Source: an optimization exercise on an open RTL-to-GDS flow (aim: small area, a short achievable clock period and few clock cycles). Production flows keep margins and buffers that such runs may drop. RTL that was checked went through simulation tests only; none was proved equivalent to the original. Some runs may be left out. An edit can pass the tests and still lose a function that they never use. For run 3, only the layout was checked, not whether the RTL still works.

==> design.v <==
module Adder(a, b, out);
   parameter bitwidth = 32;
   input[bitwidth-1: 0] a,b;
   output[bitwidth-1:0] out;
   reg[bitwidth-1:0] out;
   always @(a,b) begin
      out = a+b;
   end
endmodule
module Alu(a,b,alu_func, cmp_func, flag, out);
   parameter bitwidth = 32;
   input signed [bitwidth-1:0]a,b;
   input[3:0] alu_func;
   input[3:0] cmp_func;
   output flag;
   reg flag;
   output signed [bitwidth-1:0] out;
   reg signed [bitwidth-1:0] out;
   always @(a,b,alu_func) begin
      case(alu_func)
        4'b0111: out = a + b;      
        4'b0110: out = a - b;      
        4'b0000: out = a & b;      
        4'b0001: out = a | b;      
        4'b0010: out = a ^ b;      
        4'b1000: out = ~(a & b);   
        4'b1001: out = ~(a | b);   
        4'b1010: out = ~(a ^ b);   
        4'b1111: out = (b<<(bitwidth/2));  
        default: out = {bitwidth{1'b0}};
      endcase  
   end  
   always @(out, cmp_func) begin
      case(cmp_func)
        4'b0000: flag = 1'b1;               
        4'b0011: flag = 1'b0;               
        4'b0101: flag = (out != {bitwidth{1'b0}}) ? 1'b1 : 1'b0;    
        4'b0110: flag = (out == {bitwidth{1'b0}}) ? 1'b1 : 1'b0;    
        4'b1001:
          flag = ($signed(out) < $signed({bitwidth{1'b0}}))  ? 1'b1 : 1'b0;    
        4'b1010:
          flag = ($signed(out) >= $signed({bitwidth{1'b0}})) ? 1'b1 : 1'b0;    
        4'b1100:
          flag = ($signed(out) <= $signed({bitwidth{1'b0}})) ? 1'b1 : 1'b0;    
        4'b1111:
          flag = ($signed(out) > $signed({bitwidth{1'b0}}))  ? 1'b1 : 1'b0;    
        default: flag = 1'b0;
      endcase  
   end  
endmodule
module Decoder(inst, op_code, func_code, rd, rs1, rs2, imm);
      parameter bitwidth=32;
      input[bitwidth-1:0] inst;
      output[3:0] op_code,func_code,rd,rs1,rs2;
      reg[3:0] op_code,func_code,rd,rs1,rs2;
      output[15:0] imm;
      reg[15:0] imm;
      always @(inst) 
      begin
         op_code = inst[31:28];
         func_code = inst[27:24];
         rd  = inst[23:20];
         rs1 = inst[19:16];
         rs2 = inst[15:12];
         imm = inst[15:0];
      end
endmodule
module SignExtension(dIn, dOut);
  parameter IN_BIT_WIDTH = 16;
  parameter OUT_BIT_WIDTH = 32;
  input [(IN_BIT_WIDTH-1):0]  dIn;
  output[(OUT_BIT_WIDTH-1):0] dOut;
  assign dOut = {{(OUT_BIT_WIDTH - IN_BIT_WIDTH){dIn[IN_BIT_WIDTH-1]}}, dIn};
endmodule
module Shiftbit(din,dout);
   parameter bitwidth = 32;
   parameter shift_by = 2;
   input[bitwidth-1:0] din;
   output[bitwidth-1:0] dout;
   reg[bitwidth-1:0] dout;
   always @(din) begin
      dout = din<<shift_by;
   end
endmodule
module Multiplexer2bit(a,b,selector,out);
   parameter bitwidth = 32;
   input[bitwidth-1:0] a;
   input[bitwidth-1:0] b;
   input selector;
   output[bitwidth-1:0] out;
   reg[bitwidth-1:0] out;
   always @ (a,b,selector,out)
     begin
        case (selector)
          1'b0 : out = a;
          1'b1 : out = b;
          default: out = {bitwidth{1'b0}};
        endcase  
     end  
endmodule
module Multiplexer4bit(a,b,c,d,selector,out);
   parameter bitwidth = 32;
   input[bitwidth-1:0] a;
   input[bitwidth-1:0] b;
   input[bitwidth-1:0] c;
   input[bitwidth-1:0] d;
   input[1:0] selector;
   output[bitwidth-1:0] out;
   reg[bitwidth-1:0] out;
   always @ (a,b,c,d,selector,out)
     begin
        case (selector)
          4'b00 : out = a;
          4'b01 : out = b;
          4'b10 : out = c;
          4'b11 : out = d;
          default: out = {bitwidth{1'b0}};
        endcase  
     end  
endmodule
module Register(clk, reset, wrtEn, dataIn, dataOut);
	parameter BIT_WIDTH = 32;
	parameter RESET_VALUE = 0;
	input clk, reset, wrtEn;
	input[BIT_WIDTH - 1: 0] dataIn;
	output[BIT_WIDTH - 1: 0] dataOut;
    reg[BIT_WIDTH - 1: 0] dataOut;
	always @(posedge clk) begin
		if (reset == 1'b1)
			dataOut <= RESET_VALUE;
		else if (wrtEn == 1'b1)
			dataOut <= dataIn;
	end
endmodule
module RegisterFile(clk, reset, reg_wr_en, wr_select, reg_select1, reg_select2,
                    reg_data1, reg_data2, wr_data);
   parameter bitwidth = 32;
   input clk, reset, reg_wr_en;
   input[3:0] reg_select1, reg_select2 , wr_select;
   input[bitwidth-1:0] wr_data;
   output[bitwidth - 1:0] reg_data1, reg_data2;
   reg[bitwidth - 1:0] reg_data1, reg_data2;
   wire[bitwidth-1:0] regout[0:15];   
   Register #(bitwidth,0) R0(clk, reset, (wr_select == 4'd0) & reg_wr_en, wr_data, regout[0]);
   Register #(bitwidth,0) R1(clk, reset, (wr_select == 4'd1) & reg_wr_en, wr_data, regout[1]);
   Register #(bitwidth,0) R2(clk, reset, (wr_select == 4'd2) & reg_wr_en, wr_data, regout[2]);
   Register #(bitwidth,0) R3(clk, reset, (wr_select == 4'd3) & reg_wr_en, wr_data, regout[3]);
   Register #(bitwidth,0) R4(clk, reset, (wr_select == 4'd4) & reg_wr_en, wr_data, regout[4]);
   Register #(bitwidth,0) R5(clk, reset, (wr_select == 4'd5) & reg_wr_en, wr_data, regout[5]);
   Register #(bitwidth,0) R6(clk, reset, (wr_select == 4'd6) & reg_wr_en, wr_data, regout[6]);
   Register #(bitwidth,0) R7(clk, reset, (wr_select == 4'd7) & reg_wr_en, wr_data, regout[7]);
   Register #(bitwidth,0) R8(clk, reset, (wr_select == 4'd8) & reg_wr_en, wr_data, regout[8]);
   Register #(bitwidth,0) R9(clk, reset, (wr_select == 4'd9) & reg_wr_en, wr_data, regout[9]);
   Register #(bitwidth,0) R10(clk, reset, (wr_select == 4'd10) & reg_wr_en, wr_data, regout[10]);
   Register #(bitwidth,0) R11(clk, reset, (wr_select == 4'd11) & reg_wr_en, wr_data, regout[11]);
   Register #(bitwidth,0) R12(clk, reset, (wr_select == 4'd12) & reg_wr_en, wr_data, regout[12]);
   Register #(bitwidth,0) R13(clk, reset, (wr_select == 4'd13) & reg_wr_en, wr_data, regout[13]);
   Register #(bitwidth,0) R14(clk, reset, (wr_select == 4'd14) & reg_wr_en, wr_data, regout[14]);
   Register #(bitwidth,0) R15(clk, reset, (wr_select == 4'd15) & reg_wr_en, wr_data, regout[15]);
   always @* begin
      case(reg_select1)
        4'b0000: reg_data1 = regout[0];
        4'b0001: reg_data1 = regout[1];
        4'b0010: reg_data1 = regout[2];
        4'b0011: reg_data1 = regout[3];
        4'b0100: reg_data1 = regout[4];
        4'b0101: reg_data1 = regout[5];
        4'b0110: reg_data1 = regout[6];
        4'b0111: reg_data1 = regout[7];
        4'b1000: reg_data1 = regout[8];
        4'b1001: reg_data1 = regout[9];
        4'b1010: reg_data1 = regout[10];
        4'b1011: reg_data1 = regout[11];
        4'b1100: reg_data1 = regout[12];
        4'b1101: reg_data1 = regout[13];
        4'b1110: reg_data1 = regout[14];
        4'b1111: reg_data1 = regout[15];
      endcase  
   end  
   always @* begin
      case(reg_select2)
        4'b0000: reg_data2 = regout[0];
        4'b0001: reg_data2 = regout[1];
        4'b0010: reg_data2 = regout[2];
        4'b0011: reg_data2 = regout[3];
        4'b0100: reg_data2 = regout[4];
        4'b0101: reg_data2 = regout[5];
        4'b0110: reg_data2 = regout[6];
        4'b0111: reg_data2 = regout[7];
        4'b1000: reg_data2 = regout[8];
        4'b1001: reg_data2 = regout[9];
        4'b1010: reg_data2 = regout[10];
        4'b1011: reg_data2 = regout[11];
        4'b1100: reg_data2 = regout[12];
        4'b1101: reg_data2 = regout[13];
        4'b1110: reg_data2 = regout[14];
        4'b1111: reg_data2 = regout[15];
      endcase  
   end  
endmodule  
module SCProcController(opcode, func, allowBr, brBaseMux, rs1Mux, rs2Mux,
                        alu2Mux, aluOp, cmpOp, wrReg, wrMem, dstRegMux);
   input [3:0] opcode;
   input [3:0] func;
   output allowBr;
   output brBaseMux;
   output rs1Mux;
   output [1:0] rs2Mux;
   output [1:0] alu2Mux;
   output [3:0] aluOp;
   output [3:0] cmpOp;
   output wrReg;
   output wrMem;
   output [1:0] dstRegMux;
   wire [7:0] inputSignals;
   reg [18:0] outputSignals;
   assign inputSignals = {{opcode}, {func}};
   assign allowBr = outputSignals[18];
   assign brBaseMux = outputSignals[17];
   assign rs1Mux = outputSignals[16];
   assign rs2Mux = outputSignals[15:14];
   assign alu2Mux = outputSignals[13:12];
   assign aluOp = outputSignals[11:8];
   assign cmpOp = outputSignals[7:4];
   assign wrReg = outputSignals[3];
   assign wrMem = outputSignals[2];
   assign dstRegMux = outputSignals[1:0];
   always @ (inputSignals) begin
      case (inputSignals)
        8'b11000111: outputSignals = 19'b0_0_0_00_00_0111_0000_1_0_00;
        8'b11000110: outputSignals = 19'b0_0_0_00_00_0110_0000_1_0_00;
        8'b11000000: outputSignals = 19'b0_0_0_00_00_0000_0000_1_0_00;
        8'b11000001: outputSignals = 19'b0_0_0_00_00_0001_0000_1_0_00;
        8'b11000010: outputSignals = 19'b0_0_0_00_00_0010_0000_1_0_00;
        8'b11001000: outputSignals = 19'b0_0_0_00_00_1000_0000_1_0_00;
        8'b11001001: outputSignals = 19'b0_0_0_00_00_1001_0000_1_0_00;
        8'b11001010: outputSignals = 19'b0_0_0_00_00_1010_0000_1_0_00;
        8'b01000111: outputSignals = 19'b0_0_0_00_01_0111_0000_1_0_00;
        8'b01000110: outputSignals = 19'b0_0_0_00_01_0110_0000_1_0_00;
        8'b01000000: outputSignals = 19'b0_0_0_00_01_0000_0000_1_0_00;
        8'b01000001: outputSignals = 19'b0_0_0_00_01_0001_0000_1_0_00;
        8'b01000010: outputSignals = 19'b0_0_0_00_01_0010_0000_1_0_00;
        8'b01001000: outputSignals = 19'b0_0_0_00_01_1000_0000_1_0_00;
        8'b01001001: outputSignals = 19'b0_0_0_00_01_1001_0000_1_0_00;
        8'b01001010: outputSignals = 19'b0_0_0_00_01_1010_0000_1_0_00;
        8'b01001111: outputSignals = 19'b0_0_0_00_01_1111_0000_1_0_00;
        8'b11010000: outputSignals = 19'b0_0_0_00_00_0110_0000_1_0_11;
        8'b11010011: outputSignals = 19'b0_0_0_00_00_0110_0011_1_0_11;
        8'b11010101: outputSignals = 19'b0_0_0_00_00_0110_0101_1_0_11;
        8'b11010110: outputSignals = 19'b0_0_0_00_00_0110_0110_1_0_11;
        8'b11011001: outputSignals = 19'b0_0_0_00_00_0110_1001_1_0_11;
        8'b11011010: outputSignals = 19'b0_0_0_00_00_0110_1010_1_0_11;
        8'b11011100: outputSignals = 19'b0_0_0_00_00_0110_1100_1_0_11;
        8'b11011111: outputSignals = 19'b0_0_0_00_00_0110_1111_1_0_11;
        8'b01010000: outputSignals = 19'b0_0_0_00_01_0110_0000_1_0_11;
        8'b01010011: outputSignals = 19'b0_0_0_00_01_0110_0011_1_0_11;
        8'b01010101: outputSignals = 19'b0_0_0_00_01_0110_0101_1_0_11;
        8'b01010110: outputSignals = 19'b0_0_0_00_01_0110_0110_1_0_11;
        8'b01011001: outputSignals = 19'b0_0_0_00_01_0110_1001_1_0_11;
        8'b01011010: outputSignals = 19'b0_0_0_00_01_0110_1010_1_0_11;
        8'b01011100: outputSignals = 19'b0_0_0_00_01_0110_1100_1_0_11;
        8'b01011111: outputSignals = 19'b0_0_0_00_01_0110_1111_1_0_11;
        8'b01110000: outputSignals = 19'b0_0_0_00_01_0111_0000_1_0_01;
        8'b00110000: outputSignals = 19'b0_0_0_01_01_0111_0000_0_1_00;
        8'b00100000: outputSignals = 19'b1_0_1_10_00_0110_0000_0_0_00;
        8'b00100001: outputSignals = 19'b1_0_1_10_10_0110_0101_0_0_00;
        8'b00100010: outputSignals = 19'b1_0_1_10_10_0110_0110_0_0_00;
        8'b00100011: outputSignals = 19'b1_0_1_10_00_0110_0011_0_0_00;
        8'b00100101: outputSignals = 19'b1_0_1_10_00_0110_0101_0_0_00;
        8'b00100110: outputSignals = 19'b1_0_1_10_00_0110_0110_0_0_00;
        8'b00101000: outputSignals = 19'b1_0_1_10_10_0110_1100_0_0_00;
        8'b00101001: outputSignals = 19'b1_0_1_10_00_0110_1001_0_0_00;
        8'b00101010: outputSignals = 19'b1_0_1_10_00_0110_1010_0_0_00;
        8'b00101011: outputSignals = 19'b1_0_1_10_00_0110_1111_0_0_00;
        8'b00101100: outputSignals = 19'b1_0_1_10_11_0110_1100_0_0_00;
        8'b00101101: outputSignals = 19'b1_0_1_10_10_0110_1001_0_0_00;
        8'b00101110: outputSignals = 19'b1_0_1_10_10_0110_1010_0_0_00;
        8'b00101111: outputSignals = 19'b1_0_1_10_10_0110_1111_0_0_00;
        8'b01100000: outputSignals = 19'b1_1_0_00_00_0000_0000_1_0_10;
        default: outputSignals = 19'b0_0_00_00_0000_0000_0_0_00;
      endcase  
   end
endmodule  
module DataForward(dcd_rs1, dcd_rs2, 
				   wrReg_EX, exe_rd, 
				   wrReg_MEM, mem_rd, 
				   wrReg_WB, wb_rd, 
				   dcd_data1_sel, dcd_data2_sel);
    input [3:0] dcd_rs1;     
    input [3:0] dcd_rs2;     
    input [3:0] exe_rd;      
	input wrReg_EX;
    input [3:0] mem_rd;      
	input wrReg_MEM;
    input [3:0] wb_rd;       
	input wrReg_WB;
    output reg [1:0] dcd_data1_sel;  
    output reg [1:0] dcd_data2_sel;  
    always @(*) begin
        if (wrReg_EX && dcd_rs1 == exe_rd) begin
            dcd_data1_sel <= 1;
        end else if (wrReg_MEM && dcd_rs1 == mem_rd) begin
            dcd_data1_sel <= 2;
        end else if (wrReg_WB && dcd_rs1 == wb_rd) begin
            dcd_data1_sel <= 3;
        end else begin
            dcd_data1_sel <= 0;
        end
        if (wrReg_EX && dcd_rs2 == exe_rd) begin
            dcd_data2_sel <= 1;
        end else if (wrReg_MEM && dcd_rs2 == mem_rd) begin
            dcd_data2_sel <= 2;
        end else if (wrReg_WB && dcd_rs2 == wb_rd) begin
            dcd_data2_sel <= 3;
        end else begin
            dcd_data2_sel <= 0;
        end
    end
endmodule
module ForwardSet(reg_forward_sel,
			      regData,
				  aluResult_EX, pcIncremented_EX, condRegResult_EX, dstRegMuxSel_EX,
				  dataMemOut, 
				  wrRegData_WB,
				  dataOut);
   parameter bitwidth = 32;
   input[bitwidth-1:0] regData;
   input[bitwidth-1:0] aluResult_EX;
   input[bitwidth-1:0] pcIncremented_EX;
   input[bitwidth-1:0] condRegResult_EX;
   input[1:0] dstRegMuxSel_EX;
   input[bitwidth-1:0] dataMemOut;
   input[bitwidth-1:0] wrRegData_WB;
   input[1:0] reg_forward_sel;
   reg [bitwidth-1:0] Ex_result;
   output reg [bitwidth-1:0] dataOut;
   always @ (*) begin
		case (dstRegMuxSel_EX)
          4'b00 : Ex_result <= aluResult_EX;
          default : Ex_result <= aluResult_EX;
		  4'b10 : Ex_result <= pcIncremented_EX; 
          4'b11 : Ex_result <= condRegResult_EX;
        endcase
        case (reg_forward_sel)
          4'b00 : dataOut <= regData;
		  4'b01 : dataOut <= Ex_result;	
          4'b10 : dataOut <= dataMemOut;
          4'b11 : dataOut <= wrRegData_WB;		  
          default : dataOut <= regData;
        endcase
   end
endmodule
module SetFlushStall(reg1_forward_sel, reg2_forward_sel, takeBr, opcode_EX,
					 stall, flush);
   input reg1_forward_sel;
   input reg2_forward_sel;
   input takeBr;
   input [3:0] opcode_EX;
   output reg stall;
   output reg flush;
   always @(*) begin
		stall <= 1'b0;
		flush <= 1'b0;
		if(opcode_EX == 4'b0111) begin
			if(reg1_forward_sel == 1 || reg2_forward_sel == 1) begin
				stall <= 1'b1;
				flush <= 1'b1;
			end
		end
		else if(takeBr == 1'b1) begin
				flush <= 1'b1;
		end
		else begin
		    stall <= 1'b0;
				flush <= 1'b0;
		end
   end
endmodule
module IFLatch (clk, reset, flush, stall, 
				pcIncrementedIn, instIn, 
				pcIncrementedOut, instOut);
	parameter DATA_BIT_WIDTH = 32;
	parameter RESET_VALUE = 0;
	input clk;
	input reset;
	input flush;
	input stall;
	input[DATA_BIT_WIDTH - 1: 0] pcIncrementedIn;
	input[DATA_BIT_WIDTH - 1: 0] instIn;
	output reg [DATA_BIT_WIDTH - 1: 0] pcIncrementedOut;
	output reg [DATA_BIT_WIDTH - 1: 0] instOut;
	always @ (posedge clk) begin
        if (reset) begin
			pcIncrementedOut <= RESET_VALUE;
			instOut <= RESET_VALUE;
        end else if (stall) begin
        end else if (flush) begin
			pcIncrementedOut <= RESET_VALUE;
			instOut <= RESET_VALUE;
		end else begin
			pcIncrementedOut <= pcIncrementedIn;
			instOut <= instIn;
		end
	end
endmodule
module IDLatch (clk, reset, flush, stall,
				pcIncrementedIn, regData1In, regData2In, immvalIn, regWriteNoIn, opcodeIn,
				allowBrIn, brBaseMuxSelIn, alu2MuxSelIn, aluOpIn, cmpOpIn, wrMemIn, wrRegIn, dstRegMuxSelIn,
				pcIncrementedOut, regData1Out, regData2Out, immvalOut, regWriteNoOut, opcodeOut,
				allowBrOut, brBaseMuxSelOut, alu2MuxSelOut, aluOpOut, cmpOpOut, wrMemOut, wrRegOut, dstRegMuxSelOut);
	parameter DATA_BIT_WIDTH = 32;
	parameter RESET_VALUE = 0;
	parameter Mux4bit = 2;
	input clk, reset, flush, stall;
	input[DATA_BIT_WIDTH - 1: 0] pcIncrementedIn;
	input[DATA_BIT_WIDTH - 1:0] regData1In, regData2In;
	input[DATA_BIT_WIDTH - 1:0] immvalIn;
	input [3:0] regWriteNoIn;
	input [3:0] opcodeIn;
	input allowBrIn;
	input brBaseMuxSelIn;
	input [Mux4bit-1:0] alu2MuxSelIn;
	input [3:0] aluOpIn;
    input [3:0] cmpOpIn;
	input wrMemIn;
    input wrRegIn;
    input [1:0] dstRegMuxSelIn;
	output reg [DATA_BIT_WIDTH - 1: 0] pcIncrementedOut;
	output reg [DATA_BIT_WIDTH - 1:0] regData1Out, regData2Out;
	output reg [DATA_BIT_WIDTH - 1:0] immvalOut;
	output reg [3:0] regWriteNoOut;
	output reg [3:0] opcodeOut;
	output reg allowBrOut;
	output reg brBaseMuxSelOut;
	output reg [Mux4bit-1:0] alu2MuxSelOut;
	output reg [3:0] aluOpOut;
    output reg [3:0] cmpOpOut;
	output reg wrMemOut;
    output reg wrRegOut;
    output reg [1:0] dstRegMuxSelOut;
	always @ (posedge clk) begin
		if(reset || flush) begin
			pcIncrementedOut <= RESET_VALUE;
			regData1Out <= RESET_VALUE;
			regData2Out <= RESET_VALUE;
			immvalOut <= RESET_VALUE;
			regWriteNoOut <= RESET_VALUE;
			allowBrOut <= RESET_VALUE; 
			brBaseMuxSelOut <= RESET_VALUE;
			alu2MuxSelOut <= RESET_VALUE;
			aluOpOut <= RESET_VALUE;
			cmpOpOut <= RESET_VALUE;
			wrMemOut <= RESET_VALUE;
			wrRegOut <= RESET_VALUE;
			dstRegMuxSelOut <= RESET_VALUE;
			opcodeOut <= RESET_VALUE;
		end 
		else if(stall) begin
		end
		else begin
			pcIncrementedOut <= pcIncrementedIn;
			regData1Out <= regData1In;
			regData2Out <= regData2In;
			immvalOut <= immvalIn;
			regWriteNoOut <= regWriteNoIn;
			allowBrOut <= allowBrIn;
			brBaseMuxSelOut <= brBaseMuxSelIn;
			alu2MuxSelOut <= alu2MuxSelIn;
			aluOpOut <= aluOpIn;
			cmpOpOut <= cmpOpIn;
			wrMemOut <= wrMemIn;
			wrRegOut <= wrRegIn;
			dstRegMuxSelOut <= dstRegMuxSelIn;
			opcodeOut <= opcodeIn;
		end
	end
endmodule
module EXLatch (clk, reset,
				pcIncrementedIn, aluResultIn, condRegResultIn, regData2In, regWriteNoIn,
				wrMemIn, wrRegIn, dstRegMuxSelIn,
				pcIncrementedOut, aluResultOut, condRegResultOut, regData2Out, regWriteNoOut,
				wrMemOut, wrRegOut, dstRegMuxSelOut);
	parameter DATA_BIT_WIDTH = 32;
	parameter RESET_VALUE = 0;
	parameter Mux4bit = 2;
	input clk, reset;
	input[DATA_BIT_WIDTH - 1: 0] pcIncrementedIn;
	input[DATA_BIT_WIDTH - 1:0] aluResultIn;
	input[DATA_BIT_WIDTH - 1:0] condRegResultIn;
	input[DATA_BIT_WIDTH - 1:0] regData2In;
	input [3:0] regWriteNoIn;	
	input wrMemIn;
    input wrRegIn;
    input [1:0] dstRegMuxSelIn;
	output reg [DATA_BIT_WIDTH - 1: 0] pcIncrementedOut;
	output reg [DATA_BIT_WIDTH - 1:0] aluResultOut;
	output reg [DATA_BIT_WIDTH - 1:0] condRegResultOut; 
	output reg [DATA_BIT_WIDTH - 1:0] regData2Out; 
	output reg [3:0] regWriteNoOut;	
	output reg wrMemOut;
    output reg wrRegOut;
    output reg [1:0] dstRegMuxSelOut;
	always @ (posedge clk) begin
		if(reset) begin
			pcIncrementedOut <= RESET_VALUE;
			aluResultOut <= RESET_VALUE;
			condRegResultOut <= RESET_VALUE;
			regData2Out <= RESET_VALUE;
			regWriteNoOut <= RESET_VALUE;			
			wrMemOut <= RESET_VALUE;
			wrRegOut <= RESET_VALUE;
			dstRegMuxSelOut <= RESET_VALUE;
		end 
		else begin
			pcIncrementedOut <= pcIncrementedIn;
			aluResultOut <= aluResultIn;
			condRegResultOut <= condRegResultIn;
			regData2Out <= regData2In;
			regWriteNoOut <= regWriteNoIn;			
			wrMemOut <= wrMemIn;
			wrRegOut <= wrRegIn;
			dstRegMuxSelOut <= dstRegMuxSelIn;
		end
	end
endmodule
module MEMLatch (clk, reset,
				wrRegDataIn, regWriteNoIn,
				wrRegIn,
				wrRegDataOut, regWriteNoOut,
				wrRegOut);
	parameter DATA_BIT_WIDTH = 32;
	parameter RESET_VALUE = 0;
	parameter Mux4bit = 2;
	input clk, reset;
	input[DATA_BIT_WIDTH - 1: 0] wrRegDataIn;
	input [3:0] regWriteNoIn;	
    input wrRegIn;
	output reg [DATA_BIT_WIDTH - 1: 0] wrRegDataOut;
	output reg [3:0] regWriteNoOut;	
    output reg wrRegOut;
	always @ (posedge clk) begin
		if(reset) begin
			wrRegDataOut <= RESET_VALUE;
			regWriteNoOut <= RESET_VALUE;						
			wrRegOut <= RESET_VALUE;
		end
		else begin
			wrRegDataOut <= wrRegDataIn;
			regWriteNoOut <= regWriteNoIn;						
			wrRegOut <= wrRegIn;
		end
	end
endmodule
module PLProc(clk, reset_n, imem_addr, imem_rdata,
              dmem_addr, dmem_wdata, dmem_we, dmem_rdata);
   input  clk;
   input  reset_n;
   output [31:0] imem_addr;
   input  [31:0] imem_rdata;
   output [31:0] dmem_addr;
   output [31:0] dmem_wdata;
   output dmem_we;
   input  [31:0] dmem_rdata;
   parameter DBITS         				 = 32;
   parameter INST_SIZE      			 = 32'd4;
   parameter INST_BIT_WIDTH				 = 32;
   parameter START_PC       			 = 32'h40;
   parameter REG_INDEX_BIT_WIDTH 		 = 4;
   parameter IMEM_ADDR_BIT_WIDTH 		 = 11;
   parameter IMEM_DATA_BIT_WIDTH 		 = INST_BIT_WIDTH;
   parameter IMEM_PC_BITS_HI     		 = IMEM_ADDR_BIT_WIDTH + 2;
   parameter IMEM_PC_BITS_LO     		 = 2;
   wire reset;                   
   wire flush;
   wire stall;
   wire [DBITS - 1:0] pcIn;      
   wire [DBITS - 1:0] pcOut;     
   wire [DBITS - 1:0] pcIncremented;  
   wire [DBITS - 1:0] pcIncremented_ID;  
   wire [DBITS - 1:0] pcIncremented_EX;  
   wire [DBITS - 1:0] pcIncremented_MEM;  
   wire [DBITS - 1:0] brBase;         
   wire [DBITS - 1:0] brBaseOffset;   
   wire [IMEM_DATA_BIT_WIDTH - 1: 0] instWord;  
   wire [IMEM_DATA_BIT_WIDTH - 1: 0] instWord_ID;  
   wire [3:0] opcode;                           
   wire [3:0] opcode_EX;
   wire [3:0] func;                             
   wire [3:0] rd;                               
   wire [3:0] rs1;                              
   wire [3:0] rs2;                              
   wire [15:0] immediate;                       
   wire [DBITS - 1:0] immval;                   
   wire [DBITS - 1:0] immval_EX;                
   wire [DBITS - 1:0] instOffset;               
   wire rs1MuxSel;                              
   wire [1:0] rs2MuxSel;                        
   wire [1:0] alu2MuxSel;                       
   wire [1:0] alu2MuxSel_EX;                       
   wire [3:0] aluOp;                            
   wire [3:0] aluOp_EX;                            
   wire [3:0] cmpOp;                            
   wire [3:0] cmpOp_EX;                            
   wire brBaseMuxSel;                           
   wire brBaseMuxSel_EX;                           
   wire [1:0] dstRegMuxSel;                     
   wire [1:0] dstRegMuxSel_EX;                     
   wire [1:0] dstRegMuxSel_MEM;                     
   wire allowBr;                                
   wire allowBr_EX;                                
   wire takeBr;                                 
   wire takeBr_EX;                                 
   wire wrMem;                                  
   wire wrMem_EX;                                  
   wire wrMem_MEM;                                  
   wire wrReg;                                  
   wire wrReg_EX;                                  
   wire wrReg_MEM;                                  
   wire wrReg_WB;                                  
   wire [3:0] regWriteNo;                       
   wire [3:0] regWriteNo_EX;                       
   wire [3:0] regWriteNo_MEM;                       
   wire [3:0] regWriteNo_WB;                       
   wire [3:0] regRead1No;                       
   wire [3:0] regRead2No;                       
   wire [DBITS - 1:0] regData1;                 
   wire [DBITS - 1:0] regData1_forwarded;                 
   wire [DBITS - 1:0] regData1_EX;                 
   wire [DBITS - 1:0] regData2;                 
   wire [DBITS - 1:0] regData2_forwarded;                 
   wire [DBITS - 1:0] regData2_EX;                 
   wire [DBITS - 1:0] regData2_MEM;                 
   wire [DBITS - 1:0] wrRegData;                
   wire [DBITS - 1:0] wrRegData_WB;                
   wire [DBITS - 1:0] a;                        
   wire [DBITS - 1:0] b;                        
   wire [DBITS - 1:0] aluResult;                
   wire [DBITS - 1:0] aluResult_MEM;                
   wire condFlag;                               
   wire [DBITS - 1:0] condRegResult;            
   wire [DBITS - 1:0] condRegResult_MEM;            
   wire [DBITS - 1:0] dataMemOut;               
   assign reset = ~reset_n;
	IFLatch ifLatch	(
						.clk				(clk),
						.reset 				(reset),
						.flush 				(flush),
						.stall 				(stall),
						.pcIncrementedIn 	(pcIncremented),
						.instIn 			(instWord),
						.pcIncrementedOut   (pcIncremented_ID),
						.instOut			(instWord_ID)		
					);
	IDLatch idLatch (
						.clk					(clk),
						.reset 					(reset),
						.flush 					(flush),
						.stall 					(stall),
						.pcIncrementedIn		(pcIncremented_ID),
						.regData1In				(regData1_forwarded),
						.regData2In				(regData2_forwarded),
						.immvalIn				(immval),
						.regWriteNoIn			(regWriteNo),
						.opcodeIn				(opcode),
						.allowBrIn				(allowBr),
						.brBaseMuxSelIn			(brBaseMuxSel),
						.alu2MuxSelIn			(alu2MuxSel),
						.aluOpIn				(aluOp[3:0]),
						.cmpOpIn				(cmpOp[3:0]),
						.wrMemIn				(wrMem),
						.wrRegIn				(wrReg),
						.dstRegMuxSelIn		(dstRegMuxSel),
						.pcIncrementedOut		(pcIncremented_EX),
						.regData1Out			(regData1_EX),
						.regData2Out			(regData2_EX),
						.immvalOut				(immval_EX),
						.regWriteNoOut			(regWriteNo_EX),
						.opcodeOut				(opcode_EX),
						.allowBrOut				(allowBr_EX),
						.brBaseMuxSelOut		(brBaseMuxSel_EX),
						.alu2MuxSelOut			(alu2MuxSel_EX),
						.aluOpOut				(aluOp_EX[3:0]),
						.cmpOpOut				(cmpOp_EX[3:0]),
						.wrMemOut				(wrMem_EX),
						.wrRegOut				(wrReg_EX),
						.dstRegMuxSelOut		(dstRegMuxSel_EX)					
					);
	EXLatch exLatch (	
						.clk					(clk),
						.reset 					(reset),
						.pcIncrementedIn		(pcIncremented_EX),
						.aluResultIn			(aluResult),
						.condRegResultIn		(condRegResult),
						.regData2In				(regData2_EX),
						.regWriteNoIn			(regWriteNo_EX),
						.wrMemIn 				(wrMem_EX),
						.wrRegIn 				(wrReg_EX),
						.dstRegMuxSelIn			(dstRegMuxSel_EX),
						.pcIncrementedOut 		(pcIncremented_MEM),
						.aluResultOut			(aluResult_MEM),
						.condRegResultOut		(condRegResult_MEM),
						.regData2Out			(regData2_MEM),
						.regWriteNoOut			(regWriteNo_MEM),
						.wrMemOut 				(wrMem_MEM),
						.wrRegOut 				(wrReg_MEM),
						.dstRegMuxSelOut		(dstRegMuxSel_MEM)
					);
	MEMLatch memLatch	(
							.clk					(clk),
							.reset 					(reset),
							.wrRegDataIn			(wrRegData),
							.regWriteNoIn			(regWriteNo_MEM),
							.wrRegIn				(wrReg_MEM),
							.wrRegDataOut			(wrRegData_WB),
							.regWriteNoOut			(regWriteNo_WB),
							.wrRegOut				(wrReg_WB)
						);
	wire [1:0] reg1_forward_sel;
	wire [1:0] reg2_forward_sel;
	DataForward forwarding	(
								.dcd_rs1				(regRead1No),
								.dcd_rs2 				(regRead2No),
								.wrReg_EX 				(wrReg_EX),
								.exe_rd 				(regWriteNo_EX),
								.wrReg_MEM 				(wrReg_MEM),
								.mem_rd 				(regWriteNo_MEM),
								.wrReg_WB 				(wrReg_WB),
								.wb_rd 					(regWriteNo_WB),
								.dcd_data1_sel 			(reg1_forward_sel),
								.dcd_data2_sel			(reg2_forward_sel)
							);
		ForwardSet forwardedDataSet1(  .reg_forward_sel				(reg1_forward_sel),
									   .regData 					(regData1),
									   .aluResult_EX 				(aluResult),
									   .pcIncremented_EX 			(pcIncremented_EX),
									   .condRegResult_EX 			(condRegResult),
									   .dstRegMuxSel_EX			 	(dstRegMuxSel_EX),
									   .dataMemOut 					(wrRegData),
									   .wrRegData_WB				(wrRegData_WB),
									   .dataOut						(regData1_forwarded)
								   );
	    ForwardSet forwardedDataSet2(  .reg_forward_sel				(reg2_forward_sel),
									   .regData 					(regData2),
									   .aluResult_EX 				(aluResult),
									   .pcIncremented_EX 			(pcIncremented_EX),
									   .condRegResult_EX 			(condRegResult),
									   .dstRegMuxSel_EX			 	(dstRegMuxSel_EX),
									   .dataMemOut 					(wrRegData),
									   .wrRegData_WB				(wrRegData_WB),
									   .dataOut						(regData2_forwarded)
								   );
		SetFlushStall setFlushStall(
										.reg1_forward_sel						(reg1_forward_sel), 
										.reg2_forward_sel						(reg2_forward_sel), 
										.takeBr									(takeBr), 
										.opcode_EX								(opcode_EX),
										.stall									(stall), 
										.flush									(flush)
									);
   wire pcWrEn;
   assign pcWrEn = 1'b1 & (~stall);
   Register #(DBITS, START_PC) pc(clk, reset, pcWrEn, pcIn, pcOut);  
   Adder #(DBITS) pcIncrementer(pcOut, 32'd4, pcIncremented); 
   Multiplexer2bit #(DBITS) brBaseMux(pcIncremented_EX, regData1_EX, brBaseMuxSel_EX, brBase);
   Adder #(DBITS) brOffsetAdder(brBase, instOffset, brBaseOffset);
   assign takeBr = allowBr_EX & condFlag;
   Multiplexer2bit #(DBITS) nextPcMux(pcIncremented, brBaseOffset, takeBr, pcIn);
   assign imem_addr = pcOut;
   assign instWord = imem_rdata;
   Decoder #(IMEM_DATA_BIT_WIDTH) decoder(instWord_ID, opcode, func, rd, rs1, rs2, immediate);
   SignExtension #(16, DBITS) immSext(immediate, immval);
   Shiftbit #(DBITS, 2) instOffsetShift(immval_EX, instOffset);
   SCProcController controller( 
                               .allowBr         (allowBr),
                               .brBaseMux       (brBaseMuxSel),
                               .rs1Mux          (rs1MuxSel),
                               .rs2Mux          (rs2MuxSel),
                               .alu2Mux         (alu2MuxSel[1:0]),
                               .aluOp           (aluOp[3:0]),
                               .cmpOp           (cmpOp[3:0]),
                               .wrReg           (wrReg),
                               .wrMem           (wrMem),
                               .dstRegMux       (dstRegMuxSel[1:0]),
                               .opcode          (opcode[3:0]),
                               .func            (func[3:0]));
   assign regWriteNo = rd;
   Multiplexer2bit #(4) rs1Mux(rs1, rd, rs1MuxSel, regRead1No);
   Multiplexer4bit #(4) rs2Mux(rs2, rd, rs1, 4'b0, rs2MuxSel, regRead2No);
   RegisterFile #(DBITS) regFile(clk, reset, wrReg_WB, regWriteNo_WB, regRead1No,
                                 regRead2No, regData1, regData2, wrRegData_WB);
   assign condRegResult = {{DBITS - 1{1'b0}} ,{condFlag}};
   Multiplexer4bit #(DBITS) dstRegMux(aluResult_MEM, dataMemOut, pcIncremented_MEM,
                                      condRegResult_MEM, dstRegMuxSel_MEM, wrRegData);
   Alu #(DBITS) procAlu(a, b, aluOp_EX, cmpOp_EX, condFlag, aluResult);
   assign a = regData1_EX;
   Multiplexer4bit #(DBITS) alu2Mux(regData2_EX, immval_EX, 32'b0, 32'b0, alu2MuxSel_EX, b);
   assign dmem_addr = aluResult_MEM;
   assign dmem_wdata = regData2_MEM;
   assign dmem_we = wrMem_MEM;
   assign dataMemOut = dmem_rdata;
endmodule
==> run.sh <==
#!/bin/bash
# synth_recipe.tcl (not shown) runs the flow's synth.tcl, then flattens the netlist and writes it again
# the make line also repeats each setting of config.mk as NAME=value (left out here)
make -C /OpenROAD-flow-scripts/flow DESIGN_CONFIG=/design/flow/config.mk WORK_HOME=/design/flow/orfs CLKGATE_MAP_FILE= SYNTH_SCRIPT=/design/flow/synth_recipe.tcl finish
==> config.mk <==
export PLATFORM = sky130hd
export DESIGN_NAME = PLProc
export DESIGN_NICKNAME = PLProc
export VERILOG_FILES = /design/flow/design.v
export SDC_FILE = /design/flow/constraint.sdc
export NUM_CORES = 4
export LEC_CHECK = 0
export CAP_MARGIN = 20
export CORE_MARGIN = 2
export CORE_UTILIZATION = 40
export SLEW_MARGIN = 20
==> constraint.sdc <==
create_clock -name core_clock -period 8.5 [get_ports {clk}]
set_input_delay 1.7000 -clock core_clock [delete_from_list [all_inputs] [get_ports {clk}]]
set_output_delay 1.7000 -clock core_clock [all_outputs]
set_load 0.01 [all_outputs]
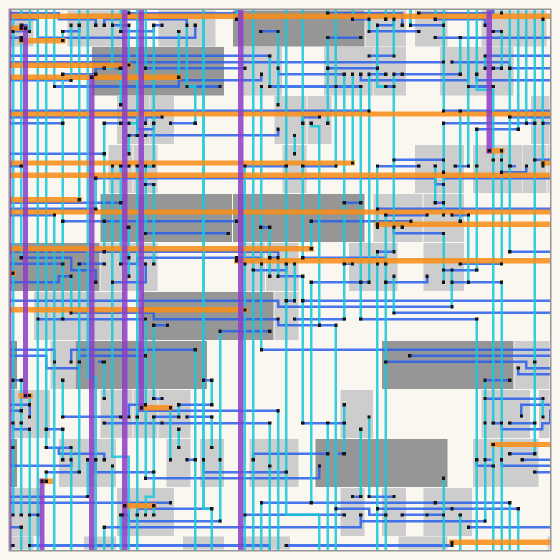
run_1/closeup.png
Region (156, 225) to (186, 255) µm. Cells in grey, sequential cells in the stronger grey; small squares are vias.
colour	layer
blue	M1
purple	M4
cyan	M2
orange	M3
cells with their middle in the window	57
most frequent	nand2_1 (14), dfxtp_1 (9), a21oi_1 (8)
netlist names of flops here include	`regFile.R0.dataOut` (3)
sequential cells in the window	9

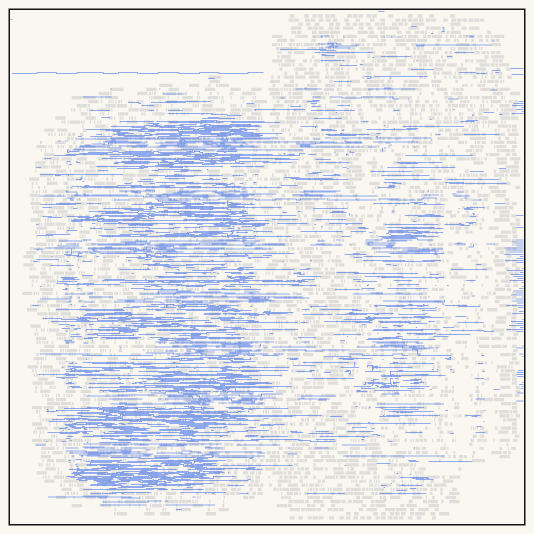
run_1/m3.png
(1.5 px per µm)
main direction	horizontal
wire length on this layer	25.9 mm
longest straight run	144 µm

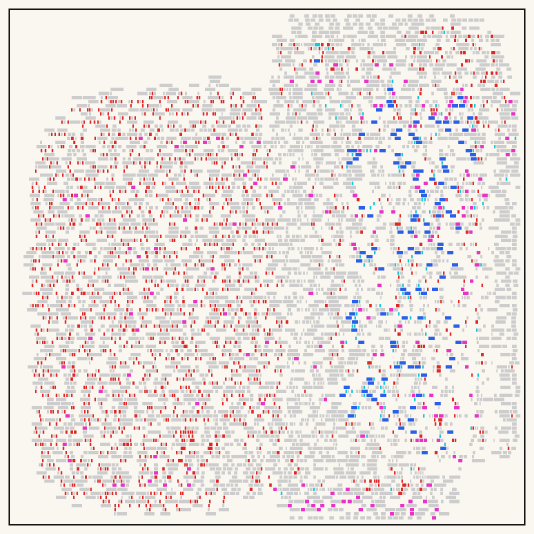
run_1/gates.png
(1.5 px per µm)
colour	family	cells
cyan	inv cells	110
magenta	non-inverting ao/oa cells	173
blue	fa/ha/maj cells	124
red	nand cells	1491

==> reports/results.ini, run 1 <==
[floorplan]
placementRows = 124
die-area_um2 = 117400
start_util = 0.4022
die_h_um = 342.6
coreArea_um2 = 114000
die_w_um = 342.6
ios = 163

[cts]
post_cts_resized = 0
clkTransAtPathRegs_ps = 60
insertion_delay_ps = 730
postCtsHoldBufs = 0
htreeDepth = 3
numCtsBuffers = 97
cts_tree = built
cts_sinks = 886
cts_setup_buffers = 0

[finish]
final_cell_count_no_fill = 7348
post-route-util = 0.4569
nNonClkBuffers = 298
multi_input_area_share = 0.5003
n_fill_cell = 11266
clock_cell_area_share = 0.06236
drive_gt1_frac = 0.07409
biggestCellCategory = multi-input gates
multi_input_cells = 4366
clock_buffers = 141
nNetsFinal = 5949
seq_share = 0.3406
buffer_area_frac = 0.05211
area_growth_pct = 13.60

[critical_path]
endpoint = idLatch.cmpOpOut[0]
reg2reg_from = idLatch.alu2MuxSelOut[0]
reg2reg_slack_ps = 1250
cpMaxStageDelayCell = dfxtp_1
reg2regPathDepth = 28
slowest_delay_ps = 420
worst-path-buf-inv = 3
reg2reg_to = idLatch.cmpOpOut[0]
critPathArrivalTime_ps = 7810
setup.worst_path.class = register to register
start_kind = register
crit_required_ps = 9060

[power]
vdd_drop_max_uv = 171.0
leakage_nw = 17.68
combPwrFrac = 0.159
comb_cell_power_mw = 1.65
fin_total_pwr_mw = 10.39
p_per_area_nw_per_um2 = 199.5
power_leader = clock

[status]
status = timing/DRC/antenna clean

[yosys]
syn_area_um2 = 45870
synth_xor_area_frac = 0.03227
yosys_warnings = 21
seq_area_frac_synth = 0.3867
synthAdderAreaFrac = 0.03415
synth_commonest_cells = nand2_1 (1249), dfxtp_1 (886), a21oi_1 (711)
synth_compound_area_frac = 0.2598
yosysMostFrequentCell = nand2_1
ys_ff_latch = 886
async_flop_share = 0
avgSynthCellArea_um2 = 7.797
synthCells = 5883
synthFlopType = dfxtp_1
ys_types = 99
ys_top_cells_by_area = dfxtp_1 (39%), nand2_1 (10%), a21oi_1 (7.8%)
synth_top_area_cell = dfxtp_1

[detailed_routing]
drc = 0
routedWlPerCell_um = 30.65
first_iter_violations = 7933
firstDrtPassIters = 7
wl_met3_um = 25910
met2_length_um = 96160
drt_wl_total_um = 225200
wl_met1_um = 86010
vias_per_cell = 6.470

[sta]
finalSetupViolCount = 0
hold_ws_ps = 444.6
period_needed_ps = 7250
slew_headroom = 0.1666
fin_tns_setup_ps = 0
fin_crit_sh = 0.8530

[job]
drv_cap = 0

[placed_design]
dp_hpwl_um = 143600
io_buffers = 162
routabilityCongestion = 1.049
dp_cells = 7172

[grt]
grt_pass1_wl_um = 316900
met2_usage = 0.5587
grt-ovfl-total = 0
grt_antenna_before_repair = 9
first_global_vias = 43768

[worst_hold_path]
hp-class = register to register
worstHoldStart = ifLatch.pcIncrementedOut[2]

Testbench counts for the RTL of run 1, summed over its fixed seeds: cycles 147,806.
## Run 2: files that changed since run 1, shown whole
==> design.v <==
module PLProc(clk, reset_n, imem_addr, imem_rdata,
              dmem_addr, dmem_wdata, dmem_we, dmem_rdata);
   input  clk;
   input  reset_n;
   output [31:0] imem_addr;
   input  [31:0] imem_rdata;
   output [31:0] dmem_addr;
   output [31:0] dmem_wdata;
   output dmem_we;
   input  [31:0] dmem_rdata;
   wire rst = ~reset_n;
   wire [31:0] inst = imem_rdata;
   wire [3:0]  op  = inst[31:28];
   wire [3:0]  fn  = inst[27:24];
   wire [3:0]  rd  = inst[23:20];
   wire [3:0]  rs1 = inst[19:16];
   wire [3:0]  rs2 = inst[15:12];
   wire [15:0] imm = inst[15:0];
   wire [31:0] sext = {{16{imm[15]}}, imm};
   wire alu_fn  = (fn == 4'b0111) | (fn == 4'b0110) | (fn == 4'b0000) |
                  (fn == 4'b0001) | (fn == 4'b0010) | (fn == 4'b1000) |
                  (fn == 4'b1001) | (fn == 4'b1010);
   wire cmp_fn  = (fn == 4'b0000) | (fn == 4'b0011) | (fn == 4'b0101) |
                  (fn == 4'b0110) | (fn == 4'b1001) | (fn == 4'b1010) |
                  (fn == 4'b1100) | (fn == 4'b1111);
   wire br_fn   = (fn != 4'b0100) & (fn != 4'b0111);
   wire br_reg  = (fn == 4'b0000) | (fn == 4'b0011) | (fn == 4'b0101) |
                  (fn == 4'b0110) | (fn == 4'b1001) | (fn == 4'b1010) |
                  (fn == 4'b1011);
   wire fn0     = (fn == 4'b0000);
   wire d_alur  = (op == 4'b1100) & alu_fn;
   wire d_alui  = (op == 4'b0100) & alu_fn;
   wire d_mvhi  = (op == 4'b0100) & (fn == 4'b1111);
   wire d_cmpr  = (op == 4'b1101) & cmp_fn;
   wire d_cmpi  = (op == 4'b0101) & cmp_fn;
   wire d_lw    = (op == 4'b0111) & fn0;
   wire d_sw    = (op == 4'b0011) & fn0;
   wire d_br    = (op == 4'b0010) & br_fn;
   wire d_jal   = (op == 4'b0110) & fn0;
   wire d_sub   = (fn == 4'b0110);
   wire d_logic = (d_alur | d_alui) & ~fn[2];      
   wire d_wr    = d_alur | d_alui | d_mvhi | d_cmpr | d_cmpi | d_lw | d_jal;
   wire d_cmp   = d_cmpr | d_cmpi;
   reg  [3:0] d_cc;
   always @* begin
      if (op[1]) begin               
         case (fn)
           4'b1011: d_cc = 4'b1111;
           4'b0001: d_cc = 4'b0101;
           4'b0010: d_cc = 4'b0110;
           4'b1000: d_cc = 4'b1100;
           4'b1100: d_cc = 4'b1100;
           4'b1101: d_cc = 4'b1001;
           4'b1110: d_cc = 4'b1010;
           default: d_cc = fn;
         endcase
      end else
         d_cc = fn;                  
   end
   wire d_cz = (d_cc == 4'b0000) | (d_cc == 4'b0110) | (d_cc == 4'b1010) | (d_cc == 4'b1100);
   wire d_cn = (d_cc == 4'b0000) | (d_cc == 4'b0101) | (d_cc == 4'b1001) | (d_cc == 4'b1100);
   wire d_cp = (d_cc == 4'b0000) | (d_cc == 4'b0101) | (d_cc == 4'b1010) | (d_cc == 4'b1111);
   wire [3:0] idx_a = rs1;
   wire [3:0] idx_b = inst[31] ? rs2 : rd;
   reg        v2;                    
   reg [31:0] op1, op2, sd;
   reg        cin;
   reg        e_wr, e_sw, e_lw, e_br, e_jal, e_cmp, e_logic, e_neg;
   reg        e_cz, e_cn, e_cp;
   reg [1:0]  e_lf;                  
   reg        e_linv;                
   reg [3:0]  e_rd;
   reg [31:0] pc;
   reg  [31:0] rf [0:15];
   wire [31:0] result;
   wire        rf_we = v2 & e_wr;
   wire [31:0] rf_wd = result & {32{reset_n}};
   integer i;
   always @(posedge clk) begin
      for (i = 0; i < 16; i = i + 1)
         if (rst | (rf_we & (e_rd == i)))
            rf[i] <= rf_wd;
   end
   wire [31:0] ra = rf[idx_a];
   wire [31:0] rb = rf[idx_b];
   wire fwd_a = rf_we & (e_rd == idx_a);
   wire fwd_b = rf_we & (e_rd == idx_b);
   wire [31:0] va = fwd_a ? result : ra;
   wire [31:0] vb = fwd_b ? result : rb;
   wire zero_a = d_mvhi | (d_br & ~br_reg);
   wire use_b  = d_alur | d_cmpr | d_br;
   wire inv_b  = (d_alur & d_sub) | (d_alui & d_sub) | d_cmp | d_br;
   wire [31:0] immv = d_mvhi ? {imm, 16'h0000} :
                      d_jal  ? {sext[29:0], 2'b00} : sext;
   wire [31:0] n_op1 = zero_a ? 32'h0 : va;
   wire [31:0] n_op2 = (use_b ? vb : immv) ^ {32{inv_b}};
   wire [31:0] n_sd  = d_br ? sext : vb;
   wire e_taken;
   wire [31:0] sum;
   wire [31:0] br_tgt;
   always @(posedge clk) begin
      if (rst) begin
         v2 <= 1'b0;
         pc <= 32'h40;
      end else begin
         v2 <= ~e_taken;
         pc <= e_taken ? (e_jal ? sum : br_tgt) : pc + 32'd4;
      end
      op1    <= n_op1;
      op2    <= n_op2;
      sd     <= n_sd;
      cin    <= inv_b;
      e_wr   <= d_wr;
      e_sw   <= d_sw;
      e_lw   <= d_lw;
      e_br   <= d_br;
      e_jal  <= d_jal;
      e_cmp  <= d_cmp;
      e_logic<= d_logic;
      e_neg  <= d_br;
      e_cz   <= d_cz;
      e_cn   <= d_cn;
      e_cp   <= d_cp;
      e_lf   <= fn[1:0];
      e_linv <= fn[3];
      e_rd   <= rd;
   end
   assign sum = op1 + op2 + {31'b0, cin};
   wire [31:0] lg0 = (e_lf == 2'b00) ? (op1 & op2) :
                     (e_lf == 2'b01) ? (op1 | op2) : (op1 ^ op2);
   wire [31:0] lg  = lg0 ^ {32{e_linv}};
   wire s_z  = (sum == 32'h0);
   wire s_lo = (sum[30:0] == 31'h0);
   wire s_n  = sum[31];
   wire d_z  = s_z;
   wire d_n  = e_neg ? (~s_z & (~s_n | s_lo)) : s_n;
   wire flag = (e_cz & d_z) | (e_cn & d_n) | (e_cp & ~d_z & ~d_n);
   assign br_tgt = pc + {sd[29:0], 2'b00};
   assign e_taken = v2 & (e_jal | (e_br & flag));
   assign result = e_lw    ? dmem_rdata :
                   e_jal   ? pc :
                   e_cmp   ? {31'b0, flag} :
                   e_logic ? lg : sum;
   assign imem_addr  = pc;
   assign dmem_addr  = sum;
   assign dmem_wdata = sd;
   assign dmem_we    = v2 & e_sw;
endmodule
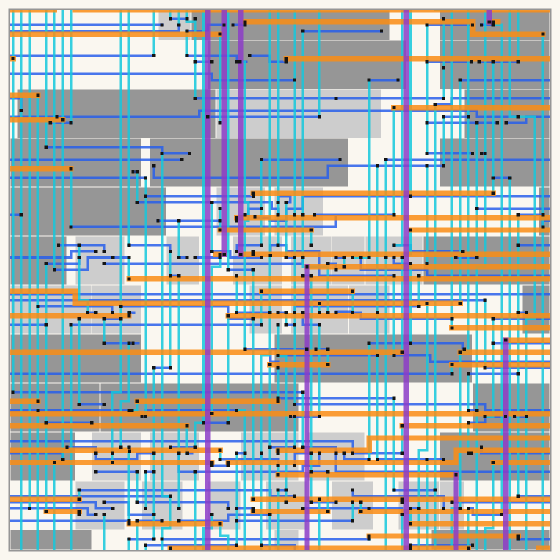
run_2/closeup.png
Region (133, 192) to (163, 222) µm. Cells in grey, sequential cells in the stronger grey; small squares are vias.
colour	layer
orange	M3
purple	M4
cyan	M2
blue	M1
netlist names of flops here include	`rf` (14)
sequential cells in the window	14
cells with their middle in the window	39
most frequent	edfxtp_1 (14), a22oi_1 (8), a21oi_1 (3)

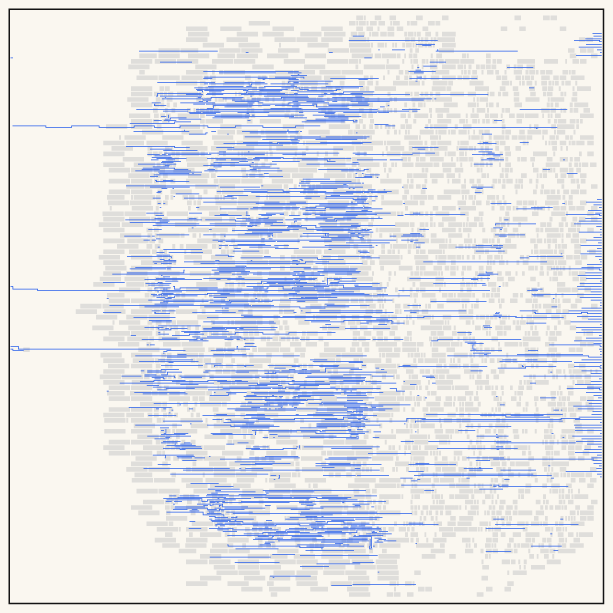
run_2/m3.png
(2 px per µm)
nets with wire on the layer	607
main direction	horizontal
longest straight run	149 µm
wire length on this layer	18500 µm
share of all routed wire	13%

==> reports/results.ini, run 2 <==
[critical_path]
worst-path-buf-inv = 3  ; unchanged
reg2reg_slack_ps = 2700  ; +1450 ps
reg2reg_from = op1[0]
cpMaxStageDelayCell = a211oi_2
critPathArrivalTime_ps = 4250  ; -3560 ps
slowest_delay_ps = 600  ; +180 ps
reg2reg_to = rf[11][0]
start_kind = register
reg2regPathDepth = 15  ; -46%

[finish]
post-route-util = 0.4689  ; +0.01193
nNonClkBuffers = 242  ; -19%
final_cell_count_no_fill = 4502  ; -39%
multi_input_area_share = 0.3741  ; -0.1263
multi_input_cells = 2194  ; -50%
n_fill_cell = 7877  ; -30%
buffer_area_frac = 0.05596  ; +0.003856

[floorplan]
coreArea_um2 = 84880  ; -26%
start_util = 0.4027  ; +0.0004858
placementRows = 107  ; -14%
die-area_um2 = 87810  ; -25%

[yosys]
seq_area_frac_synth = 0.5359  ; +0.1492
ys_ff_latch = 659  ; -26%

[cts]
insertion_delay_ps = 630  ; -100 ps
numCtsBuffers = 72  ; -26%
cts_tree = built
clkTransAtPathRegs_ps = 60  ; about the same
post_cts_resized = 0  ; unchanged
cts_setup_buffers = 0  ; unchanged

[status]
status = timing/DRC/antenna clean

[power]
leakage_nw = 14.35  ; -19%
comb_cell_power_mw = 3.60  ; +120%
p_per_area_nw_per_um2 = 299.7  ; +50%
combPwrFrac = 0.302  ; +0.143
vdd_drop_max_uv = 137.6  ; -20%

[detailed_routing]
wl_met1_um = 51870  ; -40%
drc = 0  ; unchanged
met2_length_um = 60970  ; -37%
firstDrtPassIters = 8  ; +1
drt_wl_total_um = 137700  ; -39%

[worst_hold_path]
worstHoldStart = pc[1]

[grt]
met2_usage = 0.4813  ; -0.07741

[placed_design]
io_buffers = 162  ; unchanged

[sta]
hold_ws_ps = 562.0  ; +117.4 ps
slew_headroom = 0.1703  ; +0.003690

Testbench counts for the RTL of run 2, summed over its fixed seeds: cycles 128,337.
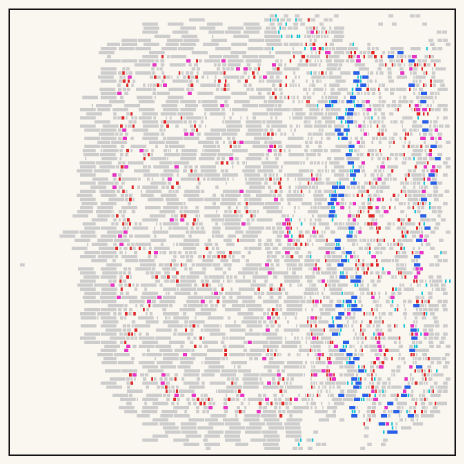
run_2/gates.png
(1.5 px per µm)
colour	family	cells
red	nand cells	377
blue	fa/ha/maj cells	97
cyan	inv cells	131
magenta	non-inverting ao/oa cells	152

--- run 3 (changed files replaced; the others as in run 2) ---
==> design.v <==
module PLProc(clk, reset_n, imem_addr, imem_rdata,
              dmem_addr, dmem_wdata, dmem_we, dmem_rdata);
   input  clk;
   input  reset_n;
   output [31:0] imem_addr;
   input  [31:0] imem_rdata;
   output [31:0] dmem_addr;
   output [31:0] dmem_wdata;
   output dmem_we;
   input  [31:0] dmem_rdata;
   wire rst = ~reset_n;
   wire [31:0] inst = imem_rdata;
   wire [3:0]  op  = inst[31:28];
   wire [3:0]  fn  = inst[27:24];
   wire [3:0]  rd  = inst[23:20];
   wire [3:0]  rs1 = inst[19:16];
   wire [3:0]  rs2 = inst[15:12];
   wire [15:0] imm = inst[15:0];
   wire [31:0] sext = {{16{imm[15]}}, imm};
   wire alu_fn  = (fn == 4'b0111) | (fn == 4'b0110) | (fn == 4'b0000) |
                  (fn == 4'b0001) | (fn == 4'b0010) | (fn == 4'b1000) |
                  (fn == 4'b1001) | (fn == 4'b1010);
   wire cmp_fn  = (fn == 4'b0000) | (fn == 4'b0011) | (fn == 4'b0101) |
                  (fn == 4'b0110) | (fn == 4'b1001) | (fn == 4'b1010) |
                  (fn == 4'b1100) | (fn == 4'b1111);
   wire br_fn   = (fn != 4'b0100) & (fn != 4'b0111);
   wire br_reg  = (fn == 4'b0000) | (fn == 4'b0011) | (fn == 4'b0101) |
                  (fn == 4'b0110) | (fn == 4'b1001) | (fn == 4'b1010) |
                  (fn == 4'b1011);
   wire fn0     = (fn == 4'b0000);
   wire d_alur  = (op == 4'b1100) & alu_fn;
   wire d_alui  = (op == 4'b0100) & alu_fn;
   wire d_mvhi  = (op == 4'b0100) & (fn == 4'b1111);
   wire d_cmpr  = (op == 4'b1101) & cmp_fn;
   wire d_cmpi  = (op == 4'b0101) & cmp_fn;
   wire d_lw    = (op == 4'b0111) & fn0;
   wire d_sw    = (op == 4'b0011) & fn0;
   wire d_br    = (op == 4'b0010) & br_fn;
   wire d_jal   = (op == 4'b0110) & fn0;
   wire d_sub   = (fn == 4'b0110);
   wire d_logic = (d_alur | d_alui) & ~fn[2];      
   wire d_wr    = d_alur | d_alui | d_mvhi | d_cmpr | d_cmpi | d_lw | d_jal;
   wire d_cmp   = d_cmpr | d_cmpi;
   reg  [3:0] d_cc;
   always @* begin
      if (op[1]) begin               
         case (fn)
           4'b1011: d_cc = 4'b1111;
           4'b0001: d_cc = 4'b0101;
           4'b0010: d_cc = 4'b0110;
           4'b1000: d_cc = 4'b1100;
           4'b1100: d_cc = 4'b1100;
           4'b1101: d_cc = 4'b1001;
           4'b1110: d_cc = 4'b1010;
           default: d_cc = fn;
         endcase
      end else
         d_cc = fn;                  
   end
   wire d_cz = (d_cc == 4'b0000) | (d_cc == 4'b0110) | (d_cc == 4'b1010) | (d_cc == 4'b1100);
   wire d_cn = (d_cc == 4'b0000) | (d_cc == 4'b0101) | (d_cc == 4'b1001) | (d_cc == 4'b1100);
   wire d_cp = (d_cc == 4'b0000) | (d_cc == 4'b0101) | (d_cc == 4'b1010) | (d_cc == 4'b1111);
   wire [3:0] idx_a = rs1;
   wire [3:0] idx_b = inst[31] ? rs2 : rd;
   wire zero_a = d_mvhi | (d_br & ~br_reg);
   wire use_a  = d_alur | d_alui | d_cmp | d_lw | d_sw | d_jal | (d_br & br_reg);
   wire use_b  = d_alur | d_cmpr | d_br;
   wire inv_b  = (d_alur & d_sub) | (d_alui & d_sub) | d_cmp | d_br;
   reg [31:0] pc;                    
   reg        v2;
   reg [31:0] op1, op2, sd;
   reg        cin;
   reg        e_wr, e_sw, e_lw, e_br, e_jal, e_cmp, e_logic, e_neg, e_sdl;
   reg        e_cz, e_cn, e_cp;
   reg [1:0]  e_lf;                  
   reg        e_linv;                
   reg [3:0]  e_rd;
   reg        v3, m_wr, m_lw, m_sw;
   reg [3:0]  m_rd;
   reg [31:0] m_x;                   
   reg [31:0] m_sd;                  
   reg  [31:0] rf [0:15];
   wire [31:0] m_res = m_lw ? dmem_rdata : m_x;
   wire        rf_we = v3 & m_wr;
   wire [31:0] rf_wd = m_res & {32{reset_n}};
   integer i;
   always @(posedge clk) begin
      for (i = 0; i < 16; i = i + 1)
         if (rst | (rf_we & (m_rd == i)))
            rf[i] <= rf_wd;
   end
   wire [31:0] sum = op1 + op2 + {31'b0, cin};
   wire [31:0] lg0 = (e_lf == 2'b00) ? (op1 & op2) :
                     (e_lf == 2'b01) ? (op1 | op2) : (op1 ^ op2);
   wire [31:0] lg  = lg0 ^ {32{e_linv}};
   wire s_z  = (sum == 32'h0);
   wire s_lo = (sum[30:0] == 31'h0);
   wire s_n  = sum[31];
   wire d_z  = s_z;
   wire d_n  = e_neg ? (~s_z & (~s_n | s_lo)) : s_n;
   wire flag = (e_cz & d_z) | (e_cn & d_n) | (e_cp & ~d_z & ~d_n);
   wire [31:0] br_tgt = pc + {sd[29:0], 2'b00};
   wire        taken  = v2 & (e_jal | (e_br & flag));
   wire [31:0] e_res = e_jal   ? pc :
                       e_cmp   ? {31'b0, flag} :
                       e_logic ? lg : sum;
   wire e_fw = v2 & e_wr & ~e_lw;    
   wire e_ld = v2 & e_lw;            
   wire m_fw = v3 & m_wr;
   wire [31:0] ra = rf[idx_a];
   wire [31:0] rb = rf[idx_b];
   wire [31:0] va = (e_fw & (e_rd == idx_a)) ? e_res :
                    (m_fw & (m_rd == idx_a)) ? m_res : ra;
   wire [31:0] vb = (e_fw & (e_rd == idx_b)) ? e_res :
                    (m_fw & (m_rd == idx_b)) ? m_res : rb;
   wire stall = e_ld & ((use_a & (e_rd == idx_a)) | (use_b & (e_rd == idx_b)));
   wire sdl   = e_ld & (e_rd == idx_b);    
   wire [31:0] immv = d_mvhi ? {imm, 16'h0000} :
                      d_jal  ? {sext[29:0], 2'b00} : sext;
   wire [31:0] n_op1 = zero_a ? 32'h0 : va;
   wire [31:0] n_op2 = (use_b ? vb : immv) ^ {32{inv_b}};
   wire [31:0] n_sd  = d_br ? sext : vb;
   always @(posedge clk) begin
      if (rst) begin
         pc <= 32'h40;
         v2 <= 1'b0;
         v3 <= 1'b0;
      end else begin
         pc <= taken ? (e_jal ? sum : br_tgt) : stall ? pc : pc + 32'd4;
         v2 <= ~taken & ~stall;
         v3 <= v2;
      end
      op1    <= n_op1;
      op2    <= n_op2;
      sd     <= n_sd;
      cin    <= inv_b;
      e_wr   <= d_wr;
      e_sw   <= d_sw;
      e_lw   <= d_lw;
      e_br   <= d_br;
      e_jal  <= d_jal;
      e_cmp  <= d_cmp;
      e_logic<= d_logic;
      e_neg  <= d_br;
      e_sdl  <= sdl;
      e_cz   <= d_cz;
      e_cn   <= d_cn;
      e_cp   <= d_cp;
      e_lf   <= fn[1:0];
      e_linv <= fn[3];
      e_rd   <= rd;
      m_wr   <= e_wr;
      m_lw   <= e_lw;
      m_sw   <= e_sw;
      m_rd   <= e_rd;
      m_x    <= e_res;
      m_sd   <= e_sdl ? dmem_rdata : sd;
   end
   assign imem_addr  = pc;
   assign dmem_addr  = m_x;
   assign dmem_wdata = m_sd;
   assign dmem_we    = v3 & m_sw;
endmodule
==> config.mk <==
export PLATFORM = sky130hd
export DESIGN_NAME = PLProc
export DESIGN_NICKNAME = PLProc
export VERILOG_FILES = /design/flow/design.v
export SDC_FILE = /design/flow/constraint.sdc
export NUM_CORES = 4
export LEC_CHECK = 0
export ABC_CLOCK_PERIOD_IN_PS = 2800
export CAP_MARGIN = 20
export CORE_MARGIN = 2
export CORE_UTILIZATION = 40
export SETUP_SLACK_MARGIN = 5
export SLEW_MARGIN = 20
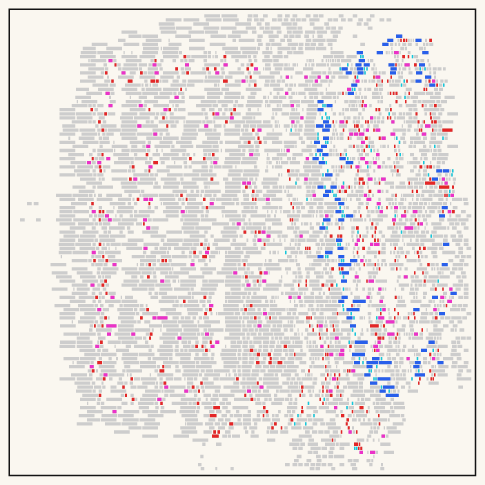
run_3/gates.png
(1.5 px per µm)
multi-input gate share of the layout cell area: 0.3957
most common cell after layout, fill and taps aside: edfxtp_1
non-filler instance count after layout: 5068

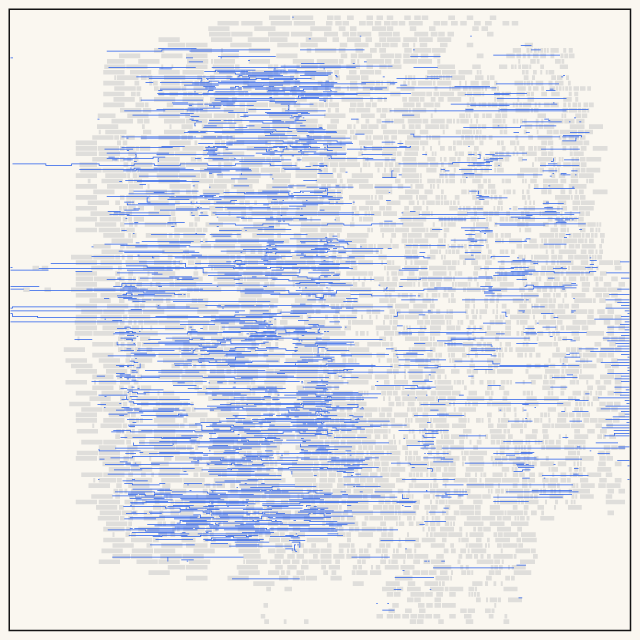
run_3/m3.png
(2 px per µm)
wire length on this layer	21.6 mm
main direction	horizontal

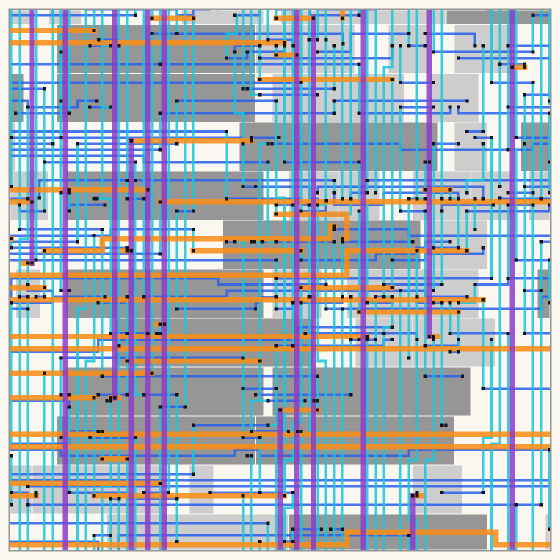
run_3/closeup.png
Region (140, 202) to (170, 232) µm. Cells in grey, sequential cells in the stronger grey; small squares are vias.
colour	layer
orange	M3
purple	M4
blue	M1
cyan	M2
sequential cells in the window	12
most frequent	edfxtp_1 (12), a22oi_1 (7), nand4_1 (3)
netlist names of flops here include	`rf` (12)
cells with their middle in the window	35

==> reports/results.ini, run 3 <==
[grt]
met2_usage = 0.5137  ; +0.03234

[cts]
cts_tree = built
post_cts_resized = 430  ; +430
numCtsBuffers = 78  ; +8.3%
insertion_delay_ps = 650  ; +20 ps
clkTransAtPathRegs_ps = 60  ; about the same
cts_setup_buffers = 131  ; +131

[finish]
multi_input_cells = 2389  ; +8.9%
nNonClkBuffers = 436  ; +80%
post-route-util = 0.5162  ; +0.04735
buffer_area_frac = 0.09805  ; +0.04208
n_fill_cell = 8081  ; +2.6%

[critical_path]
cp.depth = 14
reg2reg_slack_ps = 3850  ; +1150 ps
cpMaxStageDelayCell = or4_4
reg2reg_to = pc[24]
critPathArrivalTime_ps = 5120  ; +870 ps
worst-path-buf-inv = 1  ; -2
start_kind = register
slowest_delay_ps = 560  ; -40 ps
reg2reg_from = cin

[detailed_routing]
first_iter_violations = 5219
firstDrtPassIters = 6  ; -2
drc = 0  ; unchanged
wl_met1_um = 59760  ; +15%
met2_length_um = 72680  ; +19%
drt_wl_total_um = 165600  ; +20%

[status]
status = timing/DRC/antenna clean

[yosys]
syn_area_um2 = 37430
seq_area_frac_synth = 0.5284  ; -0.007441
ys_ff_latch = 732  ; +11%

[sta]
slew_headroom = 0.2106  ; +0.04030
hold_ws_ps = 332.4  ; -229.6 ps

[floorplan]
die_h_um = 309.9
placementRows = 112  ; +4.7%
start_util = 0.4023  ; -0.0004678

[power]
combPwrFrac = 0.314  ; +0.012
comb_cell_power_mw = 3.96  ; +10%
p_seq_mw = 5.29
leakage_nw = 17.12  ; +19%
p_per_area_nw_per_um2 = 262.5  ; -12%
fin_total_pwr_mw = 12.61
vdd_drop_max_uv = 143.0  ; +3.9%
intPower_mw = 8.111

[worst_hold_path]
worstHoldStart = e_sw

==> run 4: changes to the inputs <==
--- a/design.v
+++ b/design.v
@@ -77,3 +77,3 @@
    reg [3:0]  e_rd;
-   reg        v3, m_wr, m_lw, m_sw;
+   reg        v3, m_wr, m_lw, m_we;
    reg [3:0]  m_rd;
@@ -91,3 +91,4 @@
    end
-   wire [31:0] sum = op1 + op2 + {31'b0, cin};
+   wire [31:0] sum;
+   KSAdd32 adder(.a(op1), .b(op2), .ci(cin), .s(sum));
    wire [31:0] lg0 = (e_lf == 2'b00) ? (op1 & op2) :
@@ -95,7 +96,8 @@
    wire [31:0] lg  = lg0 ^ {32{e_linv}};
-   wire s_z  = (sum == 32'h0);
-   wire s_lo = (sum[30:0] == 31'h0);
+   wire [31:0] ab_p = op1 ^ op2;
+   wire [31:0] ab_o = op1 | op2;
+   wire s_lo = &(ab_p[30:0] ~^ {ab_o[29:0], cin});
    wire s_n  = sum[31];
-   wire d_z  = s_z;
-   wire d_n  = e_neg ? (~s_z & (~s_n | s_lo)) : s_n;
+   wire d_z  = s_lo & ~s_n;
+   wire d_n  = e_neg ? ~(s_n ^ s_lo) : s_n;
    wire flag = (e_cz & d_z) | (e_cn & d_n) | (e_cp & ~d_z & ~d_n);
@@ -115,3 +117,4 @@
                     (m_fw & (m_rd == idx_b)) ? m_res : rb;
-   wire stall = e_ld & ((use_a & (e_rd == idx_a)) | (use_b & (e_rd == idx_b)));
+   wire stall = e_ld & ((e_rd == idx_a) |
+                        ((e_rd == idx_b) & (inst[31] | (op == 4'b0010))));
    wire sdl   = e_ld & (e_rd == idx_b);    
@@ -127,2 +130,3 @@
          v3 <= 1'b0;
+         m_we <= 1'b0;
       end else begin
@@ -131,2 +135,3 @@
          v3 <= v2;
+         m_we <= v2 & e_sw;
       end
@@ -153,3 +158,2 @@
       m_lw   <= e_lw;
-      m_sw   <= e_sw;
       m_rd   <= e_rd;
@@ -161,3 +165,28 @@
    assign dmem_wdata = m_sd;
-   assign dmem_we    = v3 & m_sw;
+   assign dmem_we    = m_we;
 endmodule
+module KSAdd32(a, b, ci, s);
+   input  [31:0] a, b;
+   input         ci;
+   output [31:0] s;
+   wire [31:0] p = a ^ b;
+   wire [31:0] g0 = {a[31:1] & b[31:1], (a[0] & b[0]) | (p[0] & ci)};
+   wire [31:0] p0 = p;
+   wire [31:0] g1, p1, g2, p2, g3, p3, g4, p4, g5, p5;
+   genvar i;
+   generate
+      for (i = 0; i < 32; i = i + 1) begin : lv
+         if (i >= 1)  begin assign g1[i] = g0[i] | (p0[i] & g0[i-1]);   assign p1[i] = p0[i] & p0[i-1];   end
+         else         begin assign g1[i] = g0[i];                       assign p1[i] = p0[i];             end
+         if (i >= 2)  begin assign g2[i] = g1[i] | (p1[i] & g1[i-2]);   assign p2[i] = p1[i] & p1[i-2];   end
+         else         begin assign g2[i] = g1[i];                       assign p2[i] = p1[i];             end
+         if (i >= 4)  begin assign g3[i] = g2[i] | (p2[i] & g2[i-4]);   assign p3[i] = p2[i] & p2[i-4];   end
+         else         begin assign g3[i] = g2[i];                       assign p3[i] = p2[i];             end
+         if (i >= 8)  begin assign g4[i] = g3[i] | (p3[i] & g3[i-8]);   assign p4[i] = p3[i] & p3[i-8];   end
+         else         begin assign g4[i] = g3[i];                       assign p4[i] = p3[i];             end
+         if (i >= 16) begin assign g5[i] = g4[i] | (p4[i] & g4[i-16]);  assign p5[i] = p4[i] & p4[i-16];  end
+         else         begin assign g5[i] = g4[i];                       assign p5[i] = p4[i];             end
+      end
+   endgenerate
+   assign s = p ^ {g5[30:0], ci};
+endmodule
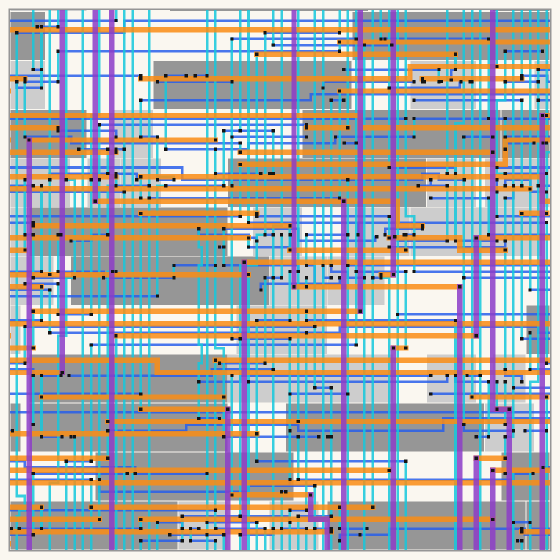
run_4/closeup.png
Region (142, 204) to (172, 234) µm. Cells in grey, sequential cells in the stronger grey; small squares are vias.
colour	layer
cyan	M2
blue	M1
orange	M3
purple	M4
sequential cells in the window	12
netlist names of flops here include	`rf` (12)
most frequent	edfxtp_1 (12), a22oi_1 (5)
cells with their middle in the window	33

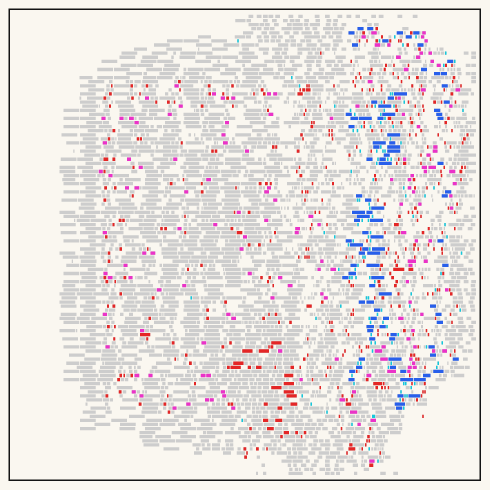
run_4/gates.png
(1.5 px per µm)
multi-input gate share of the layout cell area: 0.3883
non-filler instance count after layout: 5246

==> reports/results.ini, run 4 <==
[finish]
post-route-util = 0.5270  ; +0.01081
buffer_area_frac = 0.1186  ; +0.02057
nNonClkBuffers = 518  ; +19%
layout_commonest_cell = edfxtp_1
multi_input_cells = 2456  ; +2.8%
n_fill_cell = 8032  ; -0.61%
layout_common_cells = edfxtp_1 (512), a22oi_1 (333), nand2_1 (220), buf_4 (212), nor2_1 (193)

[critical_path]
reg2reg_to = op2[20]
critPathArrivalTime_ps = 4370  ; -750 ps
reg2reg_from = op2[0]
cpMaxStageDelayCell = o32ai_4
start_kind = input port
slowest_delay_ps = 400  ; -160 ps

[grt]
met2_usage = 0.5558  ; +0.04216
use_met3 = 0.1188

[detailed_routing]
met2_length_um = 81100  ; +12%
drt_wl_total_um = 187900  ; +13%
wl_met1_um = 63160  ; +5.7%
firstDrtPassIters = 9  ; +3

[power]
intPower_mw = 8.471  ; +4.4%
fin_total_pwr_mw = 13.20  ; +4.7%
leakage_nw = 18.37  ; +7.3%
comb_cell_power_mw = 4.22  ; +6.6%
vdd_drop_max_uv = 173.0  ; +21%
p_seq_mw = 5.30  ; about the same
p_per_area_nw_per_um2 = 264.0  ; +0.58%
combPwrFrac = 0.319  ; +0.005

[status]
status = timing/DRC/antenna clean

[cts]
post_cts_resized = 532  ; +24%
numCtsBuffers = 79  ; +1.3%
cts_tree = built
insertion_delay_ps = 660  ; about the same
clkTransAtPathRegs_ps = 60  ; about the same

[yosys]
syn_area_um2 = 38200  ; +2.1%
synthCells = 3573
ys_ff_latch = 732  ; unchanged

[floorplan]
die_h_um = 313.0  ; +1.0%
placementRows = 113  ; +0.89%
start_util = 0.4026  ; about the same

[sta]
slew_headroom = 0.2571  ; +0.04648
hold_ws_ps = 375.5  ; +43.07 ps

[worst_hold_path]
worstHoldStart = e_wr

Testbench counts for the RTL of run 4, summed over its fixed seeds: cycles 130,139.
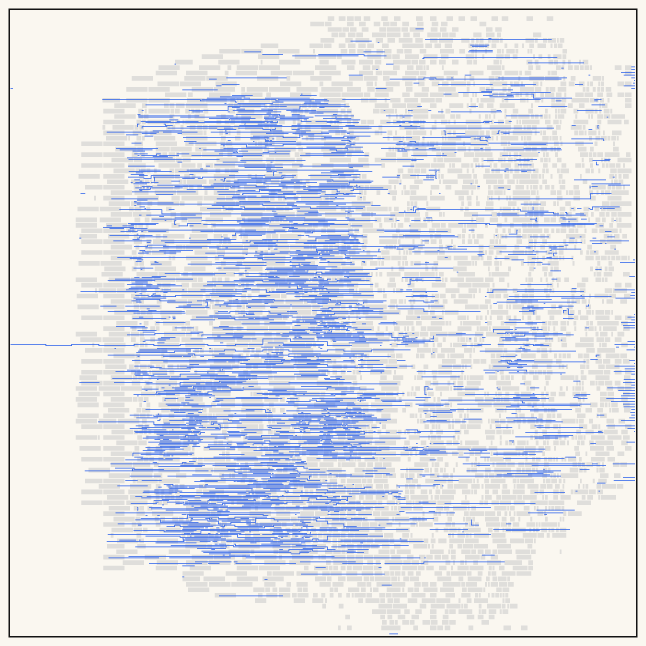
run_4/m3.png
(2 px per µm)
longest straight run	127 µm
wire length on this layer	25.5 mm
nets with wire on the layer	806
share of all routed wire	14%
main direction	horizontal

==> run 5: changes to the inputs <==
--- a/config.mk
+++ b/config.mk
@@ -13 +13,2 @@
 export SLEW_MARGIN = 20
+export TNS_END_PERCENT = 5
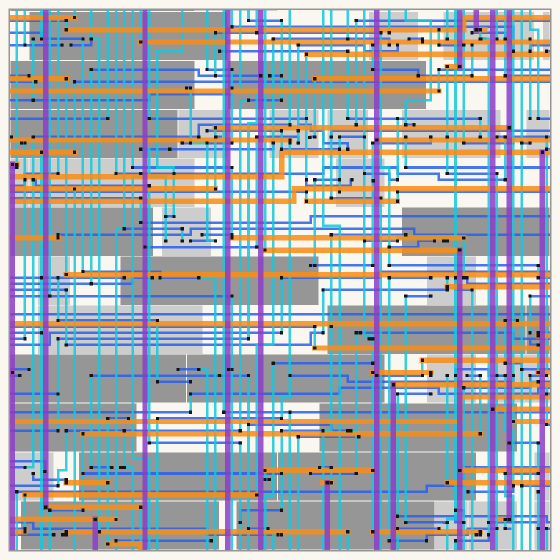
run_5/closeup.png
Region (142, 204) to (172, 234) µm. Cells in grey, sequential cells in the stronger grey; small squares are vias.

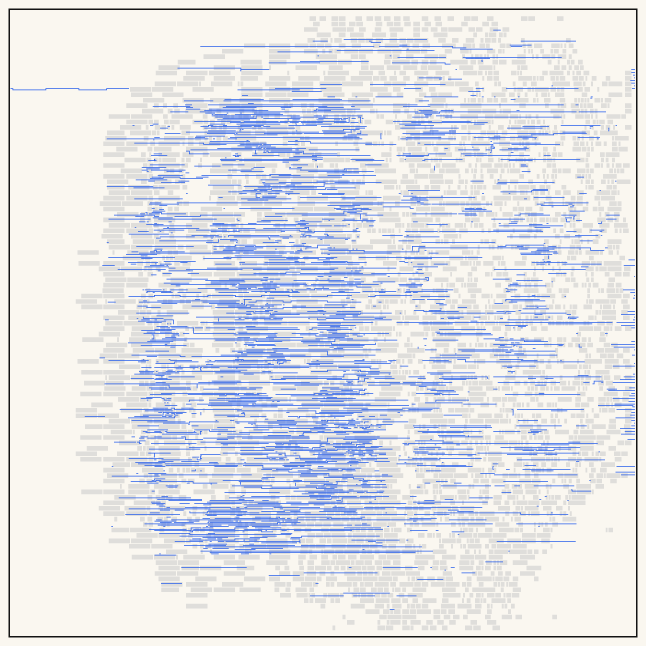
run_5/m3.png
(2 px per µm)
longest straight run	130 µm
wire length on this layer	22.1 mm
nets with wire on the layer	754
main direction	horizontal
share of all routed wire	13%

==> reports/results.ini, run 5 <==
[status]
status = timing/DRC/antenna clean

[finish]
area_growth_pct = 23.09
clock_buffers = 99
drive_gt1_frac = 0.1791
multi_input_cells = 2455  ; -0.041%
post-route-util = 0.4956  ; -0.03144
buffer_area_frac = 0.09013  ; -0.02848
layout_common_cells = edfxtp_1 (512), a22oi_1 (375), nand2_1 (237), nor2_1 (212), dfxtp_1 (210)
final_cell_count_no_fill = 5106  ; -2.7%
nNonClkBuffers = 380  ; -27%
clock_cell_area_share = 0.05706
n_fill_cell = 8391  ; +4.5%
multi_input_area_share = 0.3878  ; -0.0005116
layout_commonest_cell = edfxtp_1

[placed_design]
place_ws_ps = 2658
dp_cells = 4818
dp_hpwl_um = 105800

[critical_path]
start_kind = input port
crit_top_cell = a22oi_2
reg2reg_from = op2[26]
reg2reg_to = op1[0]
setup.worst_path.class = input port to register
startpoint = imem_rdata[31]
slowest_delay_ps = 500  ; +100 ps
cp.depth = 12
critPathArrivalTime_ps = 4370  ; about the same
crit_required_ps = 9030
cpMaxStageDelayCell = or4_1

[cts]
htreeDepth = 3
cts_tree = built
clkTransAtPathRegs_ps = 60  ; about the same
postCtsHoldBufs = 0
post_cts_resized = 341  ; -36%
numCtsBuffers = 78  ; -1.3%
insertion_delay_ps = 650  ; about the same

[sta]
hold_ws_ps = 366.8  ; -8.739 ps
slew_headroom = 0.2396  ; -0.01752
clock_skew_ps = 32.56
clock.fmax_mhz = 260.9

[grt]
grt_pass1_wl_um = 245500
use_met1 = 0.4109
grt_busiest_layer = met2
use_met3 = 0.1039  ; -0.01489
grt_use_total = 0.3483
met2_usage = 0.5272  ; -0.02861

[yosys]
synthAdderAreaFrac = 0.03289
synthCells = 3573  ; unchanged
ys_ff_latch = 732  ; unchanged
syn_area_um2 = 38200  ; unchanged
ys_top_cells_by_area = edfxtp_1 (40%), dfxtp_1 (12%), a22oi_1 (7.6%)

[power]
intPower_mw = 8.153  ; -3.8%
combPwrFrac = 0.298  ; -0.021
p_seq_mw = 5.28  ; about the same
fin_total_pwr_mw = 12.63  ; -4.3%
p_per_area_nw_per_um2 = 268.7  ; +1.8%
comb_cell_power_mw = 3.77  ; -11%
leakage_nw = 17.25  ; -6.1%
vdd_drop_max_uv = 149.8  ; -13%

[detailed_routing]
met2_length_um = 76140  ; -6.1%
wl_met3_um = 22120
drt_wl_total_um = 175700  ; -6.5%
wl_met1_um = 60360  ; -4.4%
num_vias = 34333
firstDrtPassIters = 6  ; -3

[floorplan]
die_h_um = 313.0  ; unchanged
taps = 1265
placementRows = 113  ; unchanged
start_util = 0.4026  ; unchanged

[worst_hold_path]
worstHoldStart = e_wr

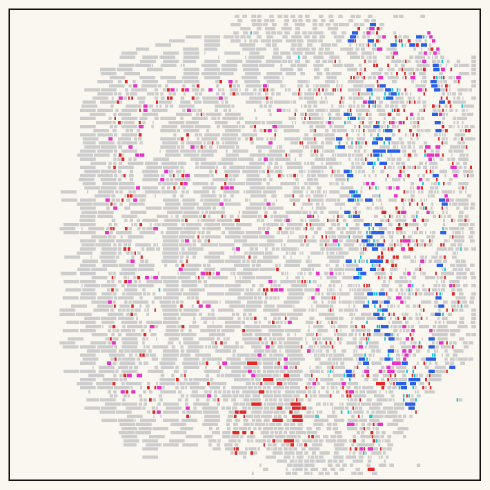
run_5/gates.png
(1.5 px per µm)
colour	family	cells
red	nand cells	442
blue	fa/ha/maj cells	98
cyan	inv cells	125
magenta	non-inverting ao/oa cells	153

==> run 6: changes to the inputs <==
--- a/design.v
+++ b/design.v
@@ -39,6 +39,13 @@
    wire d_jal   = (op == 4'b0110) & fn0;
-   wire d_sub   = (fn == 4'b0110);
-   wire d_logic = (d_alur | d_alui) & ~fn[2];      
    wire d_wr    = d_alur | d_alui | d_mvhi | d_cmpr | d_cmpi | d_lw | d_jal;
-   wire d_cmp   = d_cmpr | d_cmpi;
+   wire op_alu  = (op[2:0] == 3'b100);            
+   wire op_cmp  = (op[2:0] == 3'b101);            
+   wire op_br   = (op == 4'b0010);
+   wire s_cmp   = op_cmp;
+   wire s_logic = op_alu & ~fn[2];                
+   wire s_inv   = op_cmp | op_br | (op_alu & (fn == 4'b0110));
+   wire s_zeroa = (op_alu & (fn == 4'b1111)) | (op_br & ~br_reg);
+   wire s_useb  = op[3] | (~op[2] & ~op[0]);      
+   wire s_mvhi  = op_alu & (fn == 4'b1111);
+   wire s_jal   = (op == 4'b0110);
    reg  [3:0] d_cc;
@@ -64,6 +71,2 @@
    wire [3:0] idx_b = inst[31] ? rs2 : rd;
-   wire zero_a = d_mvhi | (d_br & ~br_reg);
-   wire use_a  = d_alur | d_alui | d_cmp | d_lw | d_sw | d_jal | (d_br & br_reg);
-   wire use_b  = d_alur | d_cmpr | d_br;
-   wire inv_b  = (d_alur & d_sub) | (d_alui & d_sub) | d_cmp | d_br;
    reg [31:0] pc;                    
@@ -71,4 +74,4 @@
    reg [31:0] op1, op2, sd;
-   reg        cin;
-   reg        e_wr, e_sw, e_lw, e_br, e_jal, e_cmp, e_logic, e_neg, e_sdl;
+   reg        e_inv;
+   reg        e_wr, e_sw, e_lw, e_br, e_jal, e_cmp, e_logic, e_sdl;
    reg        e_cz, e_cn, e_cp;
@@ -91,13 +94,24 @@
    end
+   reg [31:0] rfa, rfb;
+   integer k;
+   always @* begin
+      rfa = 32'h0;
+      rfb = 32'h0;
+      for (k = 0; k < 16; k = k + 1) begin
+         rfa = rfa | (rf[k] & {32{idx_a == k}});
+         rfb = rfb | (rf[k] & {32{idx_b == k}});
+      end
+   end
+   wire [31:0] opb = op2;             
    wire [31:0] sum;
-   KSAdd32 adder(.a(op1), .b(op2), .ci(cin), .s(sum));
+   KSAdd32 adder(.a(op1), .b(opb), .ci(e_inv), .s(sum));
    wire [31:0] lg0 = (e_lf == 2'b00) ? (op1 & op2) :
-                     (e_lf == 2'b01) ? (op1 | op2) : (op1 ^ op2);
+                     (e_lf == 2'b01) ? (op1 | op2) : (op1 ^ op2);    
    wire [31:0] lg  = lg0 ^ {32{e_linv}};
-   wire [31:0] ab_p = op1 ^ op2;
-   wire [31:0] ab_o = op1 | op2;
-   wire s_lo = &(ab_p[30:0] ~^ {ab_o[29:0], cin});
+   wire [31:0] ab_p = op1 ^ opb;
+   wire [31:0] ab_o = op1 | opb;
+   wire s_lo = &(ab_p[30:0] ~^ {ab_o[29:0], e_inv});
    wire s_n  = sum[31];
    wire d_z  = s_lo & ~s_n;
-   wire d_n  = e_neg ? ~(s_n ^ s_lo) : s_n;
+   wire d_n  = e_br ? ~(s_n ^ s_lo) : s_n;
    wire flag = (e_cz & d_z) | (e_cn & d_n) | (e_cp & ~d_z & ~d_n);
@@ -111,16 +125,20 @@
    wire m_fw = v3 & m_wr;
-   wire [31:0] ra = rf[idx_a];
-   wire [31:0] rb = rf[idx_b];
-   wire [31:0] va = (e_fw & (e_rd == idx_a)) ? e_res :
-                    (m_fw & (m_rd == idx_a)) ? m_res : ra;
-   wire [31:0] vb = (e_fw & (e_rd == idx_b)) ? e_res :
-                    (m_fw & (m_rd == idx_b)) ? m_res : rb;
+   wire fea = e_fw & (e_rd == idx_a);
+   wire fma = m_fw & (m_rd == idx_a) & ~fea;
+   wire feb = e_fw & (e_rd == idx_b);
+   wire fmb = m_fw & (m_rd == idx_b) & ~feb;
+   wire ra_en = ~fea & ~fma;
+   wire rb_en = ~feb & ~fmb;
+   wire [31:0] xa = (e_res & {32{fea}}) | (m_res & {32{fma}});
+   wire [31:0] xb = (e_res & {32{feb}}) | (m_res & {32{fmb}});
    wire stall = e_ld & ((e_rd == idx_a) |
-                        ((e_rd == idx_b) & (inst[31] | (op == 4'b0010))));
+                        ((e_rd == idx_b) & (inst[31] | op_br)));
    wire sdl   = e_ld & (e_rd == idx_b);    
-   wire [31:0] immv = d_mvhi ? {imm, 16'h0000} :
-                      d_jal  ? {sext[29:0], 2'b00} : sext;
-   wire [31:0] n_op1 = zero_a ? 32'h0 : va;
-   wire [31:0] n_op2 = (use_b ? vb : immv) ^ {32{inv_b}};
-   wire [31:0] n_sd  = d_br ? sext : vb;
+   wire [31:0] immv = s_mvhi ? {imm, 16'h0000} :
+                      s_jal  ? {sext[29:0], 2'b00} : sext;
+   wire [31:0] n_op1 = (rfa & {32{ra_en & ~s_zeroa}}) | (xa & {32{~s_zeroa}});
+   wire [31:0] n_op2 = ((rfb & {32{rb_en & s_useb}}) |
+                        (xb & {32{s_useb}}) | (immv & {32{~s_useb}})) ^ {32{s_inv}};
+   wire [31:0] n_sd  = (rfb & {32{rb_en & ~op_br}}) |
+                       (xb & {32{~op_br}}) | (sext & {32{op_br}});
    always @(posedge clk) begin
@@ -140,3 +158,3 @@
       sd     <= n_sd;
-      cin    <= inv_b;
+      e_inv  <= s_inv;
       e_wr   <= d_wr;
@@ -146,5 +164,4 @@
       e_jal  <= d_jal;
-      e_cmp  <= d_cmp;
-      e_logic<= d_logic;
-      e_neg  <= d_br;
+      e_cmp  <= s_cmp;
+      e_logic<= s_logic;
       e_sdl  <= sdl;
==> flow/run.sh (new file) <==
#!/bin/bash
# Layout flow: the standard flow (standard.sh), with the port buffers that
# buffer_ports inserts on every input and output made sky130_fd_sc_hd__buf_2
# instead of the default delay-cell buffer. Everything else is unchanged.
set -euo pipefail
bash standard.sh "BUFFER_PORTS_ARGS=-buffer_cell sky130_fd_sc_hd__buf_2" finish > flow_make.log 2>&1
==> standard.sh (new file) <==
#!/bin/bash
# synth_recipe.tcl (not shown) runs the flow's synth.tcl, then flattens the netlist and writes it again
# the make line also repeats each setting of config.mk as NAME=value (left out here)
make -C /OpenROAD-flow-scripts/flow DESIGN_CONFIG=/design/flow/config.mk WORK_HOME=/design/flow/orfs CLKGATE_MAP_FILE= SYNTH_SCRIPT=/design/flow/synth_recipe.tcl "${@:-finish}"
--- a/config.mk
+++ b/config.mk
@@ -7,3 +7,2 @@
 export LEC_CHECK = 0
-export ABC_CLOCK_PERIOD_IN_PS = 2800
 export CAP_MARGIN = 20
removed: run.sh
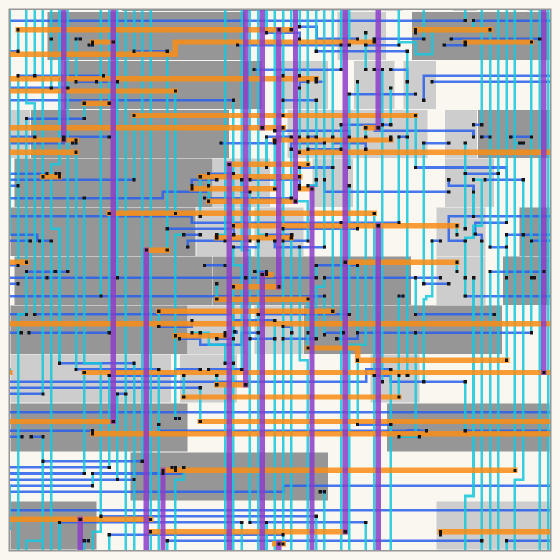
run_6/closeup.png
Region (141, 204) to (171, 234) µm. Cells in grey, sequential cells in the stronger grey; small squares are vias.
colour	layer
orange	M3
cyan	M2
blue	M1
purple	M4
cells with their middle in the window	34
sequential cells in the window	13
netlist names of flops here include	`rf` (13)
most frequent	edfxtp_1 (13), a22oi_1 (9)

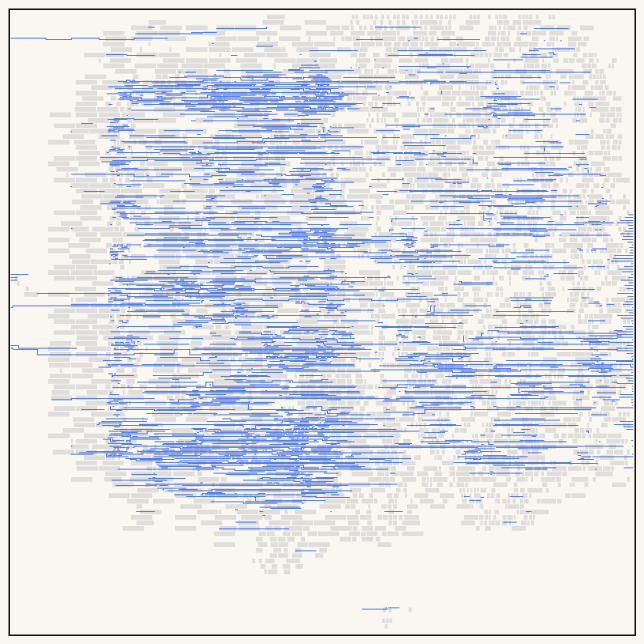
run_6/m3.png
(2 px per µm)
longest straight run	218 µm
main direction	horizontal
nets with wire on the layer	745
wire length on this layer	24.1 mm

==> reports/results.ini, run 6 <==
[sta]
clock_skew_ps = 30.55  ; -2.005 ps
clock.fmax_mhz = 267.3  ; +2.4%
period_needed_ps = 3741
finalHoldViolations = 0
hold_ws_ps = 357.6  ; -9.198 ps
slew_headroom = 0.09670  ; -0.1429
slew_viol_final = 0

[placed_design]
dp_hpwl_um = 101900  ; -3.7%
routabilityCongestion = 1.034
dp_cells = 4807  ; -0.23%
placed_area_um2 = 40410
place_ws_ps = 3446  ; +787.9 ps

[worst_hold_path]
worstHoldStart = e_wr
hp-class = register to register
whs_path_depth = 0

[floorplan]
coreArea_um2 = 94590
taps = 1265  ; unchanged
placementRows = 113  ; unchanged
start_util = 0.4017  ; -0.0009525
die_h_um = 312.2  ; -0.26%

[yosys]
ys_ff_latch = 732  ; unchanged
synthSimpleGateAreaFrac = 0.1099
synthMuxAreaShare = 0.03998
yosys_warnings = 2
syn_area_um2 = 37990  ; -0.53%
ys_top_cells_by_area = edfxtp_1 (40%), dfxtp_1 (12%), a22oi_1 (7.4%)
synthAdderAreaFrac = 0.03306  ; +0.0001765
synthCells = 3564  ; -0.25%
avgSynthCellArea_um2 = 10.66
synth_top_family_by_area = compound AO/OA/AOI/OAI gates

[grt]
grt_use_total = 0.3254  ; -0.02288
met2_usage = 0.4912  ; -0.03597
first_global_vias = 31551
use_met1 = 0.4163  ; +0.005390
grt_pass1_wl_um = 230400  ; -6.1%
use_met3 = 0.1015  ; -0.002484
grt-ovfl-total = 0
grt_busiest_layer = met2

[power]
comb_cell_power_mw = 3.79  ; about the same
p_sw_frac = 0.3605
p_per_area_nw_per_um2 = 278.4  ; +3.6%
power_leader = sequential cells
vdd_drop_max_uv = 147.4  ; -1.6%
fin_total_pwr_mw = 12.65  ; +0.17%
combPwrFrac = 0.300  ; +0.002
intPower_mw = 8.092  ; -0.74%
p_seq_mw = 5.29  ; about the same
p_seq_frac = 0.418
switchingPower_mw = 4.562
p_clk_mw = 3.58
leakage_nw = 17.06  ; -1.1%

[detailed_routing]
antenna_left = 0
firstDrtPassIters = 9  ; +3
met2_length_um = 71620  ; -5.9%
wl_met1_um = 61160  ; +1.3%
drt_wl_total_um = 169200  ; -3.7%
num_vias = 33987  ; -1.0%
wl_met3_um = 24130  ; +9.1%

[cts]
cts_setup_buffers = 23
clockRootBuffer = clkbuf_16
numCtsBuffers = 80  ; +2.6%
insertion_delay_ps = 660  ; about the same
cts_tree = built
htreeDepth = 3  ; unchanged
clockBufferDepth = 3
clkTransAtPathRegs_ps = 60  ; about the same
postCtsHoldBufs = 0  ; unchanged
post_cts_resized = 127  ; -63%

[finish]
post-route-util = 0.4806  ; -0.01501
multiInputGateArea_um2 = 18170
n_all_inverters = 117
area_growth_pct = 19.64
max_flop_register = rf
clock_cell_area_share = 0.05824  ; +0.001188
layout_commonest_cell = edfxtp_1
clock_buffers = 105  ; +6.1%
buffer_area_frac = 0.06127  ; -0.02886
multi_input_cells = 2451  ; -0.16%
seq_cells = 732
drive_gt1_frac = 0.2080  ; +0.02885
regArea_um2 = 19810
nNetsFinal = 3881
layout_common_cells = edfxtp_1 (512), a22oi_1 (346), nor2_1 (274), nand2_1 (207), dfxtp_1 (200)
n_fill_cell = 8442  ; +0.61%
final_cell_count_no_fill = 5050  ; -1.1%
nNonClkBuffers = 335  ; -12%
multi_input_area_share = 0.3998  ; +0.01202

[critical_path]
reg2reg_to = sd[24]
crit_required_ps = 9030  ; about the same
critical_path.max_fanout = 15
setup.worst_path.class = input port to register
crit_top_cell = buf_4
worst-path-buf-inv = 5
slowest_delay_ps = 310  ; -190 ps
cp.depth = 14  ; +2
critical_path.top_delay_family = buffers and inverters
startpoint = imem_rdata[31]
critPathArrivalTime_ps = 4270  ; -100 ps
cpMaxStageDelayCell = nand3b_1
start_kind = input port
reg2reg_from = op2[0]

[status]
status = timing/DRC/antenna clean

Testbench counts for the RTL of run 6, summed over its fixed seeds: cycles 130,139.
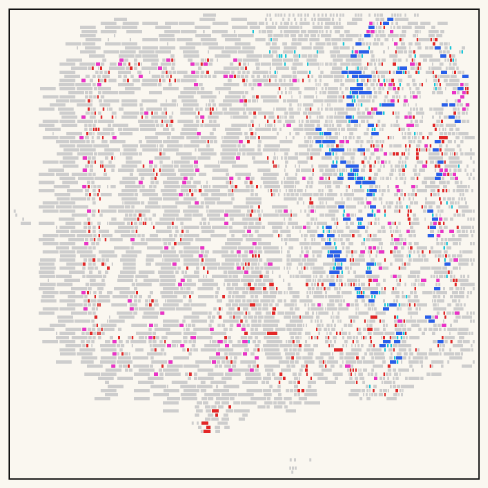
run_6/gates.png
(1.5 px per µm)
colour	family	cells
cyan	inv cells	117
red	nand cells	402
magenta	non-inverting ao/oa cells	164
blue	fa/ha/maj cells	98

==> run 7: changes to the inputs <==
==> flow/run.sh (replaced) <==
#!/bin/bash
# Layout flow: the standard flow (standard.sh) with two changes:
#  - the buffers that buffer_ports puts on every input and output port are
#    sky130_fd_sc_hd__buf_2 instead of the default delay-cell buffer;
#  - clock tree synthesis clusters up to 30 sinks within 50 um per leaf
#    buffer and inserts no dummy loads.
# Everything else (synthesis, floorplan, power grid, placement, routing) is
# the standard flow. make's output goes to flow_make.log; ORFS keeps each
# step's log under orfs/logs.
set -euo pipefail
bash standard.sh \
  "BUFFER_PORTS_ARGS=-buffer_cell sky130_fd_sc_hd__buf_2" \
  "CTS_ARGS=-sink_clustering_enable -repair_clock_nets -dont_use_dummy_load -sink_clustering_size 30 -sink_clustering_max_diameter 50" \
  finish > flow_make.log 2>&1
--- a/config.mk
+++ b/config.mk
@@ -9,3 +9,3 @@
 export CORE_MARGIN = 2
-export CORE_UTILIZATION = 40
+export CORE_UTILIZATION = 55
 export SETUP_SLACK_MARGIN = 5
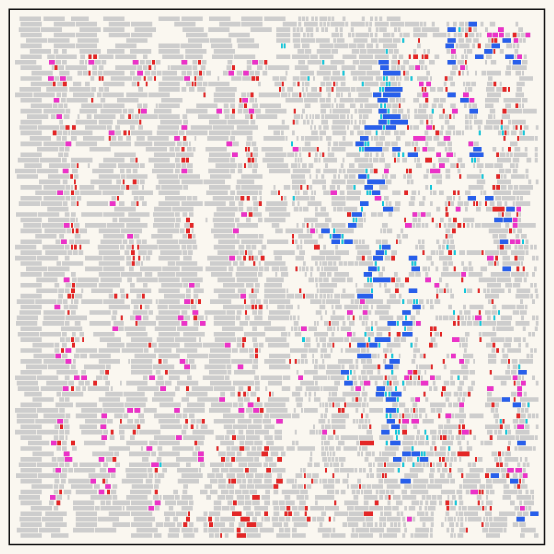
run_7/gates.png
(2 px per µm)
non-filler instance count after layout: 4588
multi-input gate share of the layout cell area: 0.4111

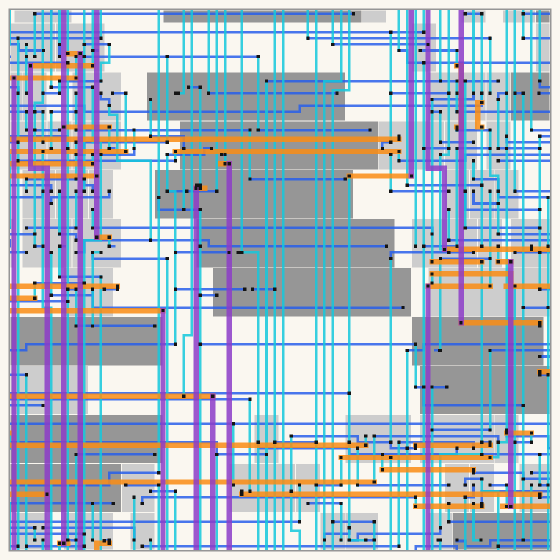
run_7/closeup.png
Region (118, 172) to (148, 202) µm. Cells in grey, sequential cells in the stronger grey; small squares are vias.
colour	layer
blue	M1
cyan	M2
orange	M3
purple	M4
most frequent	nor2_1 (11), a22oi_1 (8), edfxtp_1 (8)
netlist names of flops here include	`rf` (8), `sd` (2)
cells with their middle in the window	53
sequential cells in the window	11

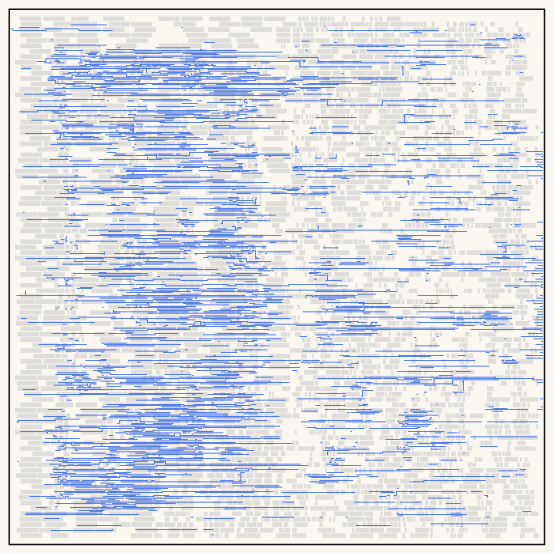
run_7/m3.png
(2 px per µm)
share of all routed wire	13%
nets with wire on the layer	669
main direction	horizontal
longest straight run	120 µm
wire length on this layer	21.5 mm

==> reports/results.ini, run 7 <==
[status]
status = timing/DRC/antenna clean

[finish]
n_all_inverters = 117  ; unchanged
max_flop_register = rf
clock_buffers = 76  ; -28%
layout_commonest_cell = edfxtp_1
seq_cells = 732  ; unchanged
buffer_area_frac = 0.06097  ; -0.0002998
regArea_um2 = 19810  ; about the same
n_fill_cell = 5284  ; -37%
multi_input_cells = 2450  ; -0.041%

[placed_design]
place_ws_ps = 3653  ; +207.1 ps
routabilityCongestion = 0.9718  ; -6.0%
dp_cells = 4418  ; -8.1%

[critical_path]
cpMaxStageDelayCell = nor4_2
reg2reg_to = op1[30]
worst-path-buf-inv = 4  ; -1
reg2reg_from = op2[0]
critical_path.max_fanout = 12  ; -3
start_kind = input port
startpoint = imem_rdata[31]
critical_path.top_delay_family = simple AND/OR/NAND/NOR gates
slowest_delay_ps = 440  ; +130 ps

[power]
leakage_nw = 16.65  ; -2.4%
vdd_drop_max_uv = 238.6  ; +62%
p_seq_frac = 0.441  ; +0.023
p_sw_frac = 0.3599  ; -0.0006032
switchingPower_mw = 4.287  ; -6.0%

[yosys]
yosys_warnings = 2  ; unchanged
avgSynthCellArea_um2 = 10.66  ; unchanged
syn_area_um2 = 37990  ; unchanged
synthMuxAreaShare = 0.03998  ; unchanged
ys_top_cells_by_area = edfxtp_1 (40%), dfxtp_1 (12%), a22oi_1 (7.4%)
ys_ff_latch = 732  ; unchanged
synthSimpleGateAreaFrac = 0.1099  ; unchanged
synthCells = 3564  ; unchanged

[grt]
first_global_vias = 31670  ; +0.38%

[sta]
clock.fmax_mhz = 269.1  ; +0.68%
slew_viol_final = 0  ; unchanged
period_needed_ps = 3716  ; -25.38 ps
hold_ws_ps = 372.0  ; +14.44 ps
clock_skew_ps = 66.20  ; +35.65 ps
finalHoldViolations = 0  ; unchanged

[floorplan]
placementRows = 96  ; -15%
taps = 882  ; -30%

[detailed_routing]
firstDrtPassIters = 8  ; -1
antenna_left = 0  ; unchanged

[cts]
cts_setup_buffers = 38  ; +65%
clockBufferDepth = 3  ; unchanged
post_cts_resized = 156  ; +23%
postCtsHoldBufs = 0  ; unchanged

[worst_hold_path]
worstHoldStart = e_wr
whs_path_depth = 0  ; unchanged
hp-class = register to register

run_7/sizing.png
(1.5 px per µm)
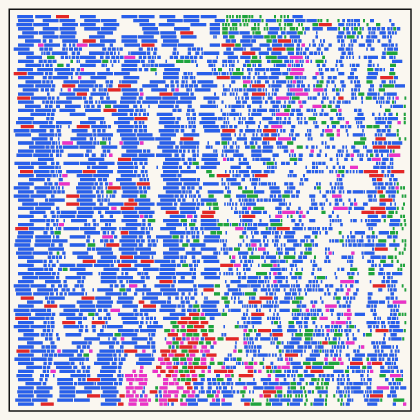

==> run 8: changes to the inputs <==
--- a/design.v
+++ b/design.v
@@ -10,3 +10,4 @@
    input  [31:0] dmem_rdata;
-   wire rst = ~reset_n;
+   reg rst;
+   always @(posedge clk) rst <= ~reset_n;
    wire [31:0] inst = imem_rdata;
@@ -77,2 +78,3 @@
    reg        e_cz, e_cn, e_cp;
+   reg        e_bnx;                 
    reg [1:0]  e_lf;                  
@@ -87,3 +89,3 @@
    wire        rf_we = v3 & m_wr;
-   wire [31:0] rf_wd = m_res & {32{reset_n}};
+   wire [31:0] rf_wd = m_res & {32{~rst}};
    integer i;
@@ -94,2 +96,5 @@
    end
+   wire e_fw = v2 & e_wr & ~e_lw;    
+   wire e_ld = v2 & e_lw;            
+   wire m_fw = v3 & m_wr;
    reg [31:0] rfa, rfb;
@@ -100,4 +105,4 @@
       for (k = 0; k < 16; k = k + 1) begin
-         rfa = rfa | (rf[k] & {32{idx_a == k}});
-         rfb = rfb | (rf[k] & {32{idx_b == k}});
+         rfa = rfa | (rf[k] & {32{(idx_a == k) & ~(e_fw & (e_rd == k)) & ~(m_fw & (m_rd == k))}});
+         rfb = rfb | (rf[k] & {32{(idx_b == k) & ~(e_fw & (e_rd == k)) & ~(m_fw & (m_rd == k))}});
       end
@@ -118,3 +123,3 @@
    wire [31:0] br_tgt = pc + {sd[29:0], 2'b00};
-   wire        taken  = v2 & (e_jal | (e_br & flag));
+   wire        taken  = v2 & (e_jal | (e_br & ~e_bnx & flag));
    wire [31:0] e_res = e_jal   ? pc :
@@ -122,5 +127,2 @@
                        e_logic ? lg : sum;
-   wire e_fw = v2 & e_wr & ~e_lw;    
-   wire e_ld = v2 & e_lw;            
-   wire m_fw = v3 & m_wr;
    wire fea = e_fw & (e_rd == idx_a);
@@ -129,4 +131,2 @@
    wire fmb = m_fw & (m_rd == idx_b) & ~feb;
-   wire ra_en = ~fea & ~fma;
-   wire rb_en = ~feb & ~fmb;
    wire [31:0] xa = (e_res & {32{fea}}) | (m_res & {32{fma}});
@@ -138,7 +138,7 @@
                       s_jal  ? {sext[29:0], 2'b00} : sext;
-   wire [31:0] n_op1 = (rfa & {32{ra_en & ~s_zeroa}}) | (xa & {32{~s_zeroa}});
-   wire [31:0] n_op2 = ((rfb & {32{rb_en & s_useb}}) |
-                        (xb & {32{s_useb}}) | (immv & {32{~s_useb}})) ^ {32{s_inv}};
-   wire [31:0] n_sd  = (rfb & {32{rb_en & ~op_br}}) |
-                       (xb & {32{~op_br}}) | (sext & {32{op_br}});
+   wire [31:0] va = rfa | xa;
+   wire [31:0] vb = rfb | xb;
+   wire [31:0] n_op1 = va & {32{~s_zeroa}};
+   wire [31:0] n_op2 = (s_useb ? vb : immv) ^ {32{s_inv}};
+   wire [31:0] n_sd  = op_br ? sext : vb;
    always @(posedge clk) begin
@@ -168,2 +168,3 @@
       e_cz   <= d_cz;
+      e_bnx  <= (imm == 16'h0000);
       e_cn   <= d_cn;
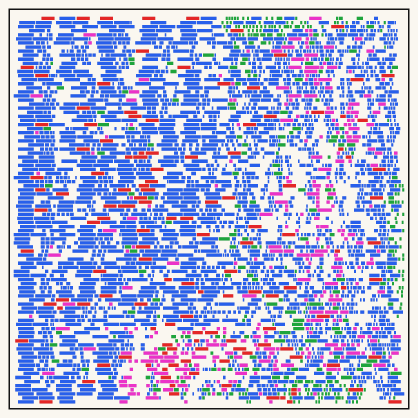
run_8/sizing.png
(1.5 px per µm)
colour	size	cells	share	most used
green	x2	348	9.6%	buf_2
blue	x1 and smaller	2816	78%	edfxtp_1
red	x6 and larger	130	3.6%	clkbuf_16
magenta	x3 and x4	313	8.7%	buf_4

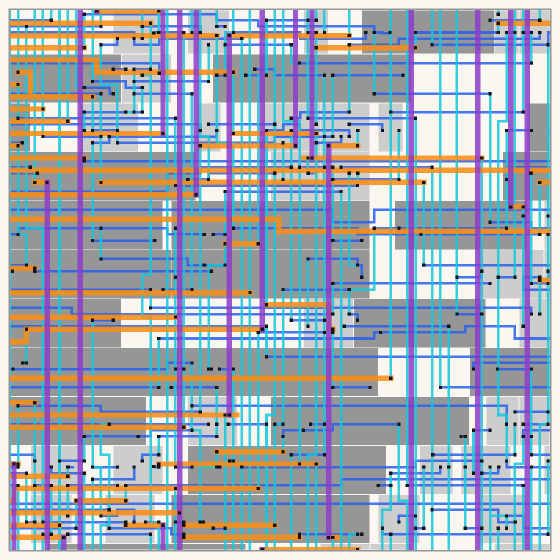
run_8/closeup.png
Region (118, 171) to (148, 201) µm. Cells in grey, sequential cells in the stronger grey; small squares are vias.
colour	layer
cyan	M2
purple	M4
blue	M1
orange	M3
netlist names of flops here include	`rf` (14), `m_x` (4)
sequential cells in the window	18
cells with their middle in the window	43
most frequent	edfxtp_1 (14), a22oi_1 (12), dfxtp_1 (4)

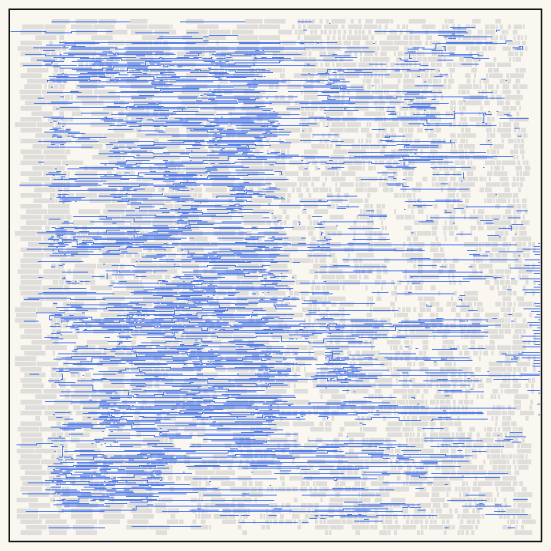
run_8/m3.png
(2 px per µm)
share of all routed wire	16%
wire length on this layer	26.9 mm
nets with wire on the layer	718
main direction	horizontal
longest straight run	213 µm

==> reports/results.ini, run 8 <==
[yosys]
avgSynthCellArea_um2 = 11.05  ; +3.6%
seq_area_frac_synth = 0.5274
synthCells = 3402  ; -4.5%
ys_top_cells_by_area = edfxtp_1 (41%), dfxtp_1 (12%), a22oi_1 (4.8%)
yosys_warnings = 2  ; unchanged
synth_top_area_cell = edfxtp_1
synthMuxAreaShare = 0.03599  ; -0.003989
synthSimpleGateAreaFrac = 0.1011  ; -0.008814
synthAdderAreaFrac = 0.03343
ys_ff_latch = 734  ; +0.27%
syn_area_um2 = 37580  ; -1.1%
synth_top_family_by_area = compound AO/OA/AOI/OAI gates
synthFlopType = edfxtp_1

[critical_path]
reg2reg_from = op1[7]
critical_path.max_fanout = 28  ; +16
setup.worst_path.class = input port to register
cpMaxStageDelayCell = buf_4
reg2regPathDepth = 13
slowest_delay_ps = 620  ; +180 ps
start_kind = input port
critical_path.top_delay_family = simple AND/OR/NAND/NOR gates
reg2reg_to = pc[7]
critPathArrivalTime_ps = 4260
endpoint = op1[6]
startpoint = imem_rdata[16]
worst-path-buf-inv = 2  ; -2

[floorplan]
taps = 873  ; -1.0%
die-area_um2 = 70440
die_w_um = 265.4
placementRows = 95  ; -1.0%

[finish]
largest_register_ffs = 512
clock_buffers = 78  ; +2.6%
max_flop_register = rf
n_fill_cell = 5181  ; -1.9%
seq_cells = 734  ; +0.27%
final_cell_count_no_fill = 4484  ; -2.3%
multi_input_area_share = 0.4066  ; -0.004453
biggestCellCategory = registers
multi_input_cells = 2300  ; -6.1%
post-route-util = 0.6604
regArea_um2 = 19870  ; +0.32%
n_all_inverters = 112  ; -4.3%
area_growth_pct = 18.44
buffer_area_frac = 0.06876  ; +0.007786
layout_commonest_cell = edfxtp_1

[detailed_routing]
vias_per_cell = 7.591
routed.top_layer = met5
routedWlPerCell_um = 37.79
num_vias = 34039
firstDrtPassIters = 9  ; +1
antenna_left = 0  ; unchanged
first_iter_violations = 6424

[cts]
cts_setup_buffers = 69  ; +82%
post_cts_resized = 240  ; +54%
clockBufferDepth = 3  ; unchanged
htreeDepth = 3
postCtsHoldBufs = 0  ; unchanged
cts_tree = built
clkTransAtPathRegs_ps = 50

[placed_design]
io_buffers = 162
place_ws_ps = 3276  ; -376.6 ps
dp_cells = 4269  ; -3.4%
routabilityCongestion = 1.005  ; +3.4%
dp_hpwl_um = 99870

[sta]
slew_headroom = 0.2142
worstMarginPinSlew_ps = 1146
hold_ws_ps = 423.9  ; +51.91 ps
finalHoldViolations = 0  ; unchanged
finalSetupViolCount = 0
clock.fmax_mhz = 262.3  ; -2.5%
clock_skew_ps = 126.1  ; +59.91 ps
slew_viol_final = 0  ; unchanged
period_needed_ps = 3812  ; +96.71 ps

[power]
p_per_area_nw_per_um2 = 274.7
p_clk_frac = 0.240
power_leader = sequential cells
vdd_drop_max_uv = 215.8  ; -9.5%
comb_cell_power_mw = 4.02
p_sw_frac = 0.3623  ; +0.002397
leakage_nw = 16.33  ; -1.9%
p_seq_frac = 0.432  ; -0.009
switchingPower_mw = 4.430  ; +3.3%

[worst_hold_path]
hp-class = register to register
whs_path_depth = 1  ; +1
hold_path_end = m_we
worstHoldStart = e_sw

[grt]
grt_pass1_wl_um = 229300
grt_use_total = 0.4575
first_global_vias = 31957  ; +0.91%
use_met3 = 0.1853

[status]
status = timing/DRC/antenna clean

Testbench counts for the RTL of run 8, summed over its fixed seeds: cycles 129,623.
run_8/gates.png
(2 px per µm)
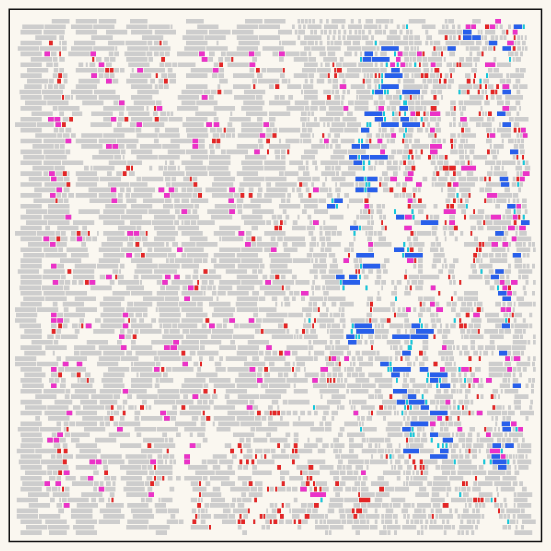

==> run 9: changes to the inputs <==
--- a/design.v
+++ b/design.v
@@ -77,3 +77,3 @@
    reg        e_wr, e_sw, e_lw, e_br, e_jal, e_cmp, e_logic, e_sdl;
-   reg        e_cz, e_cn, e_cp;
+   reg        e_t00, e_t01, e_t10, e_t11;    
    reg        e_bnx;                 
@@ -119,5 +119,3 @@
    wire s_n  = sum[31];
-   wire d_z  = s_lo & ~s_n;
-   wire d_n  = e_br ? ~(s_n ^ s_lo) : s_n;
-   wire flag = (e_cz & d_z) | (e_cn & d_n) | (e_cp & ~d_z & ~d_n);
+   wire flag = s_n ? (s_lo ? e_t11 : e_t01) : (s_lo ? e_t10 : e_t00);
    wire [31:0] br_tgt = pc + {sd[29:0], 2'b00};
@@ -128,5 +126,6 @@
    wire fea = e_fw & (e_rd == idx_a);
-   wire fma = m_fw & (m_rd == idx_a) & ~fea;
+   wire m_fw2 = m_fw & ~(e_fw & (e_rd == m_rd));
+   wire fma = m_fw2 & (m_rd == idx_a);
    wire feb = e_fw & (e_rd == idx_b);
-   wire fmb = m_fw & (m_rd == idx_b) & ~feb;
+   wire fmb = m_fw2 & (m_rd == idx_b);
    wire [31:0] xa = (e_res & {32{fea}}) | (m_res & {32{fma}});
@@ -167,6 +166,7 @@
       e_sdl  <= sdl;
-      e_cz   <= d_cz;
+      e_t10  <= d_cz;
+      e_t11  <= d_cn;
+      e_t00  <= d_br ? d_cn : d_cp;
+      e_t01  <= d_br ? d_cp : d_cn;
       e_bnx  <= (imm == 16'h0000);
-      e_cn   <= d_cn;
-      e_cp   <= d_cp;
       e_lf   <= fn[1:0];
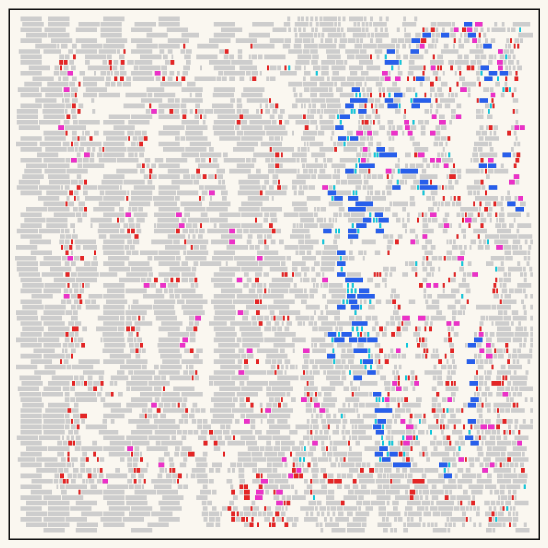
run_9/gates.png
(2 px per µm)
colour	family	cells
red	nand cells	422
cyan	inv cells	112
blue	fa/ha/maj cells	98
magenta	non-inverting ao/oa cells	118

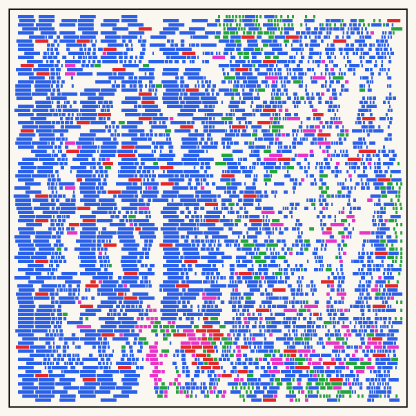
run_9/sizing.png
(1.5 px per µm)
worst setup margin: 4643 ps
final instance area: 42740 µm²
area grow syn2layout: 14.80%

==> reports/results.ini, run 9 <==
[status]
status = timing/DRC/antenna clean

[critical_path]
critical_path.max_fanout = 29  ; +3.6%
endpoint = op1[10]
worst-path-buf-inv = 2  ; unchanged
cp.depth = 7
cpMaxStageDelayCell = nand4_1
critPathArrivalTime_ps = 4230  ; -30 ps
startpoint = imem_rdata[25]
setup.worst_path.class = input port to register
start_kind = input port
reg2reg_from = m_rd[2]
critical_path.top_delay_family = simple AND/OR/NAND/NOR gates
reg2regPathDepth = 11  ; -2
slowest_delay_ps = 710  ; +90 ps
reg2reg_to = op2[25]

[placed_design]
io_buffers = 162  ; unchanged
dp_hpwl_um = 103700  ; +3.8%
routabilityCongestion = 1.005  ; about the same
place_ws_ps = 3376  ; +99.22 ps
dp_cells = 4294  ; +0.59%

[finish]
buffer_area_frac = 0.05875  ; -0.01001
final_cell_count_no_fill = 4450  ; -0.76%
multi_input_cells = 2320  ; +0.87%
max_flop_register = rf
n_all_inverters = 112  ; unchanged
layout_commonest_cell = edfxtp_1
largest_register_ffs = 512  ; unchanged
multi_input_area_share = 0.3997  ; -0.006992
seq_share = 0.4646
biggestCellCategory = registers
post-route-util = 0.6376  ; -0.02284
regArea_um2 = 19860  ; about the same
clock_buffers = 70  ; -10%
n_fill_cell = 5200  ; +0.37%
seq_cells = 735  ; +0.14%

[yosys]
synthCells = 3424  ; +0.65%
ys_ff_latch = 735  ; +0.14%
synth_top_family_by_area = compound AO/OA/AOI/OAI gates
seq_area_frac_synth = 0.5328  ; +0.005446
synth_commonest_cells = edfxtp_1 (512), a22oi_1 (288), nand2_1 (242)
synthSimpleGateAreaFrac = 0.1088  ; +0.007729
synthFlopType = edfxtp_1
avgSynthCellArea_um2 = 10.87  ; -1.6%
syn_area_um2 = 37230  ; -0.92%
yosys_warnings = 2  ; unchanged
synthAdderAreaFrac = 0.03374  ; +0.0003111
synth_top_area_cell = edfxtp_1
synthMuxAreaShare = 0.03024  ; -0.005747

[power]
p_clk_frac = 0.228  ; -0.012
comb_cell_power_mw = 3.82  ; -5.0%
leakage_nw = 15.72  ; -3.8%
p_seq_frac = 0.448  ; +0.016
vdd_drop_max_uv = 241.5  ; +12%
p_sw_frac = 0.3674  ; +0.005106
power_leader = sequential cells
switchingPower_mw = 4.331  ; -2.2%
p_per_area_nw_per_um2 = 275.8  ; +0.40%

[cts]
cts_tree = built
clkTransAtPathRegs_ps = 50  ; about the same
clockBufferDepth = 3  ; unchanged
cts_setup_buffers = 51  ; -26%
post_cts_resized = 185  ; -23%
htreeDepth = 3  ; unchanged
postCtsHoldBufs = 0  ; unchanged

[worst_hold_path]
hp-class = register to register
worstHoldStart = e_sw
whs_path_depth = 1  ; unchanged
hold_path_end = m_we

[sta]
hold_ws_ps = 424.0  ; +0.1100 ps
slew_headroom = 0.2003  ; -0.01384
grt_setup_unrepaired = true
period_needed_ps = 3857  ; +44.33 ps
slew_viol_final = 0  ; unchanged
clock.fmax_mhz = 259.3  ; -1.1%
worstMarginPinSlew_ps = 1166  ; +20.18 ps
finalSetupViolCount = 0  ; unchanged
clock_skew_ps = 99.91  ; -26.20 ps
finalHoldViolations = 0  ; unchanged

[detailed_routing]
num_vias = 33934  ; -0.31%
vias_per_cell = 7.626  ; +0.45%
routedWlPerCell_um = 37.55  ; -0.64%
first_iter_violations = 6884  ; +7.2%
firstDrtPassIters = 13  ; +4
wl_met1_um = 57170
routed.top_layer = met5

[grt]
use_met3 = 0.1762  ; -0.009162
grt_use_total = 0.4647  ; +0.007155
grt-ovfl-total = 0
grt_pass1_wl_um = 232300  ; +1.3%

[floorplan]
die_h_um = 264.2
start_util = 0.5554
die-area_um2 = 69800  ; -0.91%
die_w_um = 264.2  ; -0.46%

Testbench counts for the RTL of run 9, summed over its fixed seeds: cycles 129,623.
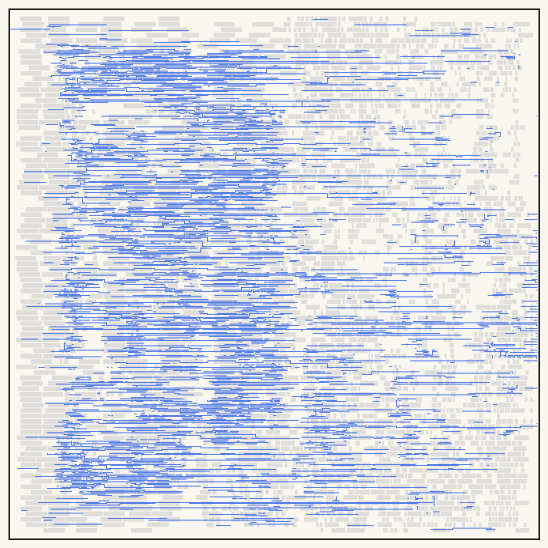
run_9/m3.png
(2 px per µm)
longest straight run	171 µm
wire length on this layer	25.2 mm
main direction	horizontal
share of all routed wire	15%
nets with wire on the layer	781

re-timing with driven ports:
The results above use ideal ports. As a check the final layouts listed here were re-extracted and re-timed, cells and wires unchanged. Step 1: set_driving_cell puts a clkbuf_16 on clk and a buf_2 on each other input, an assumption about the parent block. Step 2 times the ports against the registers' clock, not the clock port: input delays grow and output delays shrink by t, the midpoint of the rising clock arrivals with the driver on. Three values: ideal, step 1, step 2; two values: the first two.
| run | shift t [ns] | setup slack, ns | worst register clock-pin slew, ns | pins driven straight from the clock port |
|---|---|---|---|---|
| run 1 | 0.779 | 1.250 / 1.250 / 1.250 | 0.07 / 0.07 | 1 |
| run 2 | 0.696 | 2.552 / 2.478 / 2.204 | 0.08 / 0.08 | 1 |
| run 3 | 0.712 | 3.855 / 3.855 / 3.480 | 0.07 / 0.07 | 1 |
| run 4 | 0.710 | 4.633 / 4.618 / 3.908 | 0.07 / 0.07 | 1 |
| run 5 | 0.704 | 4.668 / 4.700 / 3.996 | 0.07 / 0.07 | 1 |
| run 6 | 0.719 | 4.759 / 4.643 / 3.924 | 0.07 / 0.07 | 1 |
| run 7 | 0.679 | 4.784 / 4.709 / 4.029 | 0.08 / 0.08 | 1 |
| run 8 | 0.711 | 4.688 / 4.697 / 3.987 | 0.09 / 0.09 | 1 |
| run 9 | 0.672 | 4.643 / 4.661 / 3.989 | 0.09 / 0.09 | 1 |
After both steps setup and hold are still met in every run listed. For run 6, which loses most, drivers alone change the setup slack by -0.116 ns; drivers and shift together by -0.835 ns.
